Source: an optimization exercise on an open RTL-to-GDS flow (aim: small area). Production flows keep margins and buffers that such runs may drop.
At most, simulation tests tie the RTL to the original design; equivalence was not proved.
Not every run is shown, and edits may drop behaviour that the tests do not exercise.
Only the layout flow was run in run 2; the RTL was not checked for function there.
No activity file was given, so power comes from the tool's default toggle rates.

==> design.v <==
module dual_port_ram #(
	parameter ADDR_WIDTH = 3,
	parameter DATA_WIDTH = 8
)(
	input  logic 		      clk,
	input  logic 		      rsta,
	input  logic 		      ena,
	input  logic 		      wea,
	input  logic [ADDR_WIDTH-1:0] addra,
	input  logic [DATA_WIDTH-1:0] dina,
	output logic [DATA_WIDTH-1:0] douta,
	input  logic 		      rstb,
	input  logic 		      enb,
	input  logic 		      web,
	input  logic [ADDR_WIDTH-1:0] addrb,
	input  logic [DATA_WIDTH-1:0] dinb,
	output logic [DATA_WIDTH-1:0] doutb
);
	logic [DATA_WIDTH-1:0] mem [(2**ADDR_WIDTH)-1:0];
	integer i;
	always_ff @(posedge clk) begin
		if(rsta || rstb) begin
			for(i = 0; i < (2**ADDR_WIDTH); i++) begin
				mem[i] <= '0;
			end
		end
		else begin
			if(ena && wea) begin
				mem[addra] <= dina;
			end
			if(enb && web) begin
				mem[addrb] <= dinb;
			end
		end
	end
	always_ff @(posedge clk) begin
		if(rsta) begin
			douta <= '0;
		end
		else begin
			if(ena && !wea) begin
				douta <= mem[addra];
			end
			else
				douta <= douta;
		end
	end
	always_ff @(posedge clk) begin
		if(rstb) begin
			doutb <= '0;
		end
		else begin
			if(enb && !web) begin
				doutb <= mem[addrb];
			end
			else
				doutb <= doutb;
		end
	end
endmodule
module ram_top(
	input  logic 	   clk,
	input  logic 	   rsta,
	input  logic 	   ena,
	input  logic       wea,
	input  logic [4:0] addra,
	input  logic [7:0] dina,
	output logic [7:0] douta,
	input  logic 	   rstb,
	input  logic 	   enb,
	input  logic 	   web,
	input  logic [4:0] addrb,
	input  logic [7:0] dinb,
	output logic [7:0] doutb
);
	logic [1:0] bank_a;
	logic [2:0] row_a;
	logic [1:0] bank_b;
	logic [2:0] row_b;
	assign bank_a = addra[4:3];	 
	assign row_a  = addra[2:0];	 
	assign bank_b = addrb[4:3];
	assign row_b  = addrb[2:0];
	logic [7:0] douta_bank[3:0];
	logic [7:0] doutb_bank[3:0];
	logic [1:0] rd_bank_a;
	logic [1:0] rd_bank_b;
	genvar i;
	generate
	for( i = 0; i < 4; i++) begin : banks
		dual_port_ram #(
			.ADDR_WIDTH(3),		 
			.DATA_WIDTH(8)		 
		)u_bank (
			.clk(clk),
			.rsta(rsta),
			.ena(ena && (bank_a == i)),
			.wea(wea),
			.addra(row_a),
			.dina(dina),
			.douta(douta_bank[i]),
			.rstb(rstb),
			.enb(enb && bank_b == i),
			.web(web),
			.addrb(row_b),
			.dinb(dinb),
			.doutb(doutb_bank[i])
		);
	end
	endgenerate
	always_ff @(posedge clk) begin
		if(rsta)
			rd_bank_a <= 2'd0;
		else if(ena && !wea)
			rd_bank_a <= bank_a;
	end
	always_ff @(posedge clk) begin
		if(rstb)
			rd_bank_b <= 2'd0;
		else if(enb && !web)
			rd_bank_b <= bank_b;
	end
	assign douta = douta_bank[rd_bank_a];
	assign doutb = doutb_bank[rd_bank_b];
endmodule
==> run.sh <==
#!/bin/bash
# synth_recipe.tcl (not shown) runs the flow's synth.tcl, then flattens the netlist and writes it again
# the make line also repeats each setting of config.mk as NAME=value (left out here)
make -C /OpenROAD-flow-scripts/flow DESIGN_CONFIG=/design/flow/config.mk WORK_HOME=/design/flow/orfs CLKGATE_MAP_FILE= SYNTH_SCRIPT=/design/flow/synth_recipe.tcl finish
==> config.mk <==
export PLATFORM = sky130hd
export DESIGN_NAME = ram_top
export DESIGN_NICKNAME = ram_top
export VERILOG_FILES = /design/flow/design.v
export SDC_FILE = /design/flow/constraint.sdc
export NUM_CORES = 4
export LEC_CHECK = 0
export CAP_MARGIN = 20
export CORE_MARGIN = 2
export CORE_UTILIZATION = 40
export SLEW_MARGIN = 20
==> constraint.sdc <==
create_clock -name core_clock -period 5.0 [get_ports {clk}]
set_input_delay 1.0000 -clock core_clock [delete_from_list [all_inputs] [get_ports {clk}]]
set_output_delay 1.0000 -clock core_clock [all_outputs]
set_load 0.01 [all_outputs]
Figure 1. Gate-type map (run 1).
Scale: 2 px per um.
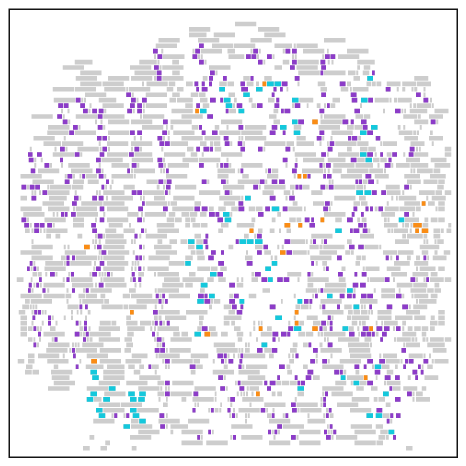
| family | color | cells |
|---|---|---|
| aoi and oai cells | purple | 492 |
| non-inverting ao/oa cells | cyan | 74 |
| and/or cells | orange | 25 |

Figure 2. Wires at chosen ports, followed through buffers (run 1).
Scale: 2 px per um.
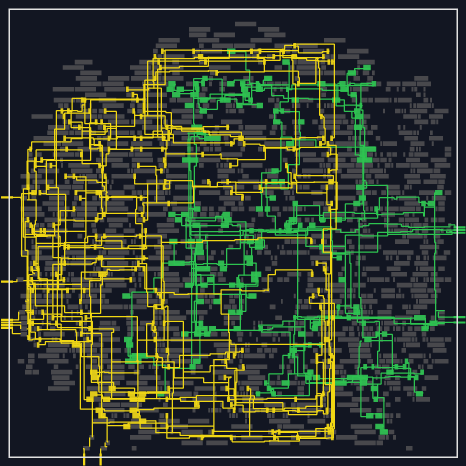
| port | color | bits | direction | edge | end cells | buffers | wire |
|---|---|---|---|---|---|---|---|
| `addra` | green | 5 | input | right | 182 | 12 | 4050 um |
| `dinb` | yellow | 8 | input | 6 left, 2 bottom | 256 | 16 | 6960 um |

Figure 3. Sequential cells grouped by signal name (run 1).
Scale: 1.5 px per um.
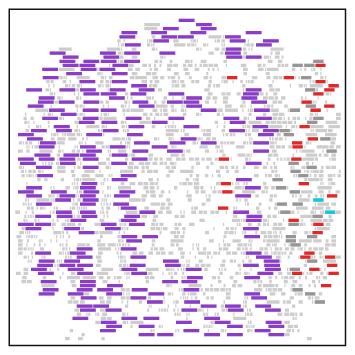
| netlist name | color | placed flops |
|---|---|---|
| `rd_bank_b` | cyan | 2 |
| `banks.u_bank.douta` | red | 32 |
| `banks.u_bank.mem` | purple | 256 |
Seq area share: 42.7%
post-layout util: 44.6%
register area: 9050 sq um
P_seq: 3.21 mW

==> summary.md, run 1 <==
| Metric | Value |
|---|---|
| Hpwl dp | about 67 mm |
| Asr flop ratio synth | 0% |
| Syn. warnings | 4 |
| Synth top area cells | edfxtp_1 (40%), nand2_1 (7.2%), dfxtp_1 (7.1%) |
| # DRC | 0 |
| # hold bufs at CTS | 0 |
| Setup TNS | 0 ns |
| FF-to-FF Start | banks[3].u_bank.mem[5][1] |
| Max-Slew Margin vs Limit | 13.4% |
| Slew Viols, Final | 0 |
| Synth top area share | roughly 40% |
| Die Area | between 40000 and 50000 sq um |
| CP max FO | 15 |
| Final setup vio count | 0 |
| Core area | 47500 sq um |
| Clock root buffer master | clkbuf_16 |
| Peak supply drop | 223 uV |
| EDFF count, synth | about 260 |
| Post-layout nets | roughly 1800 |
| Hold Startpoint | banks[0].u_bank.doutb[2] |
| CTS tree | built |
| Initial DRC count | between 3000 and 4000 |
| Total gr overflow | 0 |
| H-Tree Depth | 2 |
| Path type of the worst min-delay path | flip-flop to flip-flop |
| MaxCap Viol Count | 0 |
| Initial Util | 40.4% |
| Row count | 80 |
| Most used DFF post-synth | edfxtp_1 |
| Status | complete, no violations |
| Crit path capture type | flip-flop |
| Post-route ant nets | 0 |
| Arrival time at the worst endpoint | 3.97 ns |
| Port bufs | 48 |
| Vias in the first global route | ~15000 |
| Setup slack, reg-to-reg | ~2.9 ns |
| Seq cells post-synth | ~320 |
| Final hold viol count | 0 |
| Post-CTS Setup Inserts | 0 |
| # IOs | between 40 and 50 |
| Sink Count | around 320 |
| Worst-Skew Late Latency | 0.58 ns |
| Final Skew | roughly 0.026 ns |
| Overall routing resource usage | around 37% |
| CP Cell Sequence | clkdlybuf4s50_1, nand4bb_4, buf_4, nor3_1, nand2b_1, o21ai_1 |
| Crit Path Category | input port to flip-flop |
| Total power draw | slightly below 7 mW |
| Avg Vias per Cell | just under 7 |
| Leading area contributor after synthesis | edfxtp_1 |
| Fmax | around 0.27 GHz |
| Fill cells | 4467 |
| GP Congestion | between 1 and 1.5 |
| Largest net degree at the start of global routing | 65 |
| Length of the first detailed-routing pass in iterations | 10 |
==> run 1: cells by family after synthesis <==
group           Yosys count  synth area share (%)
buf+inv                 205                  5.38
flops                   324                  47.1
mux                     170                  10.9
compound gates          566                  21.1
simple gates            603                  15.6
==> run 1: path summary, 6_finish.rpt <==
| check | endpoint | cells after the start |
|---|---|---|
| setup / recovery | banks[1].u_bank.mem[1][7] | 6 |
| hold / removal | banks[0].u_bank.doutb[2] | 2 |
| setup reg to reg | banks[3].u_bank.douta[1] | 4 |
| hold reg to reg | banks[0].u_bank.doutb[2] | 2 |
==> run 1: per-layer routing <==
layer | up-vias | global-route usage [%]
met3 | 204 | 12.7
met4 | 4 | 16.6
met2 | 1538 | 50.8
met1 | 8296 | 51.2
met5 | - | 0
li1 | 7069 | -
==> run 1: through the flow <==
| step | area [sq um] | setup WS (ns) | util (%) | instances | hold slack [ns] |
|---|---|---|---|---|---|
| CTS | 21200 | 1.37 | 44.5 | 2462 | 0.459 |
| finish | 21200 | 1.36 | 44.6 | 2463 | 0.462 |
| global placement | 19900 | 0.824 | 41.9 | 2390 | 0.452 |
| global route | 21200 | 1.29 | 44.6 | 2462 | 0.478 |
| detailed placement | 19900 | 0.777 | 41.9 | 2390 | 0.451 |
| floorplan | 19200 | 2.24 | - | 1868 | 0.433 |
==> run 1: cell type report <==
type,count,area [sq um],share of cell area [%]
multi-input combinational,1339,9180,43.3
sequential,324,9050,42.7
clock buffer,48,1070,5.06
timing repair buffer,105,901,4.25
tap,615,769,3.63
clock inverter,24,184,0.868
inverter,7,26.3,0.124
antenna,1,2.50,0.0118
==> run 1: where the power goes <==
| group | internal [mW] | switching [mW] | total, mW |
|---|---|---|---|
| logic | 0.239 | 0.577 | 0.816 |
| clock network | 1.63 | 1.22 | 2.85 |
| registers | 3.04 | 0.170 | 3.21 |
| total | 4.91 | 1.97 | 6.88 |
==> run 1: flip-flops by register name, indices dropped and copies added, names as in the netlist <==
| signal | count |
|---|---|
| banks.u_bank.douta | 32 |
| banks.u_bank.doutb | 32 |
| banks.u_bank.mem | 256 |
| rd_bank_b | 2 |
| rd_bank_a | 2 |
==> run 1: worst max-delay path: cells and delay by family <==
family / cells / cell delay [ns]
and+or+nand+nor: 3 / 1.86
AOI/OAI and AO/OA: 1 / 0.12
buffers and inverters: 2 / 0.95
==> run 1: cells in the final DEF, fill, tap and decap left out, types with 7 or more instances in the layout <==
cell,count
and2_1,7
a31oi_1,8
a221o_1,25
nor3_1,18
mux2i_1,96
a22oi_1,19
nand3_1,15
nor2_1,79
nor2b_1,12
buf_4,60
nor3_4,27
a211oi_1,26
nand2b_1,19
o21ai_1,49
a221oi_1,41
clkbuf_16,40
o21ai_0,70
nand3b_1,13
o31ai_1,164
clkdlybuf4s50_1,42
a311oi_1,22
mux2_2,46
dfxtp_1,68
mux4_2,26
o2bb2ai_1,18
clkinv_1,12
a22o_1,12
nand2_1,368
a32o_1,19
edfxtp_1,256
a21oi_1,59
==> run 1: cell usage after synthesis (4+ instances only) <==
master     number
a211oi_1       26
a21o_1          4
a21oi_1        59
a221o_1        25
a221oi_1       41
a22o_1         12
a22oi_1        19
a311oi_1       22
a31oi_1         8
a32o_1         19
and2_1          7
and3_1          5
and3b_1         4
buf_1          12
buf_2          53
buf_4          37
buf_6           8
clkbuf_1       88
dfxtp_1        68
edfxtp_1      256
inv_1           5
mux2_2         46
mux2i_1        96
mux4_2         26
nand2_1       368
nand2b_1       19
nand2b_2        4
nand3_1        15
nand3b_1       13
nor2_1         80
nor2_2          4
nor2b_1        12
nor3_1         19
nor3_4         27
o211ai_1        5
o21ai_0        70
o21ai_1        49
o2bb2ai_1      18
o31ai_1       164
==> run 2: changes to the inputs <==
==> design.v (replaced) <==
module dual_port_ram (
	input  logic       clk,
	input  logic       wb,
	input  logic       sa,
	input  logic       hold,
	input  logic [7:0] nda,
	input  logic [7:0] ndb,
	output logic [7:0] q
);
	always_ff @(posedge clk)
		q <= ~(({8{wb}} & ndb) | ({8{sa}} & nda) | ({8{hold}} & ~q));
endmodule
module ram_aoi3 (
	input  logic [2:0] s,
	input  logic [2:0] d,
	output logic       y
);
	assign y = ~|(s & d);
endmodule
module ram_read_bit (
	input  logic        clk,
	input  logic [31:0] sel,
	input  logic        hold,
	input  logic [31:0] d,
	output logic        q
);
	logic [32:0] s, dd;
	logic [10:0] y;
	assign s  = {hold, sel};
	assign dd = {q, d};
	genvar g;
	generate
	for (g = 0; g < 11; g++) begin : aoi
		ram_aoi3 u_aoi (.s(s[3*g+2:3*g]), .d(dd[3*g+2:3*g]), .y(y[g]));
	end
	endgenerate
	always_ff @(posedge clk)
		q <= ~&y;
endmodule
module ram_top(
	input  logic 	   clk,
	input  logic 	   rsta,
	input  logic 	   ena,
	input  logic       wea,
	input  logic [4:0] addra,
	input  logic [7:0] dina,
	output logic [7:0] douta,
	input  logic 	   rstb,
	input  logic 	   enb,
	input  logic 	   web,
	input  logic [4:0] addrb,
	input  logic [7:0] dinb,
	output logic [7:0] doutb
);
	logic        rst;
	logic [7:0]  nda, ndb;      
	logic [31:0] wb;            
	logic [31:0] xa;            
	logic [31:0] sa;            
	logic [31:0] hold;          
	logic [7:0]  mem [31:0];
	assign rst = rsta | rstb;
	assign nda = ~(dina & {8{~rst}});
	assign ndb = ~(dinb & {8{~rst}});
	always_comb begin
		for (int k = 0; k < 32; k++) begin
			wb[k]   = enb & web & (addrb == k[4:0]);
			xa[k]   = rst | (ena & wea & (addra == k[4:0]));
			sa[k]   = xa[k] & ~wb[k];
			hold[k] = ~xa[k] & ~wb[k];
		end
	end
	genvar k, j;
	generate
	for (k = 0; k < 32; k++) begin : words
		dual_port_ram u_word (
			.clk(clk), .wb(wb[k]), .sa(sa[k]), .hold(hold[k]),
			.nda(nda), .ndb(ndb), .q(mem[k])
		);
	end
	endgenerate
	logic [31:0] ra, rb;
	logic        ha, hb;
	logic [31:0] col [7:0];
	always_comb begin
		ha = ~rsta & ~(ena & ~wea);
		hb = ~rstb & ~(enb & ~web);
		for (int i = 0; i < 32; i++) begin
			ra[i] = ~rsta & ena & ~wea & (addra == i[4:0]);
			rb[i] = ~rstb & enb & ~web & (addrb == i[4:0]);
		end
		for (int b = 0; b < 8; b++)
			for (int i = 0; i < 32; i++)
				col[b][i] = mem[i][b];
	end
	generate
	for (j = 0; j < 8; j++) begin : bits
		ram_read_bit u_ra (.clk(clk), .sel(ra), .hold(ha), .d(col[j]), .q(douta[j]));
		ram_read_bit u_rb (.clk(clk), .sel(rb), .hold(hb), .d(col[j]), .q(doutb[j]));
	end
	endgenerate
endmodule
--- a/config.mk
+++ b/config.mk
@@ -8,4 +8,6 @@
 export CAP_MARGIN = 20
 export CORE_MARGIN = 2
 export CORE_UTILIZATION = 40
+export GPL_TIMING_DRIVEN = 0
 export SLEW_MARGIN = 20
+export SYNTH_HIERARCHICAL = 1
Figure 4. The whole layout, all layers (run 2).
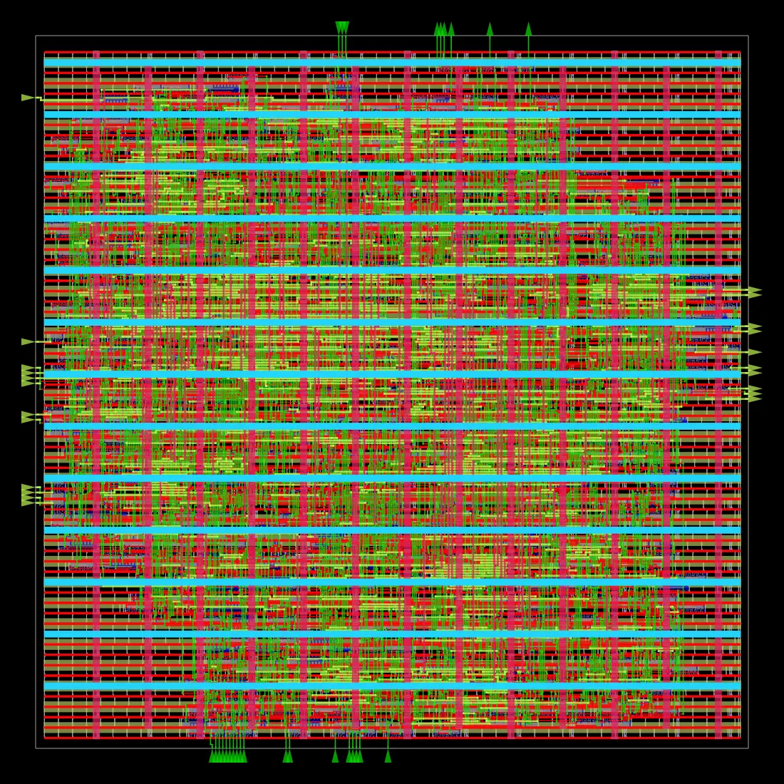
# IOs: 49
Die Area: 34800 sq um
DRT Wirelength: 57.0 mm
row count: 66
post-route insts no fill: 1959

Figure 5. Sequential cells grouped by signal name (run 2).
Scale: 2 px per um.
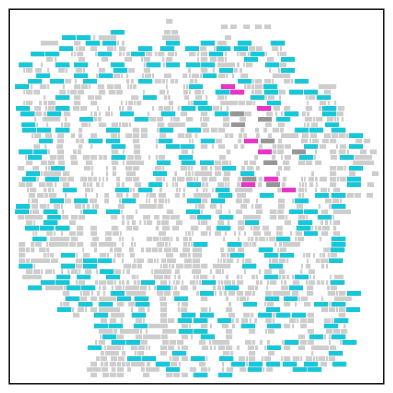
| netlist name | color | placed flops |
|---|---|---|
| `words.u_word.q` | cyan | 256 |
| `bits.u_ra.q` | magenta | 8 |
Seq area share: 34.5%
post-layout util: 48.2%

==> run 2 against run 1 <==
Critical path depth up 2. Sequential power down 21%. Critical endpoint is now bits[0].u_rb.q. Final cell count down 20%. Via count down 17%. Largest cell class unchanged.
==> summary.md, run 2 <==
| Metric | Value |
|---|---|
| Post-route ant nets | 0 (unchanged) |
| Synth top area share | 40.8% (was 40.0%) |
| MaxCap Viol Count | 0 (unchanged) |
| Status | complete, no violations (unchanged) |
| Sequential power share | 47.2% (was 46.7%) |
| # DRC | 0 (unchanged) |
| Number of flip-flops in the largest register | 256 (unchanged) |
| Fmax | 0.258 GHz (was 0.274 GHz) |
| Max-Slew Margin vs Limit | 28.2% (was 13.4%) |
| Most common cell in the netlist | a222oi_1 (was nand2_1) |
| Logic pwr share | 11.4% (was 11.9%) |
| Path type of the worst min-delay path | flip-flop to flip-flop (unchanged) |
| Asr flop ratio synth | 0% (unchanged) |
| Total gr overflow | 0 (unchanged) |
| Final hold viol count | 0 (unchanged) |
| Overall routing resource usage | 30.9% (was 36.6%) |
| Length of the first detailed-routing pass in iterations | 13 (was 10) |
| Clk pwr share | 41.5% (about the same) |
| Initial DRC count | 4263 (was 3519) |
| Peak supply drop | 251 uV (was 223 uV) |
| Switch share | 27.2% (was 28.6%) |
| Most used DFF post-synth | dfxtp_1 (was edfxtp_1) |
| Leading area contributor after synthesis | dfxtp_1 (was edfxtp_1) |
| DP Area | 14800 sq um (was 19900 sq um) |
| Hpwl dp | 40.5 mm (was 67.3 mm) |
| H-Tree Depth | 1 (was 2) |
| Top delay family on crit path | simple AND/OR/NAND/NOR gates (unchanged) |
| Sink Count | 272 (was 324) |
| Arrival time at the worst endpoint | 4.33 ns (was 3.97 ns) |
| CP Buf/Inv Count | 3 (was 2) |
| Post-CTS Setup Inserts | 0 (unchanged) |
| Final setup vio count | 0 (unchanged) |
| CTS tree | built (unchanged) |
| Top Registers | words.u_word.q: 256 flops, bits.u_ra.q: 8 flops, bits.u_rb.q: 8 flops (was banks.u_bank.mem: 256 flops, banks.u_bank.douta: 32 flops, banks.u_bank.doutb: 32 flops) |
| GP Congestion | 0.999 (was 1.03) |
| Setup TNS | 0 ns (unchanged) |
| Fill cells | 3127 (was 4467) |
| Crit Path Category | input port to flip-flop (unchanged) |
| Multi-input gate area | 6160 sq um (was 9180 sq um) |
| Total power draw | 5.41 mW (was 6.88 mW) |
| # hold bufs at CTS | 0 (unchanged) |
Figure 6. Gate-type map (run 2).
Scale: 2 px per um.
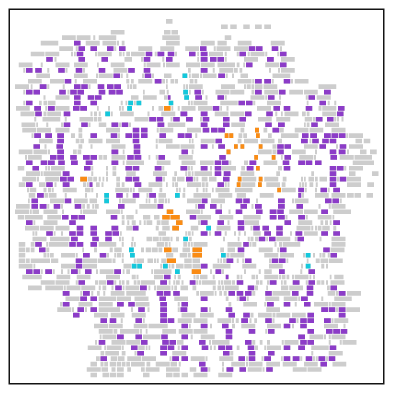
| family | color | cells |
|---|---|---|
| aoi and oai cells | purple | 444 |
| and/or cells | orange | 28 |
| non-inverting ao/oa cells | cyan | 22 |
fraction of area in multi-input gates: 39.1%
commonest non-fill, non-tap cell in the layout: a222oi_1

[run 2: cells by family (layout without fill, tap and decap cells)]
group | count (synthesis) | after routing | share of synthesized area (%)
and+or+nand+nor | 281 | 281 | 11.6
AOI/OAI and AO/OA | 466 | 466 | 34.4
other | 0 | 1 | 0
DFF | 272 | 272 | 40.8
buffers and inverters | 377 | 497 | 13.2
[run 2: Yosys stat by module (local to each module, per instance)]
module         times used  cell area (sq um)  cells inside  flops+latches
ram_aoi3              176               10.0             1              0
dual_port_ram          32                292            27              8
ram_read_bit           16               43.8             5              1
ram_top                 1               1540           276              0
[run 2: tightest hold or removal path, cell delays in order, from the launching register on]
cell	delay (ns)
dfxtp_1	0.32
inv_1	0.05
a222oi_1	0.05
[run 2: path summary, 6_finish.rpt]
check | startpoint | endpoint | slack (ns) | cells after the start
setup / recovery | web | bits[0].u_rb.q | 1.12 | 8
hold / removal | words[4].u_word.q[4] | words[4].u_word.q[4] | 0.48 | 2
setup reg to reg | words[21].u_word.q[0] | bits[0].u_rb.q | 3.01 | 3
hold reg to reg | words[4].u_word.q[4] | words[4].u_word.q[4] | 0.48 | 2
[run 2: cell type report]
| cell class | instances | share of cell area (%) |
|---|---|---|
| multi-input cells | 747 | 39.1 |
| flip-flops and latches | 272 | 34.5 |
| inverters | 258 | 6.14 |
| clock buffers | 47 | 5.62 |
| repair buffers | 64 | 5.41 |
| plain buffers | 119 | 5.06 |
| well taps | 442 | 3.51 |
| clock inverters | 9 | 0.603 |
| diodes | 1 | 0.0159 |
[run 2: metrics by stage]
stage | hold WS (ns) | setup WS (ns)
2_1_floorplan | 0.445 | 2.33
3_3_place_gp | 0.455 | 0.350
3_5_place_dp | 0.460 | 0.807
4_1_cts | 0.474 | 1.41
5_1_grt | 0.485 | 1.10
6_report | 0.476 | 1.12
[run 2: metal layers]
metal  up-vias  wire, um  GRT usage, %
met5         -         0             0
li1       6036         -             -
met2      1139     24500          47.5
met1      6756     21500          41.1
met4         0      3350          16.2
met3       201      7610          5.74
[run 2: power by group through the flow]
stage                     Combinational, mW  Sequential [mW]  Clock [mW]
final                                 0.614             2.55        2.24
after global routing                  0.662             2.56        2.33
after CTS                             0.599             2.54        2.25
after detailed placement              0.596             2.58           0
after global placement                0.552             2.58           0
after floorplan                       0.375             2.52           0
==> run 3: changes to the inputs <==
--- a/design.v
+++ b/design.v
@@ -10,13 +10,6 @@
 	always_ff @(posedge clk)
 		q <= ~(({8{wb}} & ndb) | ({8{sa}} & nda) | ({8{hold}} & ~q));
 endmodule
-module ram_aoi3 (
-	input  logic [2:0] s,
-	input  logic [2:0] d,
-	output logic       y
-);
-	assign y = ~|(s & d);
-endmodule
 module ram_read_bit (
 	input  logic        clk,
 	input  logic [31:0] sel,
@@ -24,18 +17,8 @@
 	input  logic [31:0] d,
 	output logic        q
 );
-	logic [32:0] s, dd;
-	logic [10:0] y;
-	assign s  = {hold, sel};
-	assign dd = {q, d};
-	genvar g;
-	generate
-	for (g = 0; g < 11; g++) begin : aoi
-		ram_aoi3 u_aoi (.s(s[3*g+2:3*g]), .d(dd[3*g+2:3*g]), .y(y[g]));
-	end
-	endgenerate
 	always_ff @(posedge clk)
-		q <= ~&y;
+		q <= (|(sel & d)) | (hold & q);
 endmodule
 module ram_top(
 	input  logic 	   clk,
--- a/config.mk
+++ b/config.mk
@@ -8,6 +8,5 @@
 export CAP_MARGIN = 20
 export CORE_MARGIN = 2
 export CORE_UTILIZATION = 40
-export GPL_TIMING_DRIVEN = 0
 export SLEW_MARGIN = 20
 export SYNTH_HIERARCHICAL = 1
Figure 7. Sequential cells grouped by signal name (run 3).
Scale: 2 px per um.
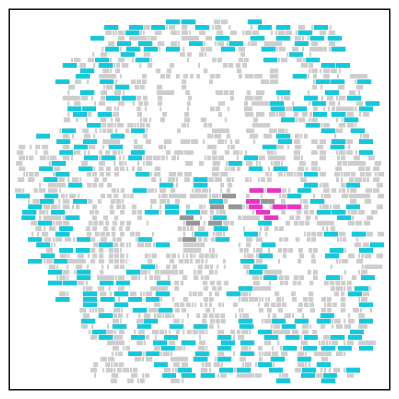
| netlist name | color | placed flops |
|---|---|---|
| `bits.u_ra.q` | magenta | 8 |
| `words.u_word.q` | cyan | 256 |

Figure 8. The whole layout, all layers (run 3).
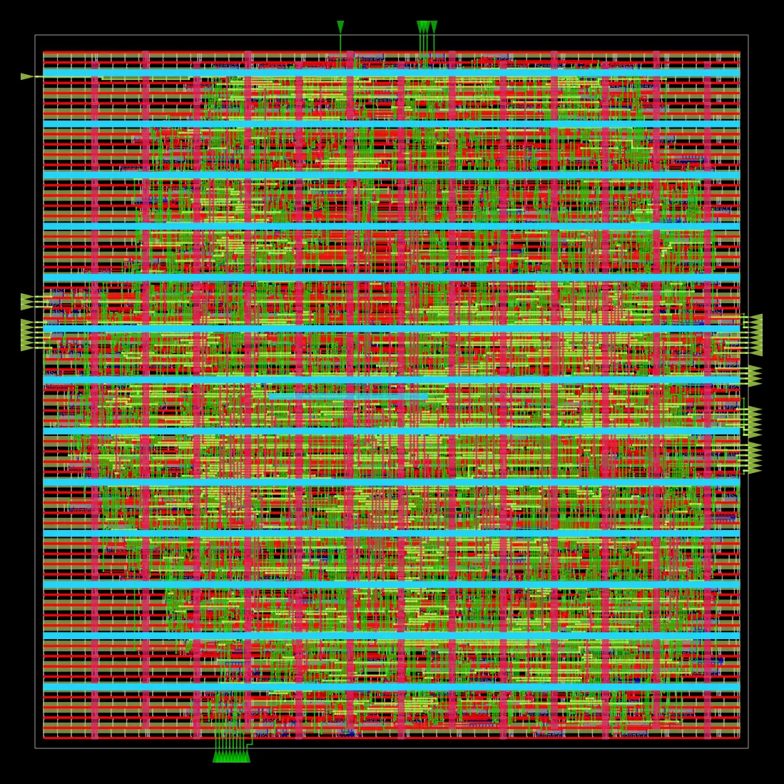
DRT Wirelength: 62.6 mm
post-route insts no fill: 2002
post-layout util: 46.2%

==> run 3 against run 2 <==
Critical endpoint is now bits[0].u_ra.q. Count of clock-buffer cells in the layout is 3 higher. Worst setup slack improved by 0.29 ns. Largest cell class unchanged. Cell area is 1.3% lower. Utilization is 2.0 points lower. Sequential share of layout area increased by 0.45 points. Area after synthesis rose by 3.3%. Highest routed layer is now met5. Clock power grew 9.8%. Critical path depth shrank 1. Still clean on timing, DRC and antenna. Sequential cell count stayed put.
==> summary.md, run 3 <==
| Metric | Value |
|---|---|
| Sink Count | 272 (unchanged) |
| Vias in the first global route | 13200 (was 12900) |
| Hpwl dp | 40.6 mm (was 40.5 mm) |
| Seq cells post-synth | 272 (unchanged) |
| Largest net degree at the start of global routing | 49 (was 23) |
| Most used DFF post-synth | dfxtp_1 (unchanged) |
| Compound-Gate Fraction of Synth Area | 35.3% (was 34.4%) |
| Post-layout nets | 1564 (was 1526) |
| Asr flop ratio synth | 0% (unchanged) |
| Worst-Skew Late Latency | 0.53 ns (was 0.57 ns) |
| Largest family of logic cells by synthesized area | compound AO/OA/AOI/OAI gates (unchanged) |
| Core area | 33700 sq um (was 32700 sq um) |
| Final setup vio count | 0 (unchanged) |
| Arrival time at the worst endpoint | 3.97 ns (was 4.33 ns) |
| Top cells by count, synth | a222oi_1 (272), dfxtp_1 (272), inv_1 (258) (was a222oi_1 (432), dfxtp_1 (272), inv_1 (258)) |
| Length of the first detailed-routing pass in iterations | 14 (was 13) |
| Setup TNS | 0 ns (unchanged) |
| Mux cell area share after synthesis | 0% (unchanged) |
| Number of flip-flops in the largest register | 256 (unchanged) |
| Final hold viol count | 0 (unchanged) |
| # hold bufs at CTS | 0 (unchanged) |
| Port bufs | 48 (unchanged) |
| Simple-Gate Fraction of Synth Area | 12.4% (was 11.6%) |
| Setup slack, reg-to-reg | 3.37 ns (was 3.01 ns) |
| Initial Util | 40.9% (was 40.8%) |
| Leading area contributor after synthesis | dfxtp_1 (unchanged) |
| Final antenna diode count | 0 (was 1) |
| Synth top area share | 39.5% (was 40.8%) |
| Adder-cell share of the synthesized area | 0% (unchanged) |
| Status | complete, no violations (unchanged) |
| MaxCap Viol Count | 0 (unchanged) |
| Fill cells | 3262 (was 3127) |
| Synth Area in XOR/XNOR | 0% (unchanged) |
| FF-to-FF Start | words[20].u_word.q[0] (was words[21].u_word.q[0]) |
| Fmax | 0.279 GHz (was 0.258 GHz) |
| Avg Vias per Cell | 7.22 (was 7.21) |
| Die Area | 35900 sq um (was 34800 sq um) |
| # IOs | 49 (unchanged) |
| Top Registers | words.u_word.q: 256 flops, bits.u_ra.q: 8 flops, bits.u_rb.q: 8 flops (unchanged) |
Figure 9. Gate-type map (run 3).
Scale: 2 px per um.
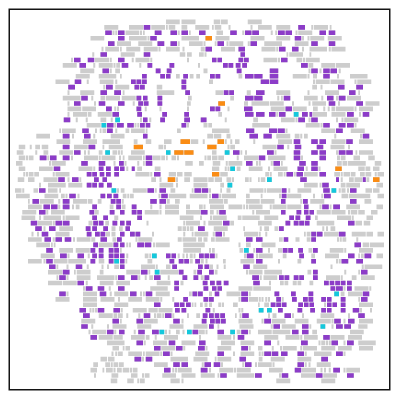
| family | color | cells |
|---|---|---|
| and/or cells | orange | 12 |
| non-inverting ao/oa cells | cyan | 22 |
| aoi and oai cells | purple | 524 |

## run 3: how the worst max path moves through the flow
stage / startpoint / to / slack (ns) / depth (start not counted)
5_1_grt: rsta / bits[6].u_ra.q / 1.39 / 7
4_1_cts: rsta / bits[0].u_ra.q / 1.58 / 7
6_report: rsta / bits[0].u_ra.q / 1.41 / 7
2_1_floorplan: rsta / bits[0].u_ra.q / 2.26 / 8
3_5_place_dp: rsta / bits[0].u_ra.q / 1.04 / 7
3_3_place_gp: rsta / bits[0].u_ra.q / 1.03 / 7
## run 3: through the flow
| stage | cell area [sq um] | setup slack [ns] | hold WS, ns | util, % | cells |
|---|---|---|---|---|---|
| floorplan | 13800 | 2.26 | 0.445 | - | 1508 |
| global placement | 14500 | 1.03 | 0.457 | 42.9 | 1943 |
| detailed placement | 14500 | 1.04 | 0.463 | 42.9 | 1943 |
| CTS | 15600 | 1.58 | 0.474 | 46.2 | 2002 |
| global route | 15600 | 1.39 | 0.490 | 46.2 | 2002 |
| finish | 15600 | 1.41 | 0.479 | 46.2 | 2002 |
## run 3: layout make-up
class	instances	area [sq um]	share of cell area, %
Clock inverter	9	109	0.700
Clock buffer	50	992	6.38
Tap cell	448	561	3.60
Multi-Input combinational cell	859	6570	42.2
Sequential cell	272	5450	35.0
Timing Repair Buffer	106	916	5.89
Inverter	258	968	6.22
## run 3: kinds of logic after synthesis
group                  count (synthesis)
AOI/OAI and AO/OA                    546
buffers and inverters                377
and+or+nand+nor                      313
DFF                                  272
## run 3: routing by layer
metal  vias to the layer above  GRT usage, %  wire (um)
li1                       6083             -          -
met1                      6895          45.4      24500
met2                      1245          50.4      26500
met3                       224          8.45       8410
met4                         2          14.6       3100
met5                         -          1.24         40
## run 3: per-module statistics from Yosys (local to each module, per instance)
| module | flip-flops and latches | cells inside | area [sq um] |
|---|---|---|---|
| ram_top | 0 | 276 | 1540 |
| ram_read_bit | 1 | 23 | 181 |
| dual_port_ram | 8 | 27 | 292 |
## run 3: power breakdown
part,leakage (nW),internal [mW],switching (mW),total (mW)
Sequential,2.27,2.37,0.215,2.58
Clock,0.538,1.48,0.983,2.46
Combinational,3.00,0.220,0.357,0.578
Total,5.81,4.07,1.56,5.62
## run 3: critical path: cells and delay by family
family                 cells  cell delay [ns]
AND/OR/NAND/NOR            5             2.07
AO/OA/AOI/OAI              1             0.32
buffers and inverters      1             0.57
==> run 4: changes to the inputs <==
==> design.v (replaced) <==
module dual_port_ram (
	input  logic       clk,
	input  logic       wb,
	input  logic       sa,
	input  logic       hold,
	input  logic [7:0] nda,
	input  logic [7:0] ndb,
	output logic [7:0] q
);
	genvar j;
	generate
	for (j = 0; j < 8; j++) begin : bits
		ram_bit u_bit (
			.clk(clk), .wb(wb), .sa(sa), .hold(hold),
			.nda(nda[j]), .ndb(ndb[j]), .q(q[j])
		);
	end
	endgenerate
endmodule
module ram_bit (
	input  logic clk,
	input  logic wb,
	input  logic sa,
	input  logic hold,
	input  logic nda,
	input  logic ndb,
	output logic q
);
	always_ff @(posedge clk)
		q <= ~((wb & ndb) | (sa & nda) | (hold & ~q));
endmodule
module ram_word_ctl (
	input  logic nwbh,
	input  logic nwbl,
	input  logic nxah,
	input  logic nxal,
	output logic wb,
	output logic xa,
	output logic hold
);
	assign wb   = ~(nwbh | nwbl);
	assign xa   = ~(nxah | nxal);
	ram_nor2 u_hold (.a(wb), .b(xa), .y(hold));
endmodule
module ram_nor2 (
	input  logic a,
	input  logic b,
	output logic y
);
	assign y = ~(a | b);
endmodule
module ram_aoi3 (
	input  logic [2:0] s,
	input  logic [2:0] d,
	output logic       y
);
	assign y = ~|(s & d);
endmodule
module ram_read_bit (
	input  logic        clk,
	input  logic [31:0] sel,
	input  logic        hold,
	input  logic [31:0] d,
	output logic        q
);
	logic [32:0] s, dd;
	logic [10:0] y;
	assign s  = {hold, sel};
	assign dd = {q, d};
	genvar g;
	generate
	for (g = 0; g < 11; g++) begin : aoi
		ram_aoi3 u_aoi (.s(s[3*g+2:3*g]), .d(dd[3*g+2:3*g]), .y(y[g]));
	end
	endgenerate
	always_ff @(posedge clk)
		q <= ~&y;
endmodule
module ram_top(
	input  logic 	   clk,
	input  logic 	   rsta,
	input  logic 	   ena,
	input  logic       wea,
	input  logic [4:0] addra,
	input  logic [7:0] dina,
	output logic [7:0] douta,
	input  logic 	   rstb,
	input  logic 	   enb,
	input  logic 	   web,
	input  logic [4:0] addrb,
	input  logic [7:0] dinb,
	output logic [7:0] doutb
);
	logic        rst;
	logic [7:0]  nda, ndb;      
	logic        coll;          
	logic [3:0]  nwbh, nxah, rah, rbh;
	logic [7:0]  nwbl, nxal, ral, rbl;
	logic [31:0] wb, xa, hold;  
	logic [31:0] ra, rb;        
	logic        ha, hb;        
	logic [7:0]  mem [31:0];
	logic [31:0] col [7:0];
	assign rst = rsta | rstb;
	assign coll = ena & wea & enb & web & (addra == addrb);
	assign nda = ~((coll ? dinb : dina) & {8{~rst}});
	assign ndb = ~(dinb & {8{~rst}});
	assign ha  = ~rsta & ~(ena & ~wea);
	assign hb  = ~rstb & ~(enb & ~web);
	always_comb begin
		for (int i = 0; i < 4; i++) begin
			nwbh[i] = ~(enb & web & (addrb[4:3] == i[1:0]));
			nxah[i] = ~(rst | (ena & wea & (addra[4:3] == i[1:0])));
			rah[i]  = ~rsta & ena & ~wea & (addra[4:3] == i[1:0]);
			rbh[i]  = ~rstb & enb & ~web & (addrb[4:3] == i[1:0]);
		end
		for (int j = 0; j < 8; j++) begin
			nwbl[j] = ~(addrb[2:0] == j[2:0]);
			nxal[j] = ~(rst | (addra[2:0] == j[2:0]));
			ral[j]  = (addra[2:0] == j[2:0]);
			rbl[j]  = (addrb[2:0] == j[2:0]);
		end
		for (int k = 0; k < 32; k++) begin
			ra[k] = rah[k / 8] & ral[k % 8];
			rb[k] = rbh[k / 8] & rbl[k % 8];
		end
		for (int b = 0; b < 8; b++)
			for (int k = 0; k < 32; k++)
				col[b][k] = mem[k][b];
	end
	genvar k, j;
	generate
	for (k = 0; k < 32; k++) begin : words
		ram_word_ctl u_ctl (
			.nwbh(nwbh[k / 8]), .nwbl(nwbl[k % 8]), .nxah(nxah[k / 8]), .nxal(nxal[k % 8]),
			.wb(wb[k]), .xa(xa[k]), .hold(hold[k])
		);
		dual_port_ram u_word (
			.clk(clk), .wb(wb[k]), .sa(xa[k]), .hold(hold[k]),
			.nda(nda), .ndb(ndb), .q(mem[k])
		);
	end
	for (j = 0; j < 8; j++) begin : bits
		ram_read_bit u_ra (.clk(clk), .sel(ra), .hold(ha), .d(col[j]), .q(douta[j]));
		ram_read_bit u_rb (.clk(clk), .sel(rb), .hold(hb), .d(col[j]), .q(doutb[j]));
	end
	endgenerate
endmodule
--- a/config.mk
+++ b/config.mk
@@ -8,5 +8,9 @@
 export CAP_MARGIN = 20
 export CORE_MARGIN = 2
 export CORE_UTILIZATION = 40
+export CTS_BUF_LIST = sky130_fd_sc_hd__clkbuf_16
+export CTS_CLUSTER_DIAMETER = 60
+export CTS_CLUSTER_SIZE = 20
+export GPL_TIMING_DRIVEN = 0
 export SLEW_MARGIN = 20
 export SYNTH_HIERARCHICAL = 1
Figure 10. Met1 routing (run 4).
Scale: 3 px per um. Supply wires on this layer in gray.
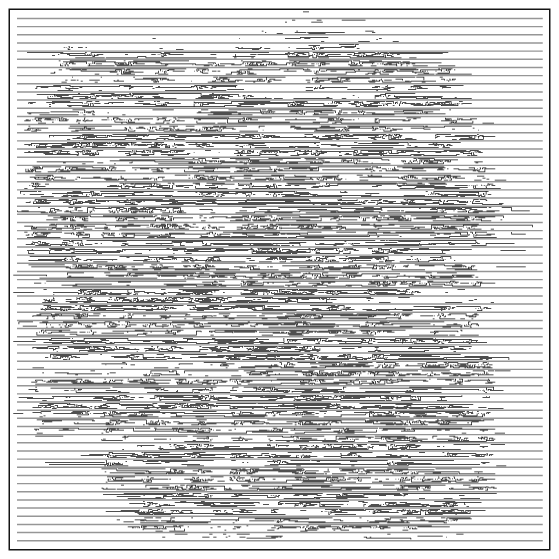
main direction: horizontal
nets with wire on the layer: 1337
DRT Wirelength: 54.6 mm
vias: 13400
GR Layer Usage met1: 43.9%

Figure 11. Gate-type map (run 4).
Scale: 3 px per um.
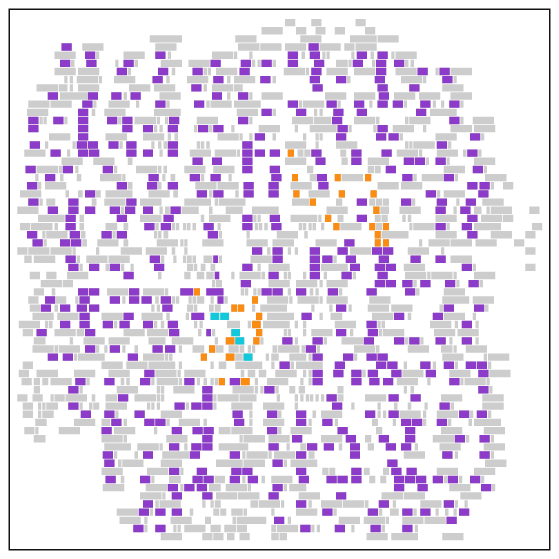
| family | color | cells | where |
|---|---|---|---|
| and/or cells | orange | 30 | center |
| aoi and oai cells | purple | 439 | widely spread |
| xor and xnor cells | cyan | 5 | center |

==> run 4 against run 3 <==
Wire length down 13%. Critical path depth unchanged. Utilization up 1.3 points. First-iteration DRC count down 0.45%. Cell area down 6.9%. Largest cell class unchanged. Highest routed layer is now met4.
==> summary.md, run 4 <==
| Metric | Value |
|---|---|
| Avg Vias per Cell | 7.52 (was 7.22) |
| Vias in the first global route | 12000 (was 13200) |
| Fill cells | 2959 (was 3262) |
| Final setup vio count | 0 (unchanged) |
| Top cells by count, synth | a222oi_1 (432), dfxtp_1 (272), inv_1 (258) (was a222oi_1 (272), dfxtp_1 (272), inv_1 (258)) |
| Crit Path Category | input port to flip-flop (unchanged) |
| Top Registers | words.u_word.bits.u_bit.q: 256 flops, bits.u_ra.q: 8 flops, bits.u_rb.q: 8 flops (was words.u_word.q: 256 flops, bits.u_ra.q: 8 flops, bits.u_rb.q: 8 flops) |
| CP Cell Sequence | clkdlybuf4s50_1, nor2_1, clkbuf_1, and2_1, nor2_1, nor2_1, a222oi_1 (was clkdlybuf4s50_1, or4b_1, nor2_1, a22oi_2, nand4_1, nor4_1, nand2_1) |
| Final Skew | 0.0120 ns (was 0.0233 ns) |
| # IOs | 49 (unchanged) |
| Die Area | 32300 sq um (was 35900 sq um) |
| DP Area | 13500 sq um (was 14500 sq um) |
| Length of the first detailed-routing pass in iterations | 11 (was 14) |
| Path depth of the worst reg2reg path | 3 (was 4) |
| Simple-Gate Fraction of Synth Area | 10.9% (was 12.4%) |
| WHS Path Cells | 2 (unchanged) |
| Synth top area share | 44.1% (was 39.5%) |
| Row count | 64 (was 67) |
| Sink Count | 272 (unchanged) |
| H-Tree Depth | 1 (was 2) |
| Mux cell area share after synthesis | 0.730% (was 0%) |
| Post-layout nets | 1395 (was 1564) |
| Path type of the worst min-delay path | flip-flop to flip-flop (unchanged) |
| Worst-Skew Late Latency | 0.56 ns (was 0.53 ns) |
| GP Congestion | 0.996 (was 1.00) |
| # hold bufs at CTS | 0 (unchanged) |
| Final hold viol count | 0 (unchanged) |
| Overall routing resource usage | 31.7% (was 33.5%) |
| Fmax | 0.270 GHz (was 0.279 GHz) |
| Largest net degree at the start of global routing | 33 (was 49) |
| Arrival time at the worst endpoint | 4.08 ns (was 3.97 ns) |
| MaxCap Viol Count | 0 (unchanged) |
| Max-Slew Margin vs Limit | 25.9% (was 34.4%) |
| Peak supply drop | 273 uV (was 225 uV) |
| Total gr overflow | 0 (unchanged) |
| Status | complete, no violations (unchanged) |
| Most used DFF post-synth | dfxtp_1 (unchanged) |
| Synth Area in XOR/XNOR | 0.355% (was 0%) |
| Port bufs | 41 (was 48) |
| Synth top area cells | dfxtp_1 (44%), a222oi_1 (35%), inv_1 (7.8%) (was dfxtp_1 (40%), a222oi_1 (20%), a22oi_1 (12%)) |
| Seq cells post-synth | 272 (unchanged) |
| Setup TNS | 0 ns (unchanged) |
| Core area | 30500 sq um (was 33700 sq um) |
| Initial DRC count | 4177 (was 4196) |
| Post-route cell area | 14500 sq um (was 15600 sq um) |
| Clock root buffer master | clkbuf_16 (unchanged) |
| Compound-Gate Fraction of Synth Area | 35.4% (was 35.3%) |
| Slew Viols, Final | 0 (unchanged) |
| Syn. warnings | 12 (unchanged) |
| Commonest non-fill, non-tap cell in the layout | a222oi_1 |
| Hpwl dp | 36.9 mm (was 40.6 mm) |
Figure 12. Sequential cells grouped by signal name (run 4).
Scale: 2 px per um.
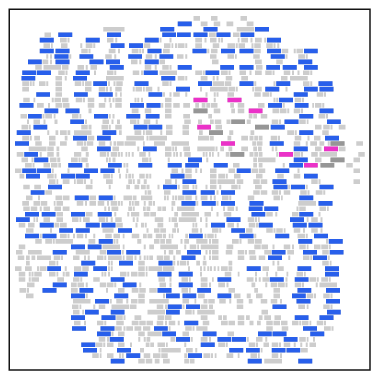
| netlist name | color | placed flops |
|---|---|---|
| `bits.u_ra.q` | magenta | 8 |
| `words.u_word.bits.u_bit.q` | blue | 256 |
not colored: 8

## run 4: cells by family after synthesis
kind of cell	count (synthesis)
simple gates	289
flops	272
mux	8
buf+inv	270
compound gates	439
xor+xnor	5
## run 4: per-stage QoR
stage	worst slack [ns]	power [mW]	hold WS, ns	utilization, %	cells
2_1_floorplan	2.21	3.10	0.480	-	1283
3_3_place_gp	0.130	3.38	0.485	43.4	1720
3_5_place_dp	0.890	3.42	0.490	44.1	1728
4_1_cts	1.47	5.68	0.502	47.5	1780
5_1_grt	1.22	5.89	0.517	47.5	1780
6_report	1.29	5.70	0.502	47.5	1780
## run 4: worst paths after layout
kind	endpoint	startpoint
worst max register to register	bits[4].u_rb.q	words[27].u_word.bits[4].u_bit.q
worst min register to register	words[1].u_word.bits[5].u_bit.q	words[1].u_word.bits[5].u_bit.q
worst max-delay path	words[14].u_word.bits[7].u_bit.q	rstb
worst min-delay path	words[1].u_word.bits[5].u_bit.q	words[1].u_word.bits[5].u_bit.q
## run 4: final cells by class
| type | count | area [sq um] | area share, % |
|---|---|---|---|
| repair buffers | 49 | 586 | 4.04 |
| flip-flops and latches | 272 | 5450 | 37.6 |
| multi-input cells | 741 | 5880 | 40.6 |
| clock inverters | 23 | 295 | 2.04 |
| plain buffers | 12 | 80.1 | 0.553 |
| clock buffers | 29 | 726 | 5.01 |
| inverters | 258 | 968 | 6.69 |
| well taps | 396 | 495 | 3.42 |
## run 4: routing by layer
layer  vias to the layer above  share of wire [%]  GRT usage (%)
li1                       5691                  -              -
met1                      6469                 39           43.9
met2                      1086                 43           47.7
met3                       136                 14           6.87
met4                         0                4.3           13.4
met5                         -                  0              0
## run 4: worst reg2reg max path: stages, from the launching register on
cell,delay [ns]
dfxtp_1,0.33
a222oi_1,0.60
nand4_1,0.40
or3_1,0.51
## run 4: modules after synthesis, one instance, submodules excluded, a selection
module,cells inside,flip-flops and latches
ram_aoi3,1,0
ram_bit,3,1
ram_nor2,1,0
ram_read_bit,5,1
ram_top,163,0
ram_word_ctl,2,0
## run 4: power breakdown
group          switching [mW]  leakage (nW)  internal (mW)
sequential              0.256          2.28           2.45
clock                    1.10         0.491           1.20
combinational           0.418          3.22          0.285
==> run 5: changes to the inputs <==
--- a/config.mk
+++ b/config.mk
@@ -8,9 +8,8 @@
 export CAP_MARGIN = 20
 export CORE_MARGIN = 2
 export CORE_UTILIZATION = 40
-export CTS_BUF_LIST = sky130_fd_sc_hd__clkbuf_16
-export CTS_CLUSTER_DIAMETER = 60
-export CTS_CLUSTER_SIZE = 20
-export GPL_TIMING_DRIVEN = 0
+export CTS_BUF_LIST = sky130_fd_sc_hd__clkbuf_8
+export CTS_CLUSTER_DIAMETER = 50
+export CTS_CLUSTER_SIZE = 12
 export SLEW_MARGIN = 20
 export SYNTH_HIERARCHICAL = 1
Figure 13. The whole layout, all layers (run 5).
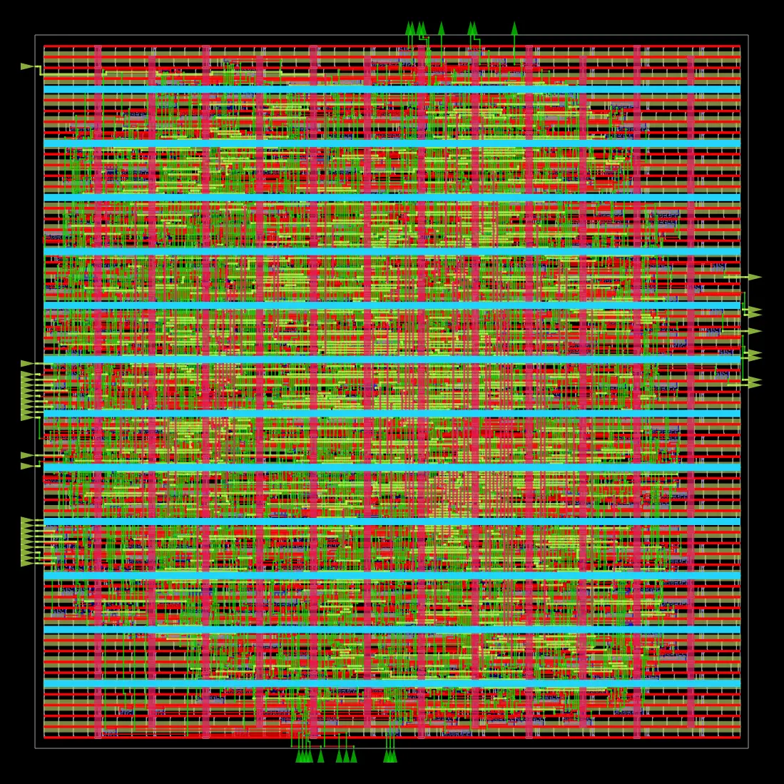
row count: 64
Die Span X: 180 um
post-route cell area: 14100 sq um
Die Area: 32300 sq um

Figure 14. Sequential cells grouped by signal name (run 5).
Scale: 2 px per um.
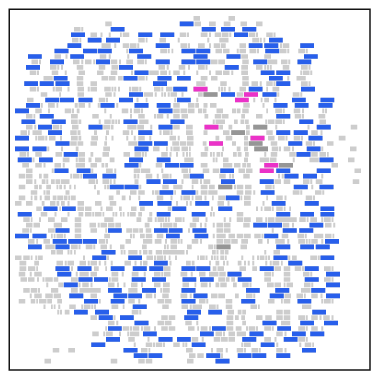
| netlist name | color | placed flops |
|---|---|---|
| `words.u_word.bits.u_bit.q` | blue | 256 |
| `bits.u_ra.q` | magenta | 8 |
P_seq: 2.72 mW
Seq area share: 38.5%
post-layout util: 46.4%
register area: 5450 sq um

==> run 5 against run 4 <==
Hold slack better by 0.0011 ns. Critical path type unchanged. Largest power group unchanged. Clock skew is 0.013 ns higher. Clock power is 23% lower. First-iteration DRC count rose by 2.5%. Area after synthesis is the same. Utilization decreased by 1.1 points.
==> summary.md, run 5 <==
| Metric | Value |
|---|---|
| Sequential power share | 52.5% (was 47.4%) |
| Final setup vio count | 0 (unchanged) |
| Length of the first detailed-routing pass in iterations | 22 (was 11) |
| # DRC | 0 (unchanged) |
| EDFF count, synth | 0 (unchanged) |
| Post-route ant nets | 0 (unchanged) |
| Most common cell in the netlist | a222oi_1 (unchanged) |
| Worst-Skew Late Latency | 0.55 ns (was 0.56 ns) |
| Most frequent cells in the layout | a222oi_1 (432), dfxtp_1 (272), inv_1 (261) (was a222oi_1 (432), dfxtp_1 (272), inv_1 (258)) |
| Most used DFF post-synth | dfxtp_1 (unchanged) |
| Crit Path Category | input port to flip-flop (unchanged) |
| Peak supply drop | 197 uV (was 273 uV) |
| Synth top area share | 44.1% (unchanged) |
| WHS Path Cells | 2 (unchanged) |
| Largest net degree at the start of global routing | 34 (was 33) |
| Top cells by count, synth | a222oi_1 (432), dfxtp_1 (272), inv_1 (258) (unchanged) |
| Overall routing resource usage | 32.9% (was 31.7%) |
| Post-CTS Setup Inserts | 0 (unchanged) |
| Fmax | 0.283 GHz (was 0.270 GHz) |
| Arrival time at the worst endpoint | 4.02 ns (was 4.08 ns) |
| Initial DRC count | 4280 (was 4177) |
| MaxCap Viol Count | 0 (unchanged) |
| Min Hold Slack | 0.504 ns (was 0.502 ns) |
| Setup TNS | 0 ns (unchanged) |
| Met2 Resource Use GR | 48.5% (was 47.7%) |
| CTS tree | built (unchanged) |
| Path type of the worst min-delay path | flip-flop to flip-flop (unchanged) |
| Avg Vias per Cell | 7.54 (was 7.52) |
| Logic pwr share | 13.5% (was 12.3%) |
| Switch share | 30.5% (was 31.1%) |
| Number of flip-flops in the largest register | 256 (unchanged) |
| Sink Count | 272 (unchanged) |
| Asr flop ratio synth | 0% (unchanged) |
| Hpwl dp | 36.1 mm (was 36.9 mm) |
| Crit path capture type | flip-flop (unchanged) |
| Reg with most FFs | words.u_word.bits.u_bit.q (unchanged) |
| Core area | 30500 sq um (unchanged) |
| Syn. warnings | 12 (unchanged) |
| GP Congestion | 1.02 (was 0.996) |
| Clk pwr share | 34.1% (was 40.3%) |
| Post-layout nets | 1414 (was 1395) |
| Leading area contributor after synthesis | dfxtp_1 (unchanged) |
| Fill cells | 2972 (was 2959) |
| Status | complete, no violations (unchanged) |
| Max-Slew Margin vs Limit | 21.9% (was 25.9%) |
| Port bufs | 48 (was 41) |
| # IOs | 49 (unchanged) |
| Commonest non-fill, non-tap cell in the layout | a222oi_1 (unchanged) |
Figure 15. Met1 routing (run 5).
Scale: 3 px per um. Supply wires on this layer in gray.
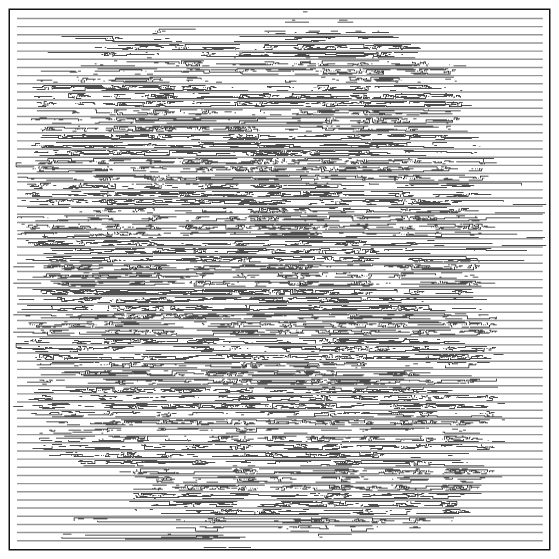
DRT Wirelength: 55.7 mm
GR Layer Usage met1: 45.9%
vias: 13600

run 5: per-layer routing:
layer  vias up  share of wire [%]
met5         -                  0
met4         0                5.1
met3       183                 14
met2      1185                 42
met1      6471                 39
li1       5718                  -
run 5: final timing paths:
kind                                          from                               end  slack [ns]
setup / recovery                               ena                    bits[6].u_ra.q        1.47
hold / removal    words[13].u_word.bits[2].u_bit.q  words[13].u_word.bits[2].u_bit.q        0.50
setup reg to reg  words[27].u_word.bits[6].u_bit.q                    bits[6].u_ra.q        3.20
hold reg to reg   words[13].u_word.bits[2].u_bit.q  words[13].u_word.bits[2].u_bit.q        0.50
run 5: logic make-up (layout without fill, tap and decap cells):
logic type	after synthesis	count (layout)	synth area share, %
buffers and inverters	270	386	8.50
other	0	2	0
DFF	272	272	44.1
and+or+nand+nor	289	289	10.9
muxes	8	8	0.730
AOI/OAI and AO/OA	439	439	35.4
xor gates and xnor gates	5	5	0.355
run 5: power by group through the flow:
stage          sequential [mW]  clock, mW  combinational, mW
2_1_floorplan             2.64          0              0.455
3_3_place_gp              2.74          0              0.662
3_5_place_dp              2.75          0              0.676
4_1_cts                   2.70       1.77              0.679
5_1_grt                   2.74       1.86              0.759
6_report                  2.72       1.76              0.697
run 5: through the flow:
stage                     setup WS [ns]  std cells  total power, mW  area, sq um
after CTS                          1.68       1795             5.14        14100
after detailed placement           1.11       1741             3.42        13400
after floorplan                    2.21       1283             3.10        12300
after global routing               1.43       1796             5.36        14100
final                              1.47       1797             5.18        14100
after global placement             1.12       1741             3.40        13400
run 5: worst max-delay path, cell delays in order:
cell,delay (ns)
clkdlybuf4s50_1,0.60
nor3b_1,0.47
nand2_1,0.48
nor2_1,0.70
a222oi_1,0.26
nand4_1,0.33
or3_1,0.18
run 5: area by class of cell:
cell class | instances | area [sq um] | share of cell area [%]
multi-input combinational | 741 | 5850 | 41.4
sequential | 272 | 5450 | 38.5
inverter | 258 | 968 | 6.85
timing repair buffer | 74 | 676 | 4.78
clock buffer | 38 | 523 | 3.70
tap | 396 | 495 | 3.50
clock inverter | 16 | 181 | 1.28
antenna | 2 | 5.00 | 0.0354
run 5: Yosys stat by module, one instance, submodules excluded, excerpt:
module | flip-flops and latches | times used | cells inside
ram_top | 0 | 1 | 163
ram_read_bit | 1 | 16 | 5
ram_bit | 1 | 256 | 3
ram_aoi3 | 0 | 176 | 1
ram_word_ctl | 0 | 32 | 2
ram_nor2 | 0 | 32 | 1
==> run 6: changes to the inputs <==
==> flow/run.sh (new file) <==
#!/bin/bash
set -euo pipefail
export BUFFER_PORTS_ARGS="-buffer_cell sky130_fd_sc_hd__buf_1"
export CTS_ARGS="-sink_clustering_enable -repair_clock_nets -dont_use_dummy_load -buf_list sky130_fd_sc_hd__clkbuf_16 -sink_clustering_size 20 -sink_clustering_max_diameter 150"
bash standard.sh > standard.log 2>&1
==> standard.sh (new file) <==
#!/bin/bash
# synth_recipe.tcl (not shown) runs the flow's synth.tcl, then flattens the netlist and writes it again
# the make line also repeats each setting of config.mk as NAME=value (left out here)
make -C /OpenROAD-flow-scripts/flow DESIGN_CONFIG=/design/flow/config.mk WORK_HOME=/design/flow/orfs CLKGATE_MAP_FILE= SYNTH_SCRIPT=/design/flow/synth_recipe.tcl "${@:-finish}"
--- a/config.mk
+++ b/config.mk
@@ -8,8 +8,6 @@
 export CAP_MARGIN = 20
 export CORE_MARGIN = 2
 export CORE_UTILIZATION = 40
-export CTS_BUF_LIST = sky130_fd_sc_hd__clkbuf_8
-export CTS_CLUSTER_DIAMETER = 50
-export CTS_CLUSTER_SIZE = 12
+export GPL_TIMING_DRIVEN = 0
 export SLEW_MARGIN = 20
 export SYNTH_HIERARCHICAL = 1
removed: run.sh
Figure 16. The whole layout, all layers (run 6).
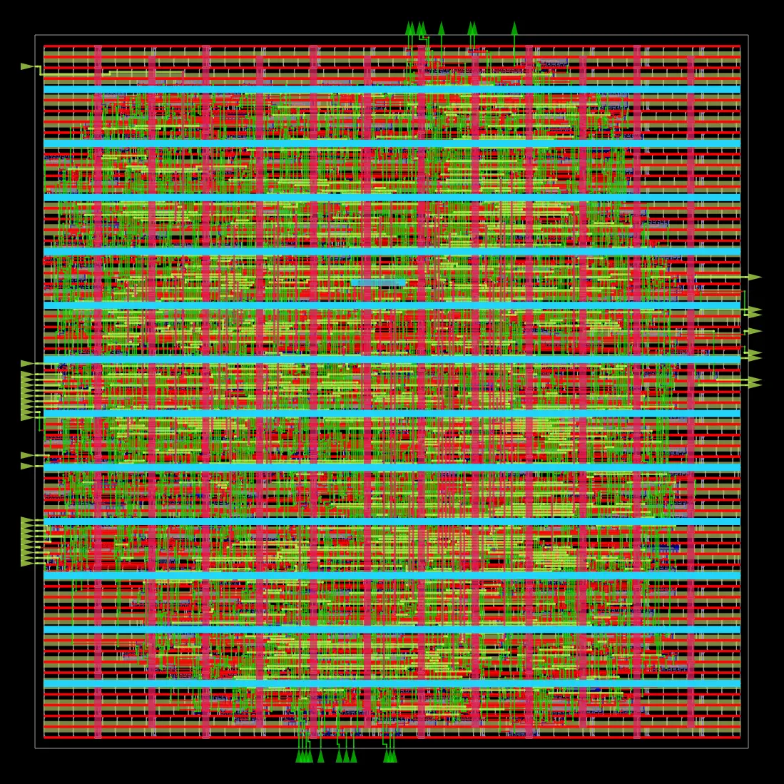
Chip Height: 180 um
post-layout util: 44.7%
DRT Wirelength: 53.4 mm

Figure 17. Wires at chosen ports, followed through buffers (run 6).
Scale: 3 px per um.
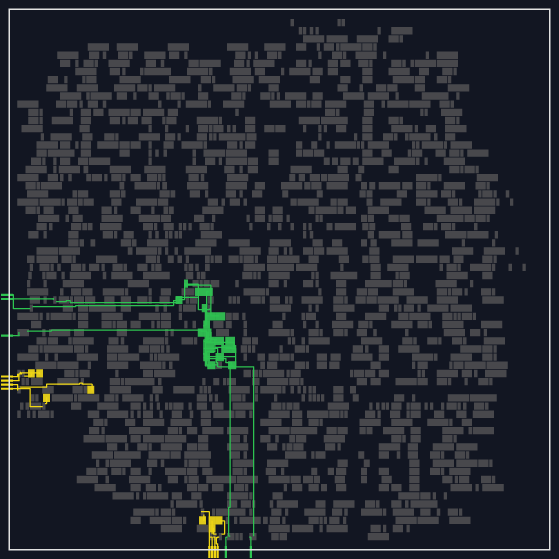
port bufs: 41

==> run 6 against run 5 <==
Still clean. Via count decreased by 3.2%. Global-route usage fell by 1.8 points. Clock power decreased by 23%. Non-clock buffer count is 13 lower. Sequential share of layout area grew 1.4 points. Critical path depth unchanged. Wire length decreased by 4.1%. Cell area is 3.5% lower. Hold slack hardly changed. Total power down 8.7%. Final cell count fell by 2.9%. Clock skew is 0.0099 ns higher. Largest cell class unchanged. Highest routed layer is now met5.
==> summary.md, run 6 <==
| Metric | Value |
|---|---|
| Post-route ant nets | 0 (unchanged) |
| Max-Slew Margin vs Limit | 29.1% (was 21.9%) |
| Clock root buffer master | clkbuf_16 (was clkbuf_8) |
| Seq cells post-synth | 272 (unchanged) |
| Length of the first detailed-routing pass in iterations | 13 (was 22) |
| Min Hold Slack | 0.504 ns (about the same) |
| Top delay family on crit path | simple AND/OR/NAND/NOR gates (unchanged) |
| Most common cell in the netlist | a222oi_1 (unchanged) |
| H-Tree Depth | 1 (was 2) |
| Peak supply drop | 214 uV (was 197 uV) |
| Multi-input gate area | 5880 sq um (was 5850 sq um) |
| Initial Util | 40.4% (unchanged) |
| Final antenna diode count | 0 (was 2) |
| Worst-Skew Late Latency | 0.51 ns (was 0.55 ns) |
| Leading area contributor after synthesis | dfxtp_1 (unchanged) |
| Synth top area share | 44.1% (unchanged) |
| Core area | 30500 sq um (unchanged) |
| Overall routing resource usage | 31.1% (was 32.9%) |
| Fmax | 0.305 GHz (was 0.283 GHz) |
| Sink Count | 272 (unchanged) |
| WHS Path Cells | 2 (unchanged) |
| Most frequent cells in the layout | a222oi_1 (432), dfxtp_1 (272), inv_1 (258) (was a222oi_1 (432), dfxtp_1 (272), inv_1 (261)) |
| Commonest non-fill, non-tap cell in the layout | a222oi_1 (unchanged) |
| Die Area | 32300 sq um (unchanged) |
| Status | complete, no violations (unchanged) |
| Slowest CP cell | nor2_1 (unchanged) |
| Synth top area cells | dfxtp_1 (44%), a222oi_1 (35%), inv_1 (7.8%) (unchanged) |
| DP Area | 13200 sq um (was 13400 sq um) |
| Avg Vias per Cell | 7.52 (was 7.54) |
| Total gr overflow | 0 (unchanged) |
| Die Span X | 180 um (unchanged) |
| Path type of the worst min-delay path | flip-flop to flip-flop (unchanged) |
| # DRC | 0 (unchanged) |
Figure 18. Sequential cells grouped by signal name (run 6).
Scale: 2 px per um.
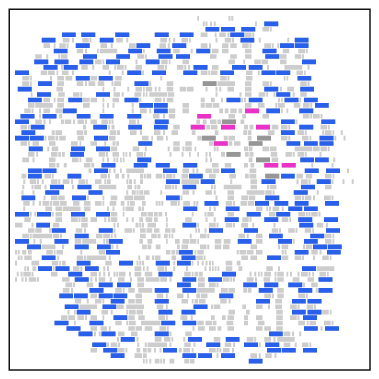
| netlist name | color | placed flops |
|---|---|---|
| `bits.u_ra.q` | magenta | 8 |
| `words.u_word.bits.u_bit.q` | blue | 256 |
P_seq: 2.70 mW
Seq area share: 39.9%

[run 6: cell counts after synthesis]
Identical to the previous run, type by type.
[run 6: layout make-up]
class | instances | area share, %
plain buffers | 12 | 0.587
clock buffers | 17 | 3.12
inverters | 258 | 7.10
multi-input cells | 741 | 43.1
flip-flops and latches | 272 | 39.9
well taps | 396 | 3.63
repair buffers | 49 | 2.52
[run 6: logic make-up (layout without fill, tap and decap cells)]
family / count (synthesis) / after routing / synth area share, %
muxes: 8 / 8 / 0.730
buffers and inverters: 270 / 336 / 8.50
DFF: 272 / 272 / 44.1
and+or+nand+nor: 289 / 289 / 10.9
xor gates and xnor gates: 5 / 5 / 0.355
AOI/OAI and AO/OA: 439 / 439 / 35.4
[run 6: worst paths after layout]
kind         slack (ns)                         endpoint                              from
max reg2reg        3.21                   bits[2].u_ra.q  words[27].u_word.bits[2].u_bit.q
max                1.72  words[7].u_word.bits[5].u_bit.q                              rstb
min                0.50  words[1].u_word.bits[5].u_bit.q   words[1].u_word.bits[5].u_bit.q
min reg2reg        0.50  words[1].u_word.bits[5].u_bit.q   words[1].u_word.bits[5].u_bit.q
[run 6: routing by layer]
metal | global-route usage, % | vias up | share of wire [%]
met3 | 4.70 | 135 | 13
met2 | 46.7 | 1052 | 43
met1 | 44.8 | 6306 | 40
met5 | 0 | - | 0.021
met4 | 12.5 | 2 | 4.5
li1 | - | 5634 | -
[run 6: metrics by stage]
step	utilization [%]	power (mW)	cells	setup slack (ns)
finish	44.7	4.73	1745	1.72
global route	44.7	4.89	1745	1.64
CTS	44.7	4.71	1745	1.86
detailed placement	43.3	3.39	1728	1.32
global placement	42.6	3.35	1720	0.510
floorplan	-	3.10	1283	2.21
[run 6: Yosys stat by module, one instance, submodules excluded, excerpt]
module	copies in the design	flip-flops and latches
ram_aoi3	176	0
ram_bit	256	1
ram_nor2	32	0
ram_read_bit	16	1
ram_top	1	0
ram_word_ctl	32	0
[run 6: power by group]
part	switching, mW	internal (mW)	leakage (nW)
registers	0.257	2.45	2.28
logic	0.411	0.260	3.12
clock network	0.746	0.609	0.209
[run 6: worst reg2reg max path, cell delays in order, from the launching register on]
cell and delay (ns):
dfxtp_1 0.34, a222oi_1 0.61, nand4_1 0.28, or3_1 0.44
==> run 7: changes to the inputs <==
==> flow/run.sh (replaced) <==
#!/bin/bash
set -euo pipefail
export BUFFER_PORTS_ARGS="-buffer_cell sky130_fd_sc_hd__buf_1"
export CTS_ARGS="-sink_clustering_enable -repair_clock_nets -dont_use_dummy_load -buf_list sky130_fd_sc_hd__clkbuf_8 -sink_clustering_size 14 -sink_clustering_max_diameter 80"
bash standard.sh > standard.log 2>&1
Figure 19. Sequential cells grouped by signal name (run 7).
Scale: 2 px per um.
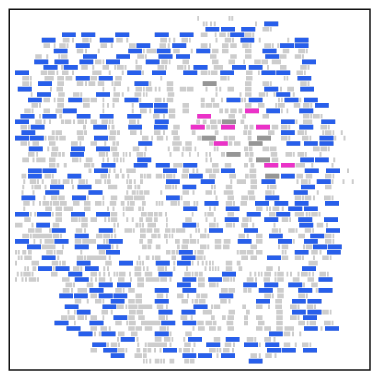
post-layout util: 44.4%
Seq area share: 40.2%

Figure 20. The whole layout, all layers (run 7).
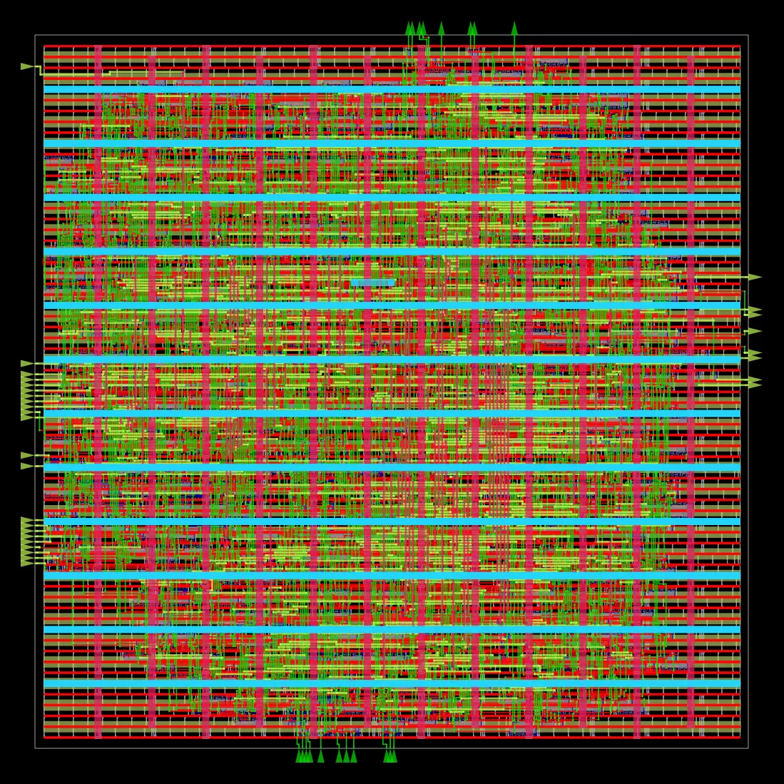
post-route cell area: 13500 sq um
DRT Wirelength: 53.4 mm

==> run 7 against run 6 <==
Still clean. Count of clock-buffer cells in the layout grew 6. Sequential cell count is the same. Register-to-register slack lost 0.02 ns. Wire length is essentially flat. Area after synthesis is the same. Final cell count grew 0.34%. Highest routed layer unchanged.
==> summary.md, run 7 <==
| Metric | Value |
|---|---|
| Met3 Resource Use GR | 4.96% (was 4.70%) |
| Sink Count | 272 (unchanged) |
| Crit Path Category | input port to flip-flop (unchanged) |
| Commonest non-fill, non-tap cell in the layout | a222oi_1 (unchanged) |
| Final Skew | 0.0406 ns (was 0.0349 ns) |
| Net Sw Power | 1.41 mW (about the same) |
| Avg Vias per Cell | 7.52 (about the same) |
| Syn. warnings | 12 (unchanged) |
| Clock root buffer master | clkbuf_8 (was clkbuf_16) |
| Switch share | 31.1% (was 29.9%) |
| Min Hold Slack | 0.508 ns (was 0.504 ns) |
| GR peak layer | met2 (unchanged) |
| Reg with most FFs | words.u_word.bits.u_bit.q (unchanged) |
| Setup TNS | 0 ns (unchanged) |
| Hpwl dp | 36.6 mm (unchanged) |
| GR Layer Usage met1 | 44.6% (was 44.8%) |
| Final hold viol count | 0 (unchanged) |
| Sequential power share | 59.7% (was 57.2%) |
| Fmax | 0.315 GHz (was 0.305 GHz) |
| Crit path from | rstb (unchanged) |
| Leading area contributor after synthesis | dfxtp_1 (unchanged) |
| Most frequent cells in the layout | a222oi_1 (432), dfxtp_1 (272), inv_1 (258) (unchanged) |
| Setup slack, reg-to-reg | 3.19 ns (was 3.21 ns) |
| Slew Viols, Final | 0 (unchanged) |
| Top cells by count, synth | a222oi_1 (432), dfxtp_1 (272), inv_1 (258) (unchanged) |
| Number of flip-flops in the largest register | 256 (unchanged) |
| Met2 Resource Use GR | 46.7% (about the same) |
| Synth top area share | 44.1% (unchanged) |
| Post-route ant nets | 0 (unchanged) |
| Crit path capture type | flip-flop (unchanged) |
| Die Area | 32300 sq um (unchanged) |
| Status | complete, no violations (unchanged) |
| Initial DRC count | 4382 (was 4167) |
| Worst-Skew Late Latency | 0.58 ns (was 0.51 ns) |
| Top Registers | words.u_word.bits.u_bit.q: 256 flops, bits.u_ra.q: 8 flops, bits.u_rb.q: 8 flops (unchanged) |
| Asr flop ratio synth | 0% (unchanged) |
| Fill cells | 3069 (was 3044) |
| Most used DFF post-synth | dfxtp_1 (unchanged) |
| Final setup vio count | 0 (unchanged) |
| GP Congestion | 1.01 (unchanged) |
| # hold bufs at CTS | 0 (unchanged) |
| # DRC | 0 (unchanged) |
| Post-CTS Setup Inserts | 0 (unchanged) |
| Logic pwr share | 14.8% (was 14.2%) |
| Total gr overflow | 0 (unchanged) |
| Int Power | 3.12 mW (was 3.31 mW) |
| Most common cell in the netlist | a222oi_1 (unchanged) |
| Path depth of the worst reg2reg path | 3 (unchanged) |
| CP max FO | 10 (unchanged) |
| CTS tree | built (unchanged) |
| Length of the first detailed-routing pass in iterations | 15 (was 13) |
| Post-Place Cells | 1728 (unchanged) |
| Final antenna diode count | 0 (unchanged) |
Figure 21. Wires at chosen ports, followed through buffers (run 7).
Scale: 3 px per um.
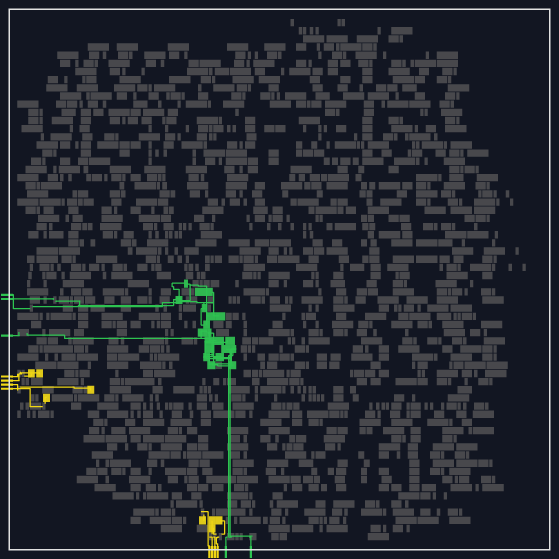

## run 7: cell count changes in the layout (fill, tap and decap cells not counted)
cell / delta
clkbuf_16: -17
clkbuf_8: +23
## run 7: worst min-delay path by stage
stage	startpoint	end	slack (ns)
global route	words[7].u_word.bits[1].u_bit.q	words[7].u_word.bits[1].u_bit.q	0.52
finish	words[1].u_word.bits[5].u_bit.q	words[1].u_word.bits[5].u_bit.q	0.51
CTS	words[1].u_word.bits[5].u_bit.q	words[1].u_word.bits[5].u_bit.q	0.50
global placement	words[1].u_word.bits[7].u_bit.q	words[1].u_word.bits[7].u_bit.q	0.48
floorplan	words[10].u_word.bits[0].u_bit.q	words[10].u_word.bits[0].u_bit.q	0.48
detailed placement	words[1].u_word.bits[5].u_bit.q	words[1].u_word.bits[5].u_bit.q	0.49
## run 7: layout make-up
type                       count  area [sq um]  share of cell area (%)
inverter                     258           968                    7.16
multi-input combinational    741          5880                    43.5
buffer                        12          80.1                   0.592
tap                          396           495                    3.66
timing repair buffer          49           344                    2.54
sequential                   272          5450                    40.2
clock buffer                  23           317                    2.34
## run 7: kinds of logic after synthesis
| family | share of synthesized area [%] |
|---|---|
| AO/OA/AOI/OAI | 35.4 |
| AND/OR/NAND/NOR | 10.9 |
| flip-flops | 44.1 |
| buffers and inverters | 8.50 |
| multiplexers | 0.730 |
| XOR/XNOR | 0.355 |
## run 7: stage by stage
step / setup slack [ns] / area (sq um)
finish: 1.82 / 13500
global route: 1.75 / 13500
CTS: 1.93 / 13500
detailed placement: 1.32 / 13200
global placement: 0.510 / 13000
floorplan: 2.21 / 12300
## run 7: Yosys stat by module (local to each module, per instance), excerpt
module        flops+latches  cells  copies in the design  cell area [sq um]
ram_read_bit              1      5                    16               43.8
ram_top                   0    163                     1                867
ram_word_ctl              0      2                    32               7.51
ram_nor2                  0      1                    32               3.75
ram_bit                   1      3                   256               33.8
ram_aoi3                  0      1                   176               10.0
## run 7: worst max-delay path, cell delays in order
cell and delay, ns:
buf_1 0.15, nor2_1 0.53, clkbuf_1 0.42, and2_1 0.46
nor2_1 0.27, nor2_1 0.53, a222oi_1 0.20
## run 7: power by group through the flow
stage                     logic, mW  registers [mW]  clock network [mW]
after detailed placement      0.650            2.74                   0
final                         0.670            2.70                1.15
after CTS                     0.652            2.69                1.16
after global routing          0.733            2.73                1.23
after floorplan               0.455            2.64                   0
after global placement        0.618            2.73                   0
## run 7: metal layers
layer | share of wire (%) | vias to the layer above
met5 | 0.017 | -
met2 | 42 | 1062
li1 | - | 5637
met3 | 14 | 157
met1 | 39 | 6304
met4 | 4.9 | 2
==> run 8: changes to the inputs <==
--- a/config.mk
+++ b/config.mk
@@ -8,6 +8,6 @@
 export CAP_MARGIN = 20
 export CORE_MARGIN = 2
 export CORE_UTILIZATION = 40
-export GPL_TIMING_DRIVEN = 0
+export GPL_TIMING_DRIVEN = 1
 export SLEW_MARGIN = 20
 export SYNTH_HIERARCHICAL = 1
Figure 22. Wires at chosen ports, followed through buffers (run 8).
Scale: 3 px per um.
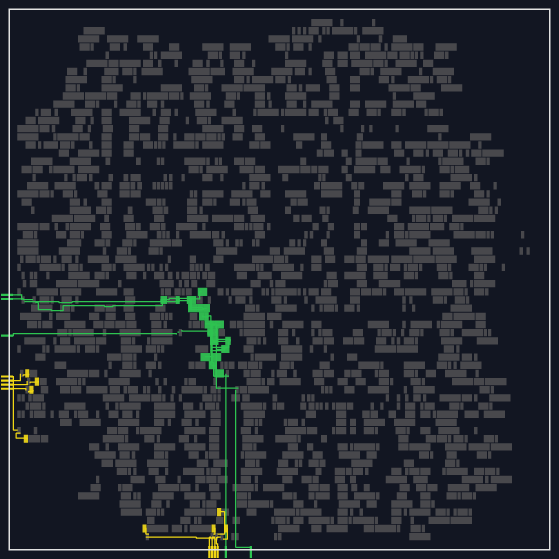
port bufs: 48

Figure 23. Gate-type map (run 8).
Scale: 3 px per um.
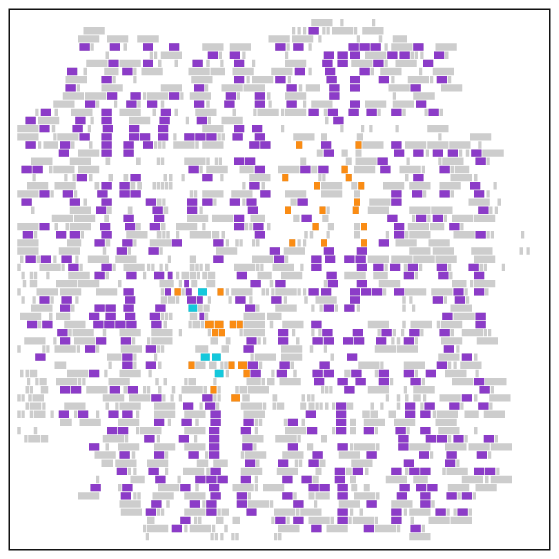
| family | color | cells |
|---|---|---|
| and/or cells | orange | 30 |
| aoi and oai cells | purple | 439 |
| xor and xnor cells | cyan | 5 |

==> run 8 against run 7 <==
Highest routed layer is now met4. Sequential cell count stayed put. Still clean. Sequential share of layout area is 0.44 points higher. Maximum frequency is 1.7% lower. Worst setup slack worse by 0.056 ns. Hold slack hardly changed. Synthesized cell count stayed put. Clock power hardly changed. Final cell count is 0.34% higher. Critical endpoint is now words[18].u_word.bits[4].u_bit.q. Largest cell class unchanged. Global-route usage is 1.6 points higher. Combinational power is 0.9% lower.
==> summary.md, run 8 <==
| Metric | Value |
|---|---|
| Status | complete, no violations (unchanged) |
| Largest net degree at the start of global routing | 34 (was 33) |
| Largest family of logic cells by synthesized area | compound AO/OA/AOI/OAI gates (unchanged) |
| Number of flip-flops in the largest register | 256 (unchanged) |
| Compound-Gate Fraction of Synth Area | 35.4% (unchanged) |
| Adder-cell share of the synthesized area | 0% (unchanged) |
| Most common cell in the netlist | a222oi_1 (unchanged) |
| Max-Slew Margin vs Limit | 20.5% (was 30.2%) |
| Logic pwr share | 14.6% (was 14.8%) |
| Synth top area cells | dfxtp_1 (44%), a222oi_1 (35%), inv_1 (7.8%) (unchanged) |
| Path type of the worst min-delay path | flip-flop to flip-flop (unchanged) |
| Arrival time at the worst endpoint | 3.60 ns (was 3.57 ns) |
| Avg Vias per Cell | 7.55 (was 7.52) |
| GP Congestion | 1.07 (was 1.01) |
| Top Registers | words.u_word.bits.u_bit.q: 256 flops, bits.u_ra.q: 8 flops, bits.u_rb.q: 8 flops (unchanged) |
| Top cells by count, synth | a222oi_1 (432), dfxtp_1 (272), inv_1 (258) (unchanged) |
| EDFF count, synth | 0 (unchanged) |
| Worst-Skew Late Latency | 0.61 ns (was 0.58 ns) |
| Final setup vio count | 0 (unchanged) |
| Mux cell area share after synthesis | 0.730% (unchanged) |
| Simple-Gate Fraction of Synth Area | 10.9% (unchanged) |
| DRT Wirelength | 55.7 mm (was 53.4 mm) |
| Overall routing resource usage | 32.9% (was 31.2%) |
| Setup slack, reg-to-reg | 3.10 ns (was 3.19 ns) |
| Seq cells post-synth | 272 (unchanged) |
| Fmax | 0.309 GHz (was 0.315 GHz) |
| Crit Path Category | input port to flip-flop (unchanged) |
| Vias | 13300 (was 13200) |
| Synth top area share | 44.1% (unchanged) |
| Final hold viol count | 0 (unchanged) |
| Setup WS post-layout | 1.77 ns (was 1.82 ns) |
| Net Sw Power | 1.44 mW (was 1.41 mW) |
| Chip Height | 180 um (unchanged) |
| Switch share | 31.6% (was 31.1%) |
| Post-CTS Setup Inserts | 0 (unchanged) |
| Min Hold Slack | 0.508 ns (about the same) |
| Row count | 64 (unchanged) |
| Most used DFF post-synth | dfxtp_1 (unchanged) |
| Leading area contributor after synthesis | dfxtp_1 (unchanged) |
| Reg with most FFs | words.u_word.bits.u_bit.q (unchanged) |
| MaxCap Viol Count | 0 (unchanged) |
| Clock root buffer master | clkbuf_8 (unchanged) |
| Die Span X | 180 um (unchanged) |
| Post-layout util | 43.9% (was 44.4%) |
| Hpwl dp | 36.4 mm (was 36.6 mm) |
| H-Tree Depth | 1 (unchanged) |
Figure 24. Sequential cells grouped by signal name (run 8).
Scale: 2 px per um.
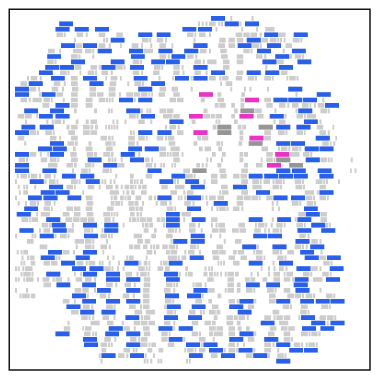
| netlist name | color | placed flops |
|---|---|---|
| `words.u_word.bits.u_bit.q` | blue | 256 |
| `bits.u_ra.q` | magenta | 8 |
not colored: 8

run 8: per-stage QoR:
stage / instance area, sq um / instances
2_1_floorplan: 12300 / 1283
3_3_place_gp: 13100 / 1733
3_5_place_dp: 13100 / 1733
4_1_cts: 13400 / 1756
5_1_grt: 13400 / 1756
6_report: 13400 / 1757
run 8: cell families after synthesis:
kind of cell,after synthesis
muxes,8
and+or+nand+nor,289
xor gates and xnor gates,5
buffers and inverters,270
DFF,272
AOI/OAI and AO/OA,439
run 8: layout make-up:
cell class | count | area, sq um
fillers | 3037 | 17100
flip-flops and latches | 272 | 5450
inverters | 258 | 968
multi-input cells | 741 | 5840
clock buffers | 23 | 317
repair buffers | 66 | 315
well taps | 396 | 495
diodes | 1 | 2.50
run 8: power by group through the flow:
stage,combinational [mW],sequential [mW],clock [mW]
floorplan,0.455,2.64,0
global placement,0.628,2.74,0
detailed placement,0.642,2.75,0
CTS,0.644,2.70,1.17
global route,0.729,2.74,1.25
finish,0.664,2.72,1.16
run 8: Yosys stat by module, one instance, submodules excluded, a selection:
module / flops+latches / cell area (sq um) / copies in the design / cells inside
ram_read_bit: 1 / 43.8 / 16 / 5
ram_word_ctl: 0 / 7.51 / 32 / 2
ram_aoi3: 0 / 10.0 / 176 / 1
ram_top: 0 / 867 / 1 / 163
ram_bit: 1 / 33.8 / 256 / 3
ram_nor2: 0 / 3.75 / 32 / 1
run 8: per-layer routing:
metal	share of wire, %	GRT usage (%)
met1	40	46.6
met2	41	48.0
met3	14	7.50
met4	4.8	13.4
met5	0	0
run 8: critical path: stages:
cell,delay (ns)
buf_1,0.15
or2_2,0.37
a31oi_1,0.87
nor2_1,0.43
nor2_1,0.55
a222oi_1,0.21
run 8: worst paths after layout:
kind	start	to	depth (start not counted)
worst max-delay path	rstb	words[18].u_word.bits[4].u_bit.q	6
worst min-delay path	words[29].u_word.bits[0].u_bit.q	words[29].u_word.bits[0].u_bit.q	2
worst max register to register	words[15].u_word.bits[2].u_bit.q	bits[2].u_ra.q	3
worst min register to register	words[29].u_word.bits[0].u_bit.q	words[29].u_word.bits[0].u_bit.q	2
==> run 9: changes to the inputs <==
--- a/config.mk
+++ b/config.mk
@@ -7,7 +7,7 @@
 export LEC_CHECK = 0
 export CAP_MARGIN = 20
 export CORE_MARGIN = 2
-export CORE_UTILIZATION = 40
+export CORE_UTILIZATION = 55
 export GPL_TIMING_DRIVEN = 1
 export SLEW_MARGIN = 20
 export SYNTH_HIERARCHICAL = 1
Figure 25. Sequential cells grouped by signal name (run 9).
Scale: 2 px per um.
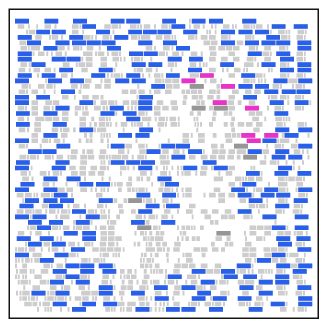
| netlist name | color | placed flops |
|---|---|---|
| `words.u_word.bits.u_bit.q` | blue | 256 |
| `bits.u_ra.q` | magenta | 8 |
not colored: 8

Figure 26. Wires at chosen ports, followed through buffers (run 9).
Scale: 3 px per um.
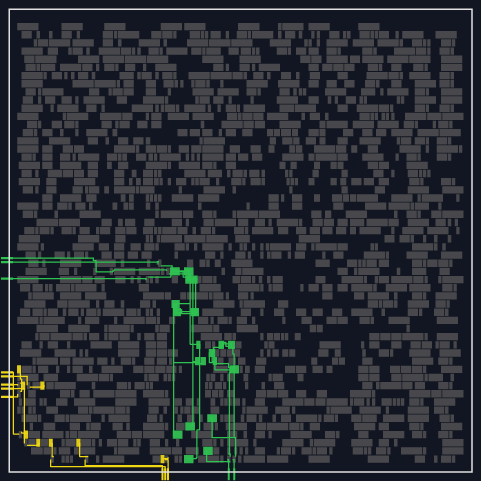
| port | color | bits | direction | edge | end cells | buffers | wire |
|---|---|---|---|---|---|---|---|
| `addra` | green | 5 | input | 3 left, 2 bottom | 20 | 5 | 562 um |
| `dinb` | yellow | 8 | input | 5 left, 3 bottom | 8 | 8 | 172 um |

==> run 9 against run 8 <==
Wire length down 0.45%. Critical path depth unchanged. Non-clock buffer count down 6. Highest routed layer unchanged. Die area down 27%. First-iteration DRC count up 18%. Final cell count down 6.9%. Maximum frequency up 2.9%. Worst setup slack better by 0.091 ns. Register-to-register slack worse by 0.06 ns. Utilization up 16 points. Critical path type unchanged. Largest cell class unchanged. Combinational power about the same. Via count up 2.1%. Largest power group unchanged.
==> summary.md, run 9 <==
| Metric | Value |
|---|---|
| Setup WS post-layout | 1.86 ns (was 1.77 ns) |
| Top Registers | words.u_word.bits.u_bit.q: 256 flops, bits.u_ra.q: 8 flops, bits.u_rb.q: 8 flops (unchanged) |
| Compound-Gate Fraction of Synth Area | 35.4% (unchanged) |
| Port bufs | 48 (unchanged) |
| Synth Area in XOR/XNOR | 0.355% (unchanged) |
| Leading area contributor after synthesis | dfxtp_1 (unchanged) |
| Arrival time at the worst endpoint | 3.50 ns (was 3.60 ns) |
| Reg with most FFs | words.u_word.bits.u_bit.q (unchanged) |
| Hpwl dp | 35.7 mm (was 36.4 mm) |
| Synth top area share | 44.1% (unchanged) |
| Core area | 21900 sq um (was 30500 sq um) |
| Seq cells post-synth | 272 (unchanged) |
| Max-Slew Margin vs Limit | 21.5% (was 20.5%) |
| Commonest non-fill, non-tap cell in the layout | a222oi_1 (unchanged) |
| EDFF count, synth | 0 (unchanged) |
| Simple-Gate Fraction of Synth Area | 10.9% (unchanged) |
| Slew Viols, Final | 0 (unchanged) |
| Largest net degree at the start of global routing | 34 (unchanged) |
| Most frequent cells in the layout | a222oi_1 (432), dfxtp_1 (272), inv_1 (258) (unchanged) |
| Initial Util | 56.4% (was 40.4%) |
| Final hold viol count | 0 (unchanged) |
| Most used DFF post-synth | dfxtp_1 (unchanged) |
| DP Area | 12900 sq um (was 13100 sq um) |
| Length of the first detailed-routing pass in iterations | 14 (was 15) |
| Top cells by count, synth | a222oi_1 (432), dfxtp_1 (272), inv_1 (258) (unchanged) |
| Min Hold Slack | 0.510 ns (was 0.508 ns) |
| Post-route cell area | 13200 sq um (was 13400 sq um) |
| CP max FO | 9 (unchanged) |
| Status | complete, no violations (unchanged) |
| Vias in the first global route | 12200 (was 12000) |
| Post-Place Cells | 1611 (was 1733) |
| Peak supply drop | 240 uV (was 225 uV) |
| Mux cell area share after synthesis | 0.730% (unchanged) |
| Post-route ant nets | 0 (unchanged) |
| MaxCap Viol Count | 0 (unchanged) |
Figure 27. Gate-type map (run 9).
Scale: 3 px per um.
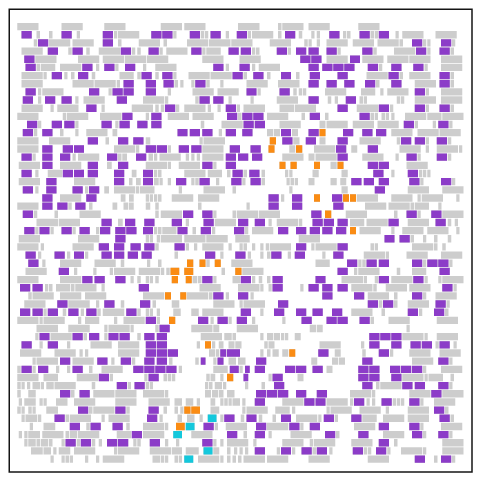
| family | color | cells |
|---|---|---|
| xor and xnor cells | cyan | 5 |
| aoi and oai cells | purple | 439 |
| and/or cells | orange | 30 |

[run 9: changes by cell type in the layout (fill, tap and decap cells not counted), sizes merged]
cell   previous run  this run
buf              66        60
diode             1         2
[run 9: layer usage]
metal | part of all wire (%) | GRT usage [%] | vias to the layer above
met5 | 0 | 0 | -
met4 | 5.8 | 20.1 | 0
met3 | 18 | 12.8 | 224
met2 | 41 | 65.1 | 1367
met1 | 36 | 63.0 | 6310
li1 | - | - | 5647
[run 9: worst paths after layout]
| check | from | end | slack, ns | depth (start not counted) |
|---|---|---|---|---|
| worst max-delay path | addra[0] | words[20].u_word.bits[5].u_bit.q | 1.86 | 6 |
| worst min-delay path | words[5].u_word.bits[2].u_bit.q | words[5].u_word.bits[2].u_bit.q | 0.51 | 2 |
| worst max register to register | words[27].u_word.bits[5].u_bit.q | bits[5].u_ra.q | 3.04 | 3 |
| worst min register to register | words[5].u_word.bits[2].u_bit.q | words[5].u_word.bits[2].u_bit.q | 0.51 | 2 |
[run 9: cell type report]
cell class	instances	area (sq um)
fillers	2032	8680
clock buffers	23	317
flip-flops and latches	272	5450
diodes	2	5.00
well taps	280	350
multi-input cells	741	5850
repair buffers	60	270
inverters	258	968
[run 9: cells by family (layout without fill, tap and decap cells)]
kind of cell	Yosys count	after routing
AND/OR/NAND/NOR	289	289
flip-flops	272	272
XOR/XNOR	5	5
multiplexers	8	8
other	0	2
buffers and inverters	270	341
AO/OA/AOI/OAI	439	439
[run 9: where the power goes]
part | total [mW] | internal, mW | switching (mW)
Combinational | 0.664 | 0.249 | 0.415
Sequential | 2.74 | 2.45 | 0.291
Clock | 1.15 | 0.412 | 0.739
[run 9: worst max-delay path: stages]
cell      delay, ns
buf_1          0.33
nor2_1         0.12
a21oi_1        0.88
nor2_1         0.40
nor2_1         0.54
a222oi_1       0.21
[run 9: per-module statistics from Yosys, one instance, submodules excluded, a selection]
| module | flip-flops and latches | cell area (sq um) |
|---|---|---|
| ram_top | 0 | 867 |
| ram_read_bit | 1 | 43.8 |
| ram_bit | 1 | 33.8 |
| ram_aoi3 | 0 | 10.0 |
| ram_word_ctl | 0 | 7.51 |
| ram_nor2 | 0 | 3.75 |
==> run 10: changes to the inputs <==
--- a/design.v
+++ b/design.v
@@ -103,14 +103,14 @@
 	logic [31:0] col [7:0];
 	assign rst = rsta | rstb;
 	assign coll = ena & wea & enb & web & (addra == addrb);
-	assign nda = ~((coll ? dinb : dina) & {8{~rst}});
+	assign nda = ~(dina & {8{~rst}});
 	assign ndb = ~(dinb & {8{~rst}});
 	assign ha  = ~rsta & ~(ena & ~wea);
 	assign hb  = ~rstb & ~(enb & ~web);
 	always_comb begin
 		for (int i = 0; i < 4; i++) begin
 			nwbh[i] = ~(enb & web & (addrb[4:3] == i[1:0]));
-			nxah[i] = ~(rst | (ena & wea & (addra[4:3] == i[1:0])));
+			nxah[i] = ~(rst | (ena & wea & ~coll & (addra[4:3] == i[1:0])));
 			rah[i]  = ~rsta & ena & ~wea & (addra[4:3] == i[1:0]);
 			rbh[i]  = ~rstb & enb & ~web & (addrb[4:3] == i[1:0]);
 		end
--- a/config.mk
+++ b/config.mk
@@ -7,7 +7,7 @@
 export LEC_CHECK = 0
 export CAP_MARGIN = 20
 export CORE_MARGIN = 2
-export CORE_UTILIZATION = 55
+export CORE_UTILIZATION = 40
 export GPL_TIMING_DRIVEN = 1
 export SLEW_MARGIN = 20
 export SYNTH_HIERARCHICAL = 1
Figure 28. Sequential cells grouped by signal name (run 10).
Scale: 2 px per um.
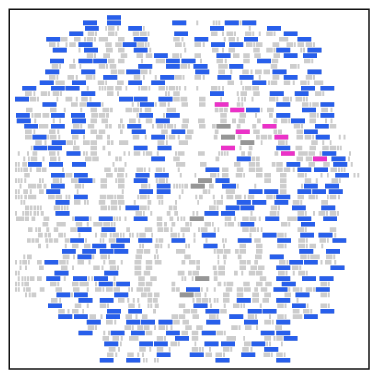
Seq area share: 40.7%
P_seq: 2.74 mW
post-layout util: 44.0%

Figure 29. Met1 routing (run 10).
Scale: 3 px per um. Supply wires on this layer in gray.
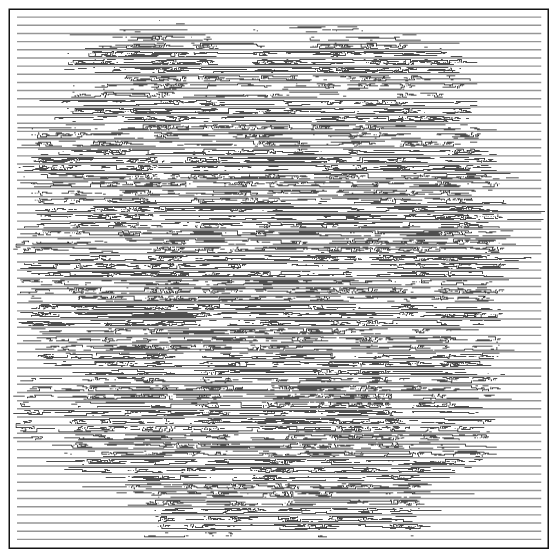
longest straight run: 79.1 um
share of all routed wire: 40%
main direction: horizontal
GR Layer Usage met1: 49.8%
DRT Wirelength: 57.2 mm
vias: 13500

==> run 10 against run 9 <==
Final cell count up 7.6%. First-iteration DRC count down 3.8%. Critical endpoint is now bits[0].u_rb.q. Sequential share of layout area down 0.54 points. Sequential cell count unchanged. Wire length up 3.1%. Register-to-register slack better by 0.15 ns.
==> summary.md, run 10 <==
| Metric | Value |
|---|---|
| Status | complete, no violations (unchanged) |
| Path type of the worst min-delay path | flip-flop to flip-flop (unchanged) |
| Number of flip-flops in the largest register | 256 (unchanged) |
| Die Span X | 179 um (was 154 um) |
| # hold bufs at CTS | 0 (unchanged) |
| Multi-input gate area | 5790 sq um (was 5850 sq um) |
| CP Buf/Inv Count | 1 (unchanged) |
| Asr flop ratio synth | 0% (unchanged) |
| Top cells by count, synth | a222oi_1 (432), dfxtp_1 (272), inv_1 (258) (unchanged) |
| EDFF count, synth | 0 (unchanged) |
| Post-CTS Setup Inserts | 0 (unchanged) |
| Max-Slew Margin vs Limit | 17.4% (was 21.5%) |
| CP Cell Sequence | buf_1, or3_1, nor2_1, a222oi_1, nand4_1, or3_1 (was buf_1, nor2_1, a21oi_1, nor2_1, nor2_1, a222oi_1) |
| Total gr overflow | 0 (unchanged) |
| Post-layout nets | 1398 (was 1389) |
| Worst-Skew Late Latency | 0.60 ns (about the same) |
| Die Area | 32100 sq um (was 23600 sq um) |
| Register area | 5450 sq um (unchanged) |
| Vias in the first global route | 12100 (was 12200) |
| Slew Viols, Final | 0 (unchanged) |
| Total power draw | 4.59 mW (was 4.55 mW) |
| Row count | 64 (was 54) |
| Core area | 30400 sq um (was 21900 sq um) |
| Reg with most FFs | words.u_word.bits.u_bit.q (unchanged) |
| Top delay family on crit path | simple AND/OR/NAND/NOR gates (was compound AO/OA/AOI/OAI gates) |
| Final hold viol count | 0 (unchanged) |
| Post-route ant nets | 0 (unchanged) |
| Largest net degree at the start of global routing | 33 (was 34) |
| Commonest non-fill, non-tap cell in the layout | a222oi_1 (unchanged) |
| Hpwl dp | 38.0 mm (was 35.7 mm) |
| Synth top area share | 44.4% (was 44.1%) |
| Synth top area cells | dfxtp_1 (44%), a222oi_1 (35%), inv_1 (7.9%) (was dfxtp_1 (44%), a222oi_1 (35%), inv_1 (7.8%)) |
| Crit path capture type | flip-flop (unchanged) |
| Syn. warnings | 12 (unchanged) |
| H-Tree Depth | 1 (unchanged) |
| Peak supply drop | 202 uV (was 240 uV) |
| Most common cell in the netlist | a222oi_1 (unchanged) |
| Clock root buffer master | clkbuf_8 (unchanged) |
| Leading area contributor after synthesis | dfxtp_1 (unchanged) |
| Arrival time at the worst endpoint | 3.59 ns (was 3.50 ns) |
| Chip Height | 179 um (was 154 um) |
| Final Skew | 0.0576 ns (was 0.0601 ns) |
| Most frequent cells in the layout | a222oi_1 (432), dfxtp_1 (272), inv_1 (258) (unchanged) |
| Most used DFF post-synth | dfxtp_1 (unchanged) |
| Initial Util | 40.3% (was 56.4%) |
| Avg Vias per Cell | 7.67 (was 8.28) |
| Most frequent CP cell | or3_1 (was nor2_1) |
| CTS tree | built (unchanged) |
| Slowest stage delay, CP | 0.58 ns (was 0.88 ns) |
| Top Registers | words.u_word.bits.u_bit.q: 256 flops, bits.u_ra.q: 8 flops, bits.u_rb.q: 8 flops (unchanged) |
| Sink Count | 272 (unchanged) |
| Initial DRC count | 4726 (was 4914) |
Figure 30. Wires at chosen ports, followed through buffers (run 10).
Scale: 3 px per um.
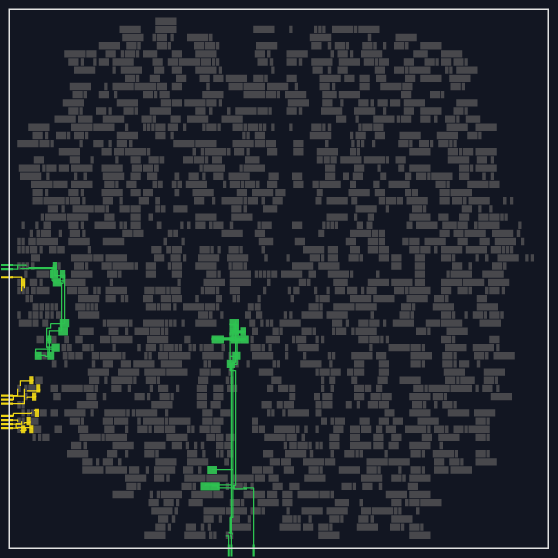
| port | color | bits | direction | edge | end cells | buffers | wire |
|---|---|---|---|---|---|---|---|
| `dinb` | yellow | 8 | input | left | 8 | 8 | 76.7 um |
| `addra` | green | 5 | input | 3 bottom, 2 left | 21 | 5 | 445 um |

-- run 10: Yosys stat by module (local to each module, per instance), a selection --
module        flip-flops and latches  area (sq um)  cells
ram_aoi3                           0          10.0      1
ram_bit                            1          33.8      3
ram_nor2                           0          3.75      1
ram_read_bit                       1          43.8      5
ram_top                            0           805    161
ram_word_ctl                       0          7.51      2
-- run 10: cells by family after synthesis --
logic type      Yosys count  synth area share (%)
compound gates          442                  35.7
simple gates            291                  11.2
buf+inv                 271                  8.47
xor+xnor                  5                 0.357
flops                   272                  44.4
-- run 10: layer usage --
| layer | wire (um) | vias to the layer above | global-route usage, % |
|---|---|---|---|
| li1 | - | 5640 | - |
| met1 | 22600 | 6492 | 49.8 |
| met2 | 23500 | 1202 | 50.0 |
| met3 | 8630 | 155 | 7.91 |
| met4 | 2360 | 2 | 13.9 |
| met5 | 11 | - | 0 |
-- run 10: stage by stage --
step,cell area [sq um],worst slack [ns],utilization [%],hold slack (ns),instances
after global routing,13400,1.79,44.0,0.527,1759
after detailed placement,13100,1.40,42.9,0.496,1736
after CTS,13400,2.03,44.0,0.509,1759
after floorplan,12300,2.17,-,0.480,1281
final,13400,1.90,44.0,0.512,1760
after global placement,13100,1.46,42.9,0.486,1736
-- run 10: worst register-to-register path, stage by stage, from the launching register on --
cell and delay [ns]:
dfxtp_1 0.35, a222oi_1 0.49, nand4_1 0.40, or3_1 0.46
-- run 10: area by class of cell --
| class | instances | share of cell area [%] |
|---|---|---|
| clock buffer | 23 | 2.37 |
| antenna | 1 | 0.0187 |
| tap | 396 | 3.70 |
| multi-input combinational | 738 | 43.3 |
| sequential | 272 | 40.7 |
| inverter | 258 | 7.24 |
| timing repair buffer | 72 | 2.69 |
-- run 10: path summary, 6_finish.rpt --
kind                                          from                               to  slack (ns)  cells past startpoint
setup / recovery                          addrb[0]                   bits[0].u_rb.q        1.90                      6
hold / removal     words[2].u_word.bits[1].u_bit.q  words[2].u_word.bits[1].u_bit.q        0.51                      2
setup reg to reg  words[24].u_word.bits[0].u_bit.q                   bits[0].u_rb.q        3.19                      3
hold reg to reg    words[2].u_word.bits[1].u_bit.q  words[2].u_word.bits[1].u_bit.q        0.51                      2
-- run 10: report_power, final --
group,total (mW),internal [mW],leakage (nW),switching (mW)
clock network,1.17,0.411,0.165,0.759
registers,2.74,2.45,2.28,0.286
logic,0.682,0.256,3.07,0.425
==> run 11: changes to the inputs <==
--- a/config.mk
+++ b/config.mk
@@ -7,7 +7,7 @@
 export LEC_CHECK = 0
 export CAP_MARGIN = 20
 export CORE_MARGIN = 2
-export CORE_UTILIZATION = 40
+export CORE_UTILIZATION = 50
 export GPL_TIMING_DRIVEN = 1
 export SLEW_MARGIN = 20
 export SYNTH_HIERARCHICAL = 1
Figure 31. Wires at chosen ports, followed through buffers (run 11).
Scale: 3 px per um.
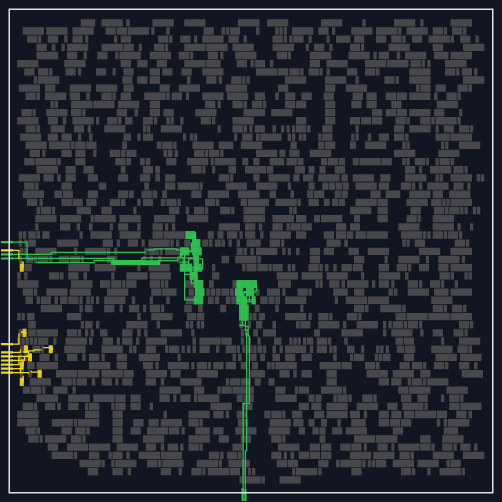
| port | color | bits | direction | edge | end cells | buffers | wire |
|---|---|---|---|---|---|---|---|
| `dinb` | yellow | 8 | input | left | 8 | 8 | 69.1 um |
| `addra` | green | 5 | input | 3 left, 2 bottom | 21 | 5 | 482 um |

Figure 32. Gate-type map (run 11).
Scale: 3 px per um.
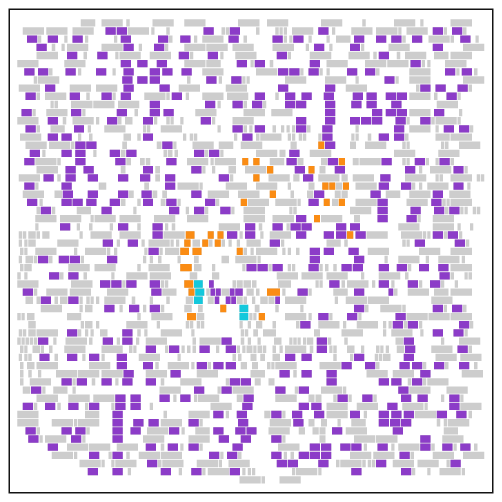
| family | color | cells | where |
|---|---|---|---|
| aoi and oai cells | purple | 442 | widely spread |
| and/or cells | orange | 32 | center |
| xor and xnor cells | cyan | 5 | center |

==> run 11 against run 10 <==
Wire length fell by 5.1%. Hold slack got worse by 0.0066 ns. Utilization rose by 11 points. Register-to-register slack got worse by 0.10 ns. Die area fell by 20%. Critical path depth rose by 1. Synthesized cell count did not move. Non-clock buffer count rose by 7.
==> summary.md, run 11 <==
| Metric | Value |
|---|---|
| Peak supply drop | 214 uV (was 202 uV) |
| Vias | 13400 (was 13500) |
| Total gr overflow | 0 (unchanged) |
| Arrival time at the worst endpoint | 3.61 ns (was 3.59 ns) |
| Sink Count | 272 (unchanged) |
| Most frequent CP cell | nor2_1 (was or3_1) |
| Path depth of the worst reg2reg path | 3 (unchanged) |
| Setup TNS | 0 ns (unchanged) |
| Post-layout nets | 1405 (was 1398) |
| Max-Slew Margin vs Limit | 28.8% (was 17.4%) |
| Synth top area share | 44.4% (unchanged) |
| GR Layer Usage met1 | 57.3% (was 49.8%) |
| Commonest non-fill, non-tap cell in the layout | a222oi_1 (unchanged) |
| Reg with most FFs | words.u_word.bits.u_bit.q (unchanged) |
| Met3 Resource Use GR | 10.8% (was 7.91%) |
| Asr flop ratio synth | 0% (unchanged) |
| EDFF count, synth | 0 (unchanged) |
| Seq cells post-synth | 272 (unchanged) |
| Met2 Resource Use GR | 58.1% (was 50.0%) |
| Slowest CP cell | o21ai_1 (was a222oi_1) |
| Initial DRC count | 4893 (was 4726) |
| Status | complete, no violations (unchanged) |
| Core area | 24200 sq um (was 30400 sq um) |
| Overall routing resource usage | 40.4% (was 34.7%) |
| # IOs | 49 (unchanged) |
| Top delay family on crit path | simple AND/OR/NAND/NOR gates (unchanged) |
| Vias in the first global route | 12200 (was 12100) |
| CP max FO | 9 (unchanged) |
| Fmax | 0.314 GHz (was 0.322 GHz) |
| Final Skew | 0.0363 ns (was 0.0576 ns) |
| Hold Path Sink | words[29].u_word.bits[4].u_bit.q (was words[2].u_word.bits[1].u_bit.q) |
| Crit path from | web (was addrb[0]) |
| Crit path capture type | flip-flop (unchanged) |
| Clock root buffer master | clkbuf_8 (unchanged) |
| MaxCap Viol Count | 0 (unchanged) |
| Initial Util | 50.8% (was 40.3%) |
| # hold bufs at CTS | 0 (unchanged) |
| Number of flip-flops in the largest register | 256 (unchanged) |
| # DRC | 0 (unchanged) |
| Most common cell in the netlist | a222oi_1 (unchanged) |
| GR peak layer | met2 (unchanged) |
Figure 33. The whole layout, all layers (run 11).
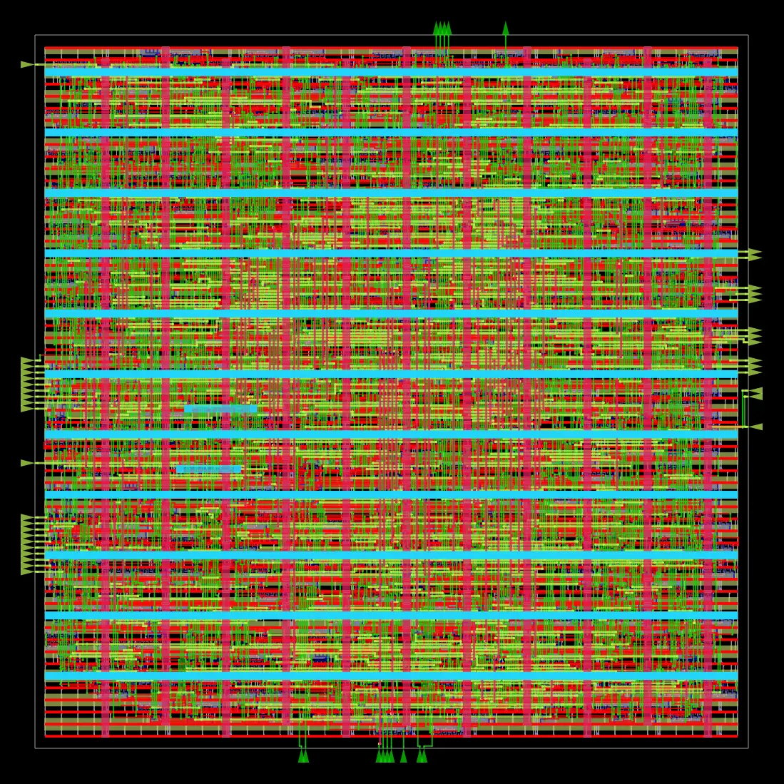
Die Area: 25800 sq um
post-route insts no fill: 1695
row count: 57

run 11: kinds of logic (layout without fill, tap and decap cells):
kind of cell    count (synthesis)  in the layout  synth area share (%)
other cells                     0              1                     0
flops                         272            272                  44.4
compound gates                442            442                  35.7
simple gates                  291            291                  11.2
buf+inv                       271            360                  8.47
xor+xnor                        5              5                 0.357
run 11: worst min-delay path, stage by stage, from the launching register on:
cell and delay [ns]:
dfxtp_1 0.32, inv_1 0.05, a222oi_1 0.08
run 11: through the flow:
step / util [%] / setup WS [ns] / std cells
2_1_floorplan: - / 2.17 / 1281
3_3_place_gp: 53.9 / 1.52 / 1671
3_5_place_dp: 53.9 / 1.37 / 1671
4_1_cts: 55.2 / 1.97 / 1694
5_1_grt: 55.2 / 1.62 / 1694
6_report: 55.2 / 1.81 / 1695
run 11: worst max-delay path by stage:
stage | to | slack [ns] | depth (start not counted)
4_1_cts | words[8].u_word.bits[1].u_bit.q | 1.97 | 7
3_5_place_dp | words[8].u_word.bits[1].u_bit.q | 1.37 | 7
2_1_floorplan | words[0].u_word.bits[0].u_bit.q | 2.17 | 7
5_1_grt | words[11].u_word.bits[4].u_bit.q | 1.62 | 7
6_report | words[8].u_word.bits[1].u_bit.q | 1.81 | 7
3_3_place_gp | words[8].u_word.bits[1].u_bit.q | 1.52 | 7
run 11: per-module statistics from Yosys (local to each module, per instance), excerpt:
| module | copies in the design | cells inside | flops+latches | area [sq um] |
|---|---|---|---|---|
| ram_aoi3 | 176 | 1 | 0 | 10.0 |
| ram_bit | 256 | 3 | 1 | 33.8 |
| ram_nor2 | 32 | 1 | 0 | 3.75 |
| ram_read_bit | 16 | 5 | 1 | 43.8 |
| ram_top | 1 | 161 | 0 | 805 |
| ram_word_ctl | 32 | 2 | 0 | 7.51 |
run 11: power by group:
group          leakage, nW  internal (mW)  switching [mW]
Clock                0.165          0.411           0.735
Sequential            2.28           2.45           0.279
Combinational         3.10          0.260           0.413
run 11: cell type report:
cell class              instances  area share, %
inverters                     258           7.26
multi-input cells             738           43.4
repair buffers                 79           3.09
well taps                     324           3.04
clock buffers                  23           2.37
diodes                          1         0.0188
flip-flops and latches        272           40.8
run 11: metal layers:
layer,wire (um),vias up
met3,8710,179
met5,27,-
met4,2570,4
met1,20700,6368
li1,-,5661
met2,22300,1182
==> run 12: changes to the inputs <==
==> flow/run.sh (replaced) <==
#!/bin/bash
set -euo pipefail
export BUFFER_PORTS_ARGS="-buffer_cell sky130_fd_sc_hd__buf_1"
export CTS_ARGS="-sink_clustering_enable -repair_clock_nets -dont_use_dummy_load -buf_list sky130_fd_sc_hd__clkbuf_8 -sink_clustering_size 13 -sink_clustering_max_diameter 80"
bash standard.sh > standard.log 2>&1
--- a/config.mk
+++ b/config.mk
@@ -7,7 +7,7 @@
 export LEC_CHECK = 0
 export CAP_MARGIN = 20
 export CORE_MARGIN = 2
-export CORE_UTILIZATION = 50
+export CORE_UTILIZATION = 40
 export GPL_TIMING_DRIVEN = 1
 export SLEW_MARGIN = 20
 export SYNTH_HIERARCHICAL = 1
Figure 34. The whole layout, all layers (run 12).
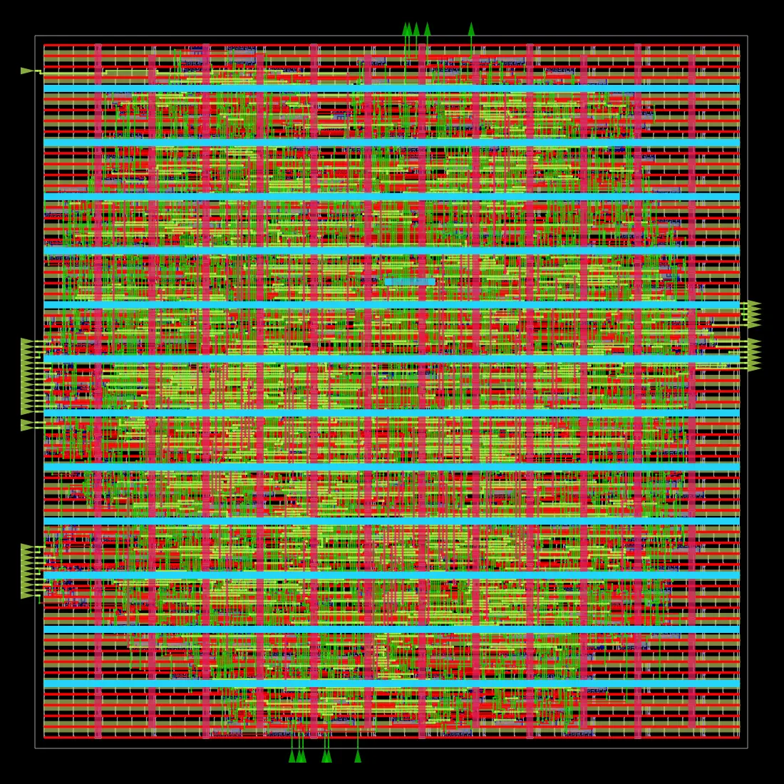
Die Area: 32100 sq um
Die Span X: 179 um
post-route insts no fill: 1760
post-layout util: 44.0%

Figure 35. Met1 routing (run 12).
Scale: 3 px per um. Supply wires on this layer in gray.
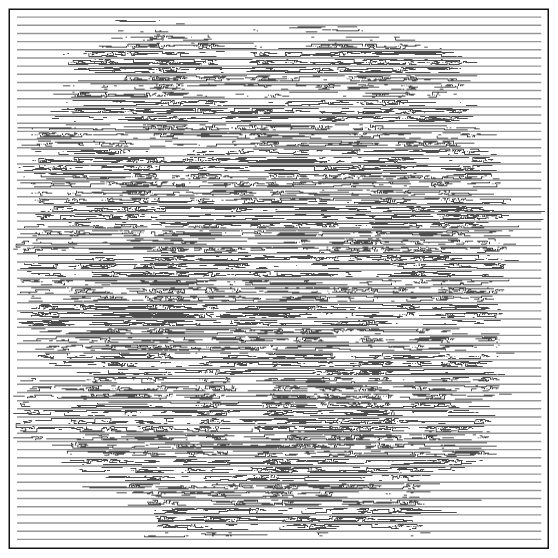
nets with wire on the layer: 1348
main direction: horizontal
longest straight run: 79.1 um
wire length on this layer: 22.3 mm

==> run 12 against run 11 <==
Clock power grew 3%. Cell area grew 0.39%. Count of clock-buffer cells in the layout grew 1. Still clean on timing, DRC and antenna. Largest cell class unchanged. Register-to-register slack gained 0.06 ns. Synthesized cell count is the same. Wire length grew 5.7%. Via count grew 1.4%. Sequential cell count is the same. Final cell count grew 3.8%. Highest routed layer unchanged.
==> summary.md, run 12 <==
| Metric | Value |
|---|---|
| Register area | 5450 sq um (unchanged) |
| Largest net degree at the start of global routing | 33 (unchanged) |
| Final setup vio count | 0 (unchanged) |
| Core area | 30400 sq um (was 24200 sq um) |
| Slowest CP cell | a222oi_1 (was o21ai_1) |
| # IOs | 49 (unchanged) |
| Fill cells | 3108 (was 2344) |
| CP max FO | 9 (unchanged) |
| Multi-input gate area | 5790 sq um (about the same) |
| Avg Vias per Cell | 7.71 (was 7.90) |
| Post-route ant nets | 0 (unchanged) |
| Initial DRC count | 4937 (was 4893) |
| Most frequent cells in the layout | a222oi_1 (432), dfxtp_1 (272), inv_1 (258) (unchanged) |
| Syn. warnings | 12 (unchanged) |
| Final hold viol count | 0 (unchanged) |
| MaxCap Viol Count | 0 (unchanged) |
| Net Sw Power | 1.48 mW (was 1.43 mW) |
| Vias in the first global route | 12100 (was 12200) |
| Path type of the worst min-delay path | flip-flop to flip-flop (unchanged) |
| Sequential power share | 59.3% (was 60.0%) |
| Max-Slew Margin vs Limit | 10.5% (was 28.8%) |
| Final antenna diode count | 0 (was 1) |
| Synth top area cells | dfxtp_1 (44%), a222oi_1 (35%), inv_1 (7.9%) (unchanged) |
| Commonest non-fill, non-tap cell in the layout | a222oi_1 (unchanged) |
| Crit path capture type | flip-flop (unchanged) |
| CTS tree | built (unchanged) |
| Most common cell in the netlist | a222oi_1 (unchanged) |
| Length of the first detailed-routing pass in iterations | 14 (was 15) |
| Hpwl dp | 38.0 mm (was 35.7 mm) |
| # DRC | 0 (unchanged) |
| Reg with most FFs | words.u_word.bits.u_bit.q (unchanged) |
| # hold bufs at CTS | 0 (unchanged) |
| Worst-Skew Late Latency | 0.61 ns (was 0.58 ns) |
| Setup TNS | 0 ns (unchanged) |
| Top Registers | words.u_word.bits.u_bit.q: 256 flops, bits.u_ra.q: 8 flops, bits.u_rb.q: 8 flops (unchanged) |
| Port bufs | 48 (unchanged) |
| Clock root buffer master | clkbuf_8 (unchanged) |
| Crit Path Category | input port to flip-flop (unchanged) |
| Peak supply drop | 200 uV (was 214 uV) |
| Asr flop ratio synth | 0% (unchanged) |
| Slowest stage delay, CP | 0.59 ns (was 0.79 ns) |
| Initial Util | 40.3% (was 50.8%) |
| EDFF count, synth | 0 (unchanged) |
| Total gr overflow | 0 (unchanged) |
| Clk pwr share | 25.9% (was 25.2%) |
| Status | complete, no violations (unchanged) |
| Post-CTS Setup Inserts | 0 (unchanged) |
Figure 36. Wires at chosen ports, followed through buffers (run 12).
Scale: 3 px per um.
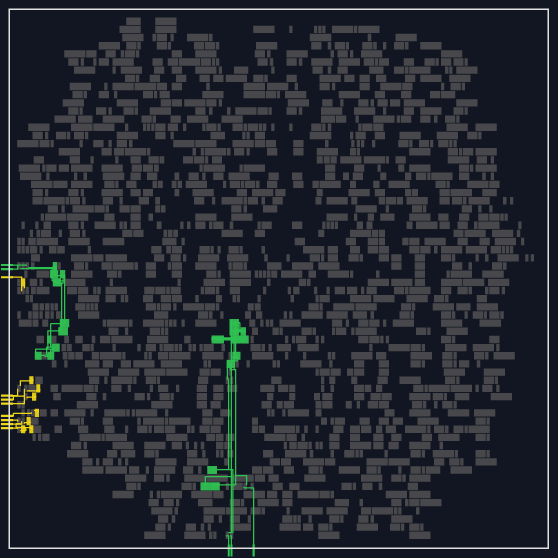

## run 12: kinds of logic (layout without fill, tap and decap cells)
kind of cell	count (synthesis)	in the layout	synth area share, %
buffers and inverters	271	354	8.47
xor gates and xnor gates	5	5	0.357
DFF	272	272	44.4
and+or+nand+nor	291	291	11.2
AOI/OAI and AO/OA	442	442	35.7
## run 12: worst paths after layout
| path | from | endpoint | slack [ns] | cells after the start |
|---|---|---|---|---|
| worst max-delay path | addrb[0] | bits[0].u_rb.q | 1.92 | 6 |
| worst min register to register | words[30].u_word.bits[3].u_bit.q | words[30].u_word.bits[3].u_bit.q | 0.51 | 2 |
| worst min-delay path | words[30].u_word.bits[3].u_bit.q | words[30].u_word.bits[3].u_bit.q | 0.51 | 2 |
| worst max register to register | words[27].u_word.bits[0].u_bit.q | bits[0].u_ra.q | 3.15 | 3 |
## run 12: layout make-up
class                           instances  area share (%)
Clock buffer                           24            2.47
Inverter                              258            7.23
Multi-Input combinational cell        738            43.3
Sequential cell                       272            40.7
Tap cell                              396            3.70
Timing Repair Buffer                   72            2.69
## run 12: power groups by stage
stage	registers (mW)	logic [mW]	clock network (mW)
after global routing	2.76	0.741	1.27
after floorplan	2.65	0.459	0
final	2.74	0.682	1.19
after global placement	2.76	0.644	0
after detailed placement	2.77	0.657	0
after CTS	2.72	0.659	1.19
## run 12: per-stage QoR
step	cell area, sq um	power [mW]	worst slack, ns	instances	util [%]
global route	13400	4.76	1.80	1760	44.0
finish	13400	4.61	1.92	1760	44.0
global placement	13100	3.41	1.46	1736	42.9
detailed placement	13100	3.42	1.40	1736	42.9
floorplan	12300	3.11	2.17	1281	-
CTS	13400	4.57	2.03	1760	44.0
## run 12: routing by layer
metal | vias to the layer above | global-route usage [%] | routed length, um
met5 | - | 0 | 11
met2 | 1230 | 50.6 | 23500
met1 | 6508 | 50.5 | 22300
met3 | 180 | 6.96 | 9040
met4 | 2 | 13.0 | 2440
li1 | 5658 | - | -
## run 12: worst max-delay path: cells and delay by family
family	cells	cell delay [ns]
AO/OA/AOI/OAI	1	0.59
buffers and inverters	1	0.29
AND/OR/NAND/NOR	4	1.68
## run 12: modules after synthesis (local to each module, per instance), excerpt
module	flip-flops and latches	cells inside	copies in the design	cell area, sq um
ram_aoi3	0	1	176	10.0
ram_bit	1	3	256	33.8
ram_nor2	0	1	32	3.75
ram_read_bit	1	5	16	43.8
ram_top	0	161	1	805
ram_word_ctl	0	2	32	7.51

## Gallery

Wires at chosen ports, followed through buffers.
panel A
Scale: 2 px per um.
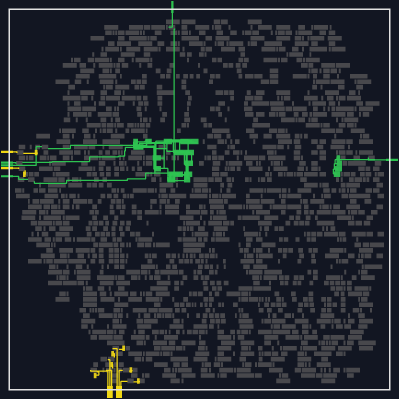
panel B
Scale: 3 px per um.
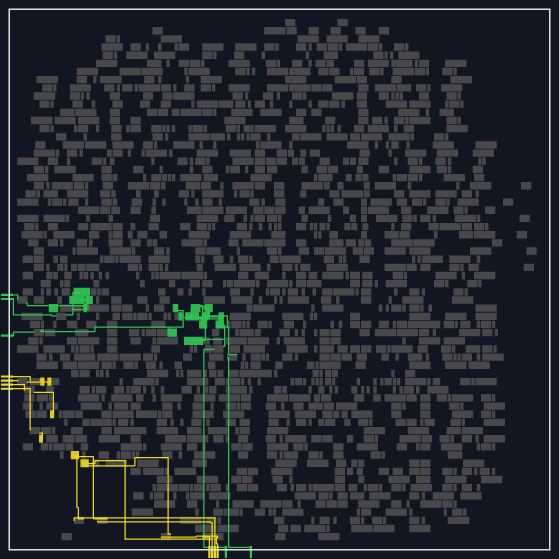
panel C
Scale: 2 px per um.
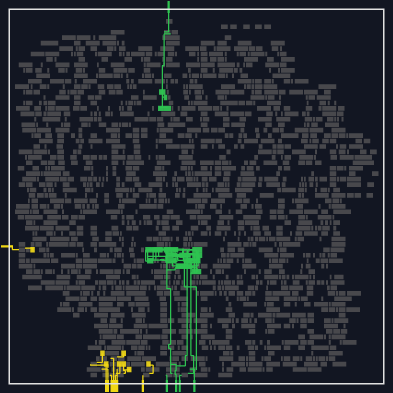
panel B: run 5
panel C: run 2
panel A: run 3

re-timing with driven ports:
The results above use ideal ports. As a check the final layouts listed here were re-extracted and re-timed, cells and wires unchanged.
Step 1 assumes that a clkbuf_16 drives the clock port and a buf_2 every other input.
Step 2, shift: input delay + t, output delay - t, t = (earliest + latest rising clock arrival at the registers) / 2. This alone moves slack from input paths to output paths.
Slacks: ideal ports / drivers / drivers and shift; pairs: ideal ports / drivers.
run	t (ns)	setup slack, ns	hold slack, ns	pins driven straight from the clock port
run 1	0.621	1.355 / 1.392 / 0.771	0.462 / 0.462 / 0.462	1
run 2	0.619	1.119 / 1.148 / 0.530	0.476 / 0.476 / 0.476	1
run 3	0.573	1.410 / 1.432 / 0.860	0.479 / 0.479 / 0.479	1
run 4	0.605	1.295 / 1.321 / 0.715	0.502 / 0.502 / 0.502	1
run 5	0.591	1.469 / 1.491 / 0.901	0.504 / 0.504 / 0.504	1
run 6	0.550	1.718 / 1.749 / 1.198	0.504 / 0.504 / 0.504	1
run 7	0.608	1.822 / 1.848 / 1.240	0.508 / 0.508 / 0.508	1
run 8	0.631	1.766 / 1.797 / 1.167	0.508 / 0.508 / 0.508	1
run 9	0.621	1.858 / 1.830 / 1.208	0.510 / 0.510 / 0.510	1
run 10	0.618	1.898 / 1.921 / 1.303	0.512 / 0.512 / 0.512	1
run 11	0.611	1.813 / 1.801 / 1.190	0.506 / 0.506 / 0.506	1
run 12	0.641	1.920 / 1.931 / 1.289	0.514 / 0.514 / 0.514	1
After both steps every run listed still meets setup and hold. For run 9, which loses most, drivers alone change the setup slack by -0.028 ns; drivers and shift together by -0.650 ns.
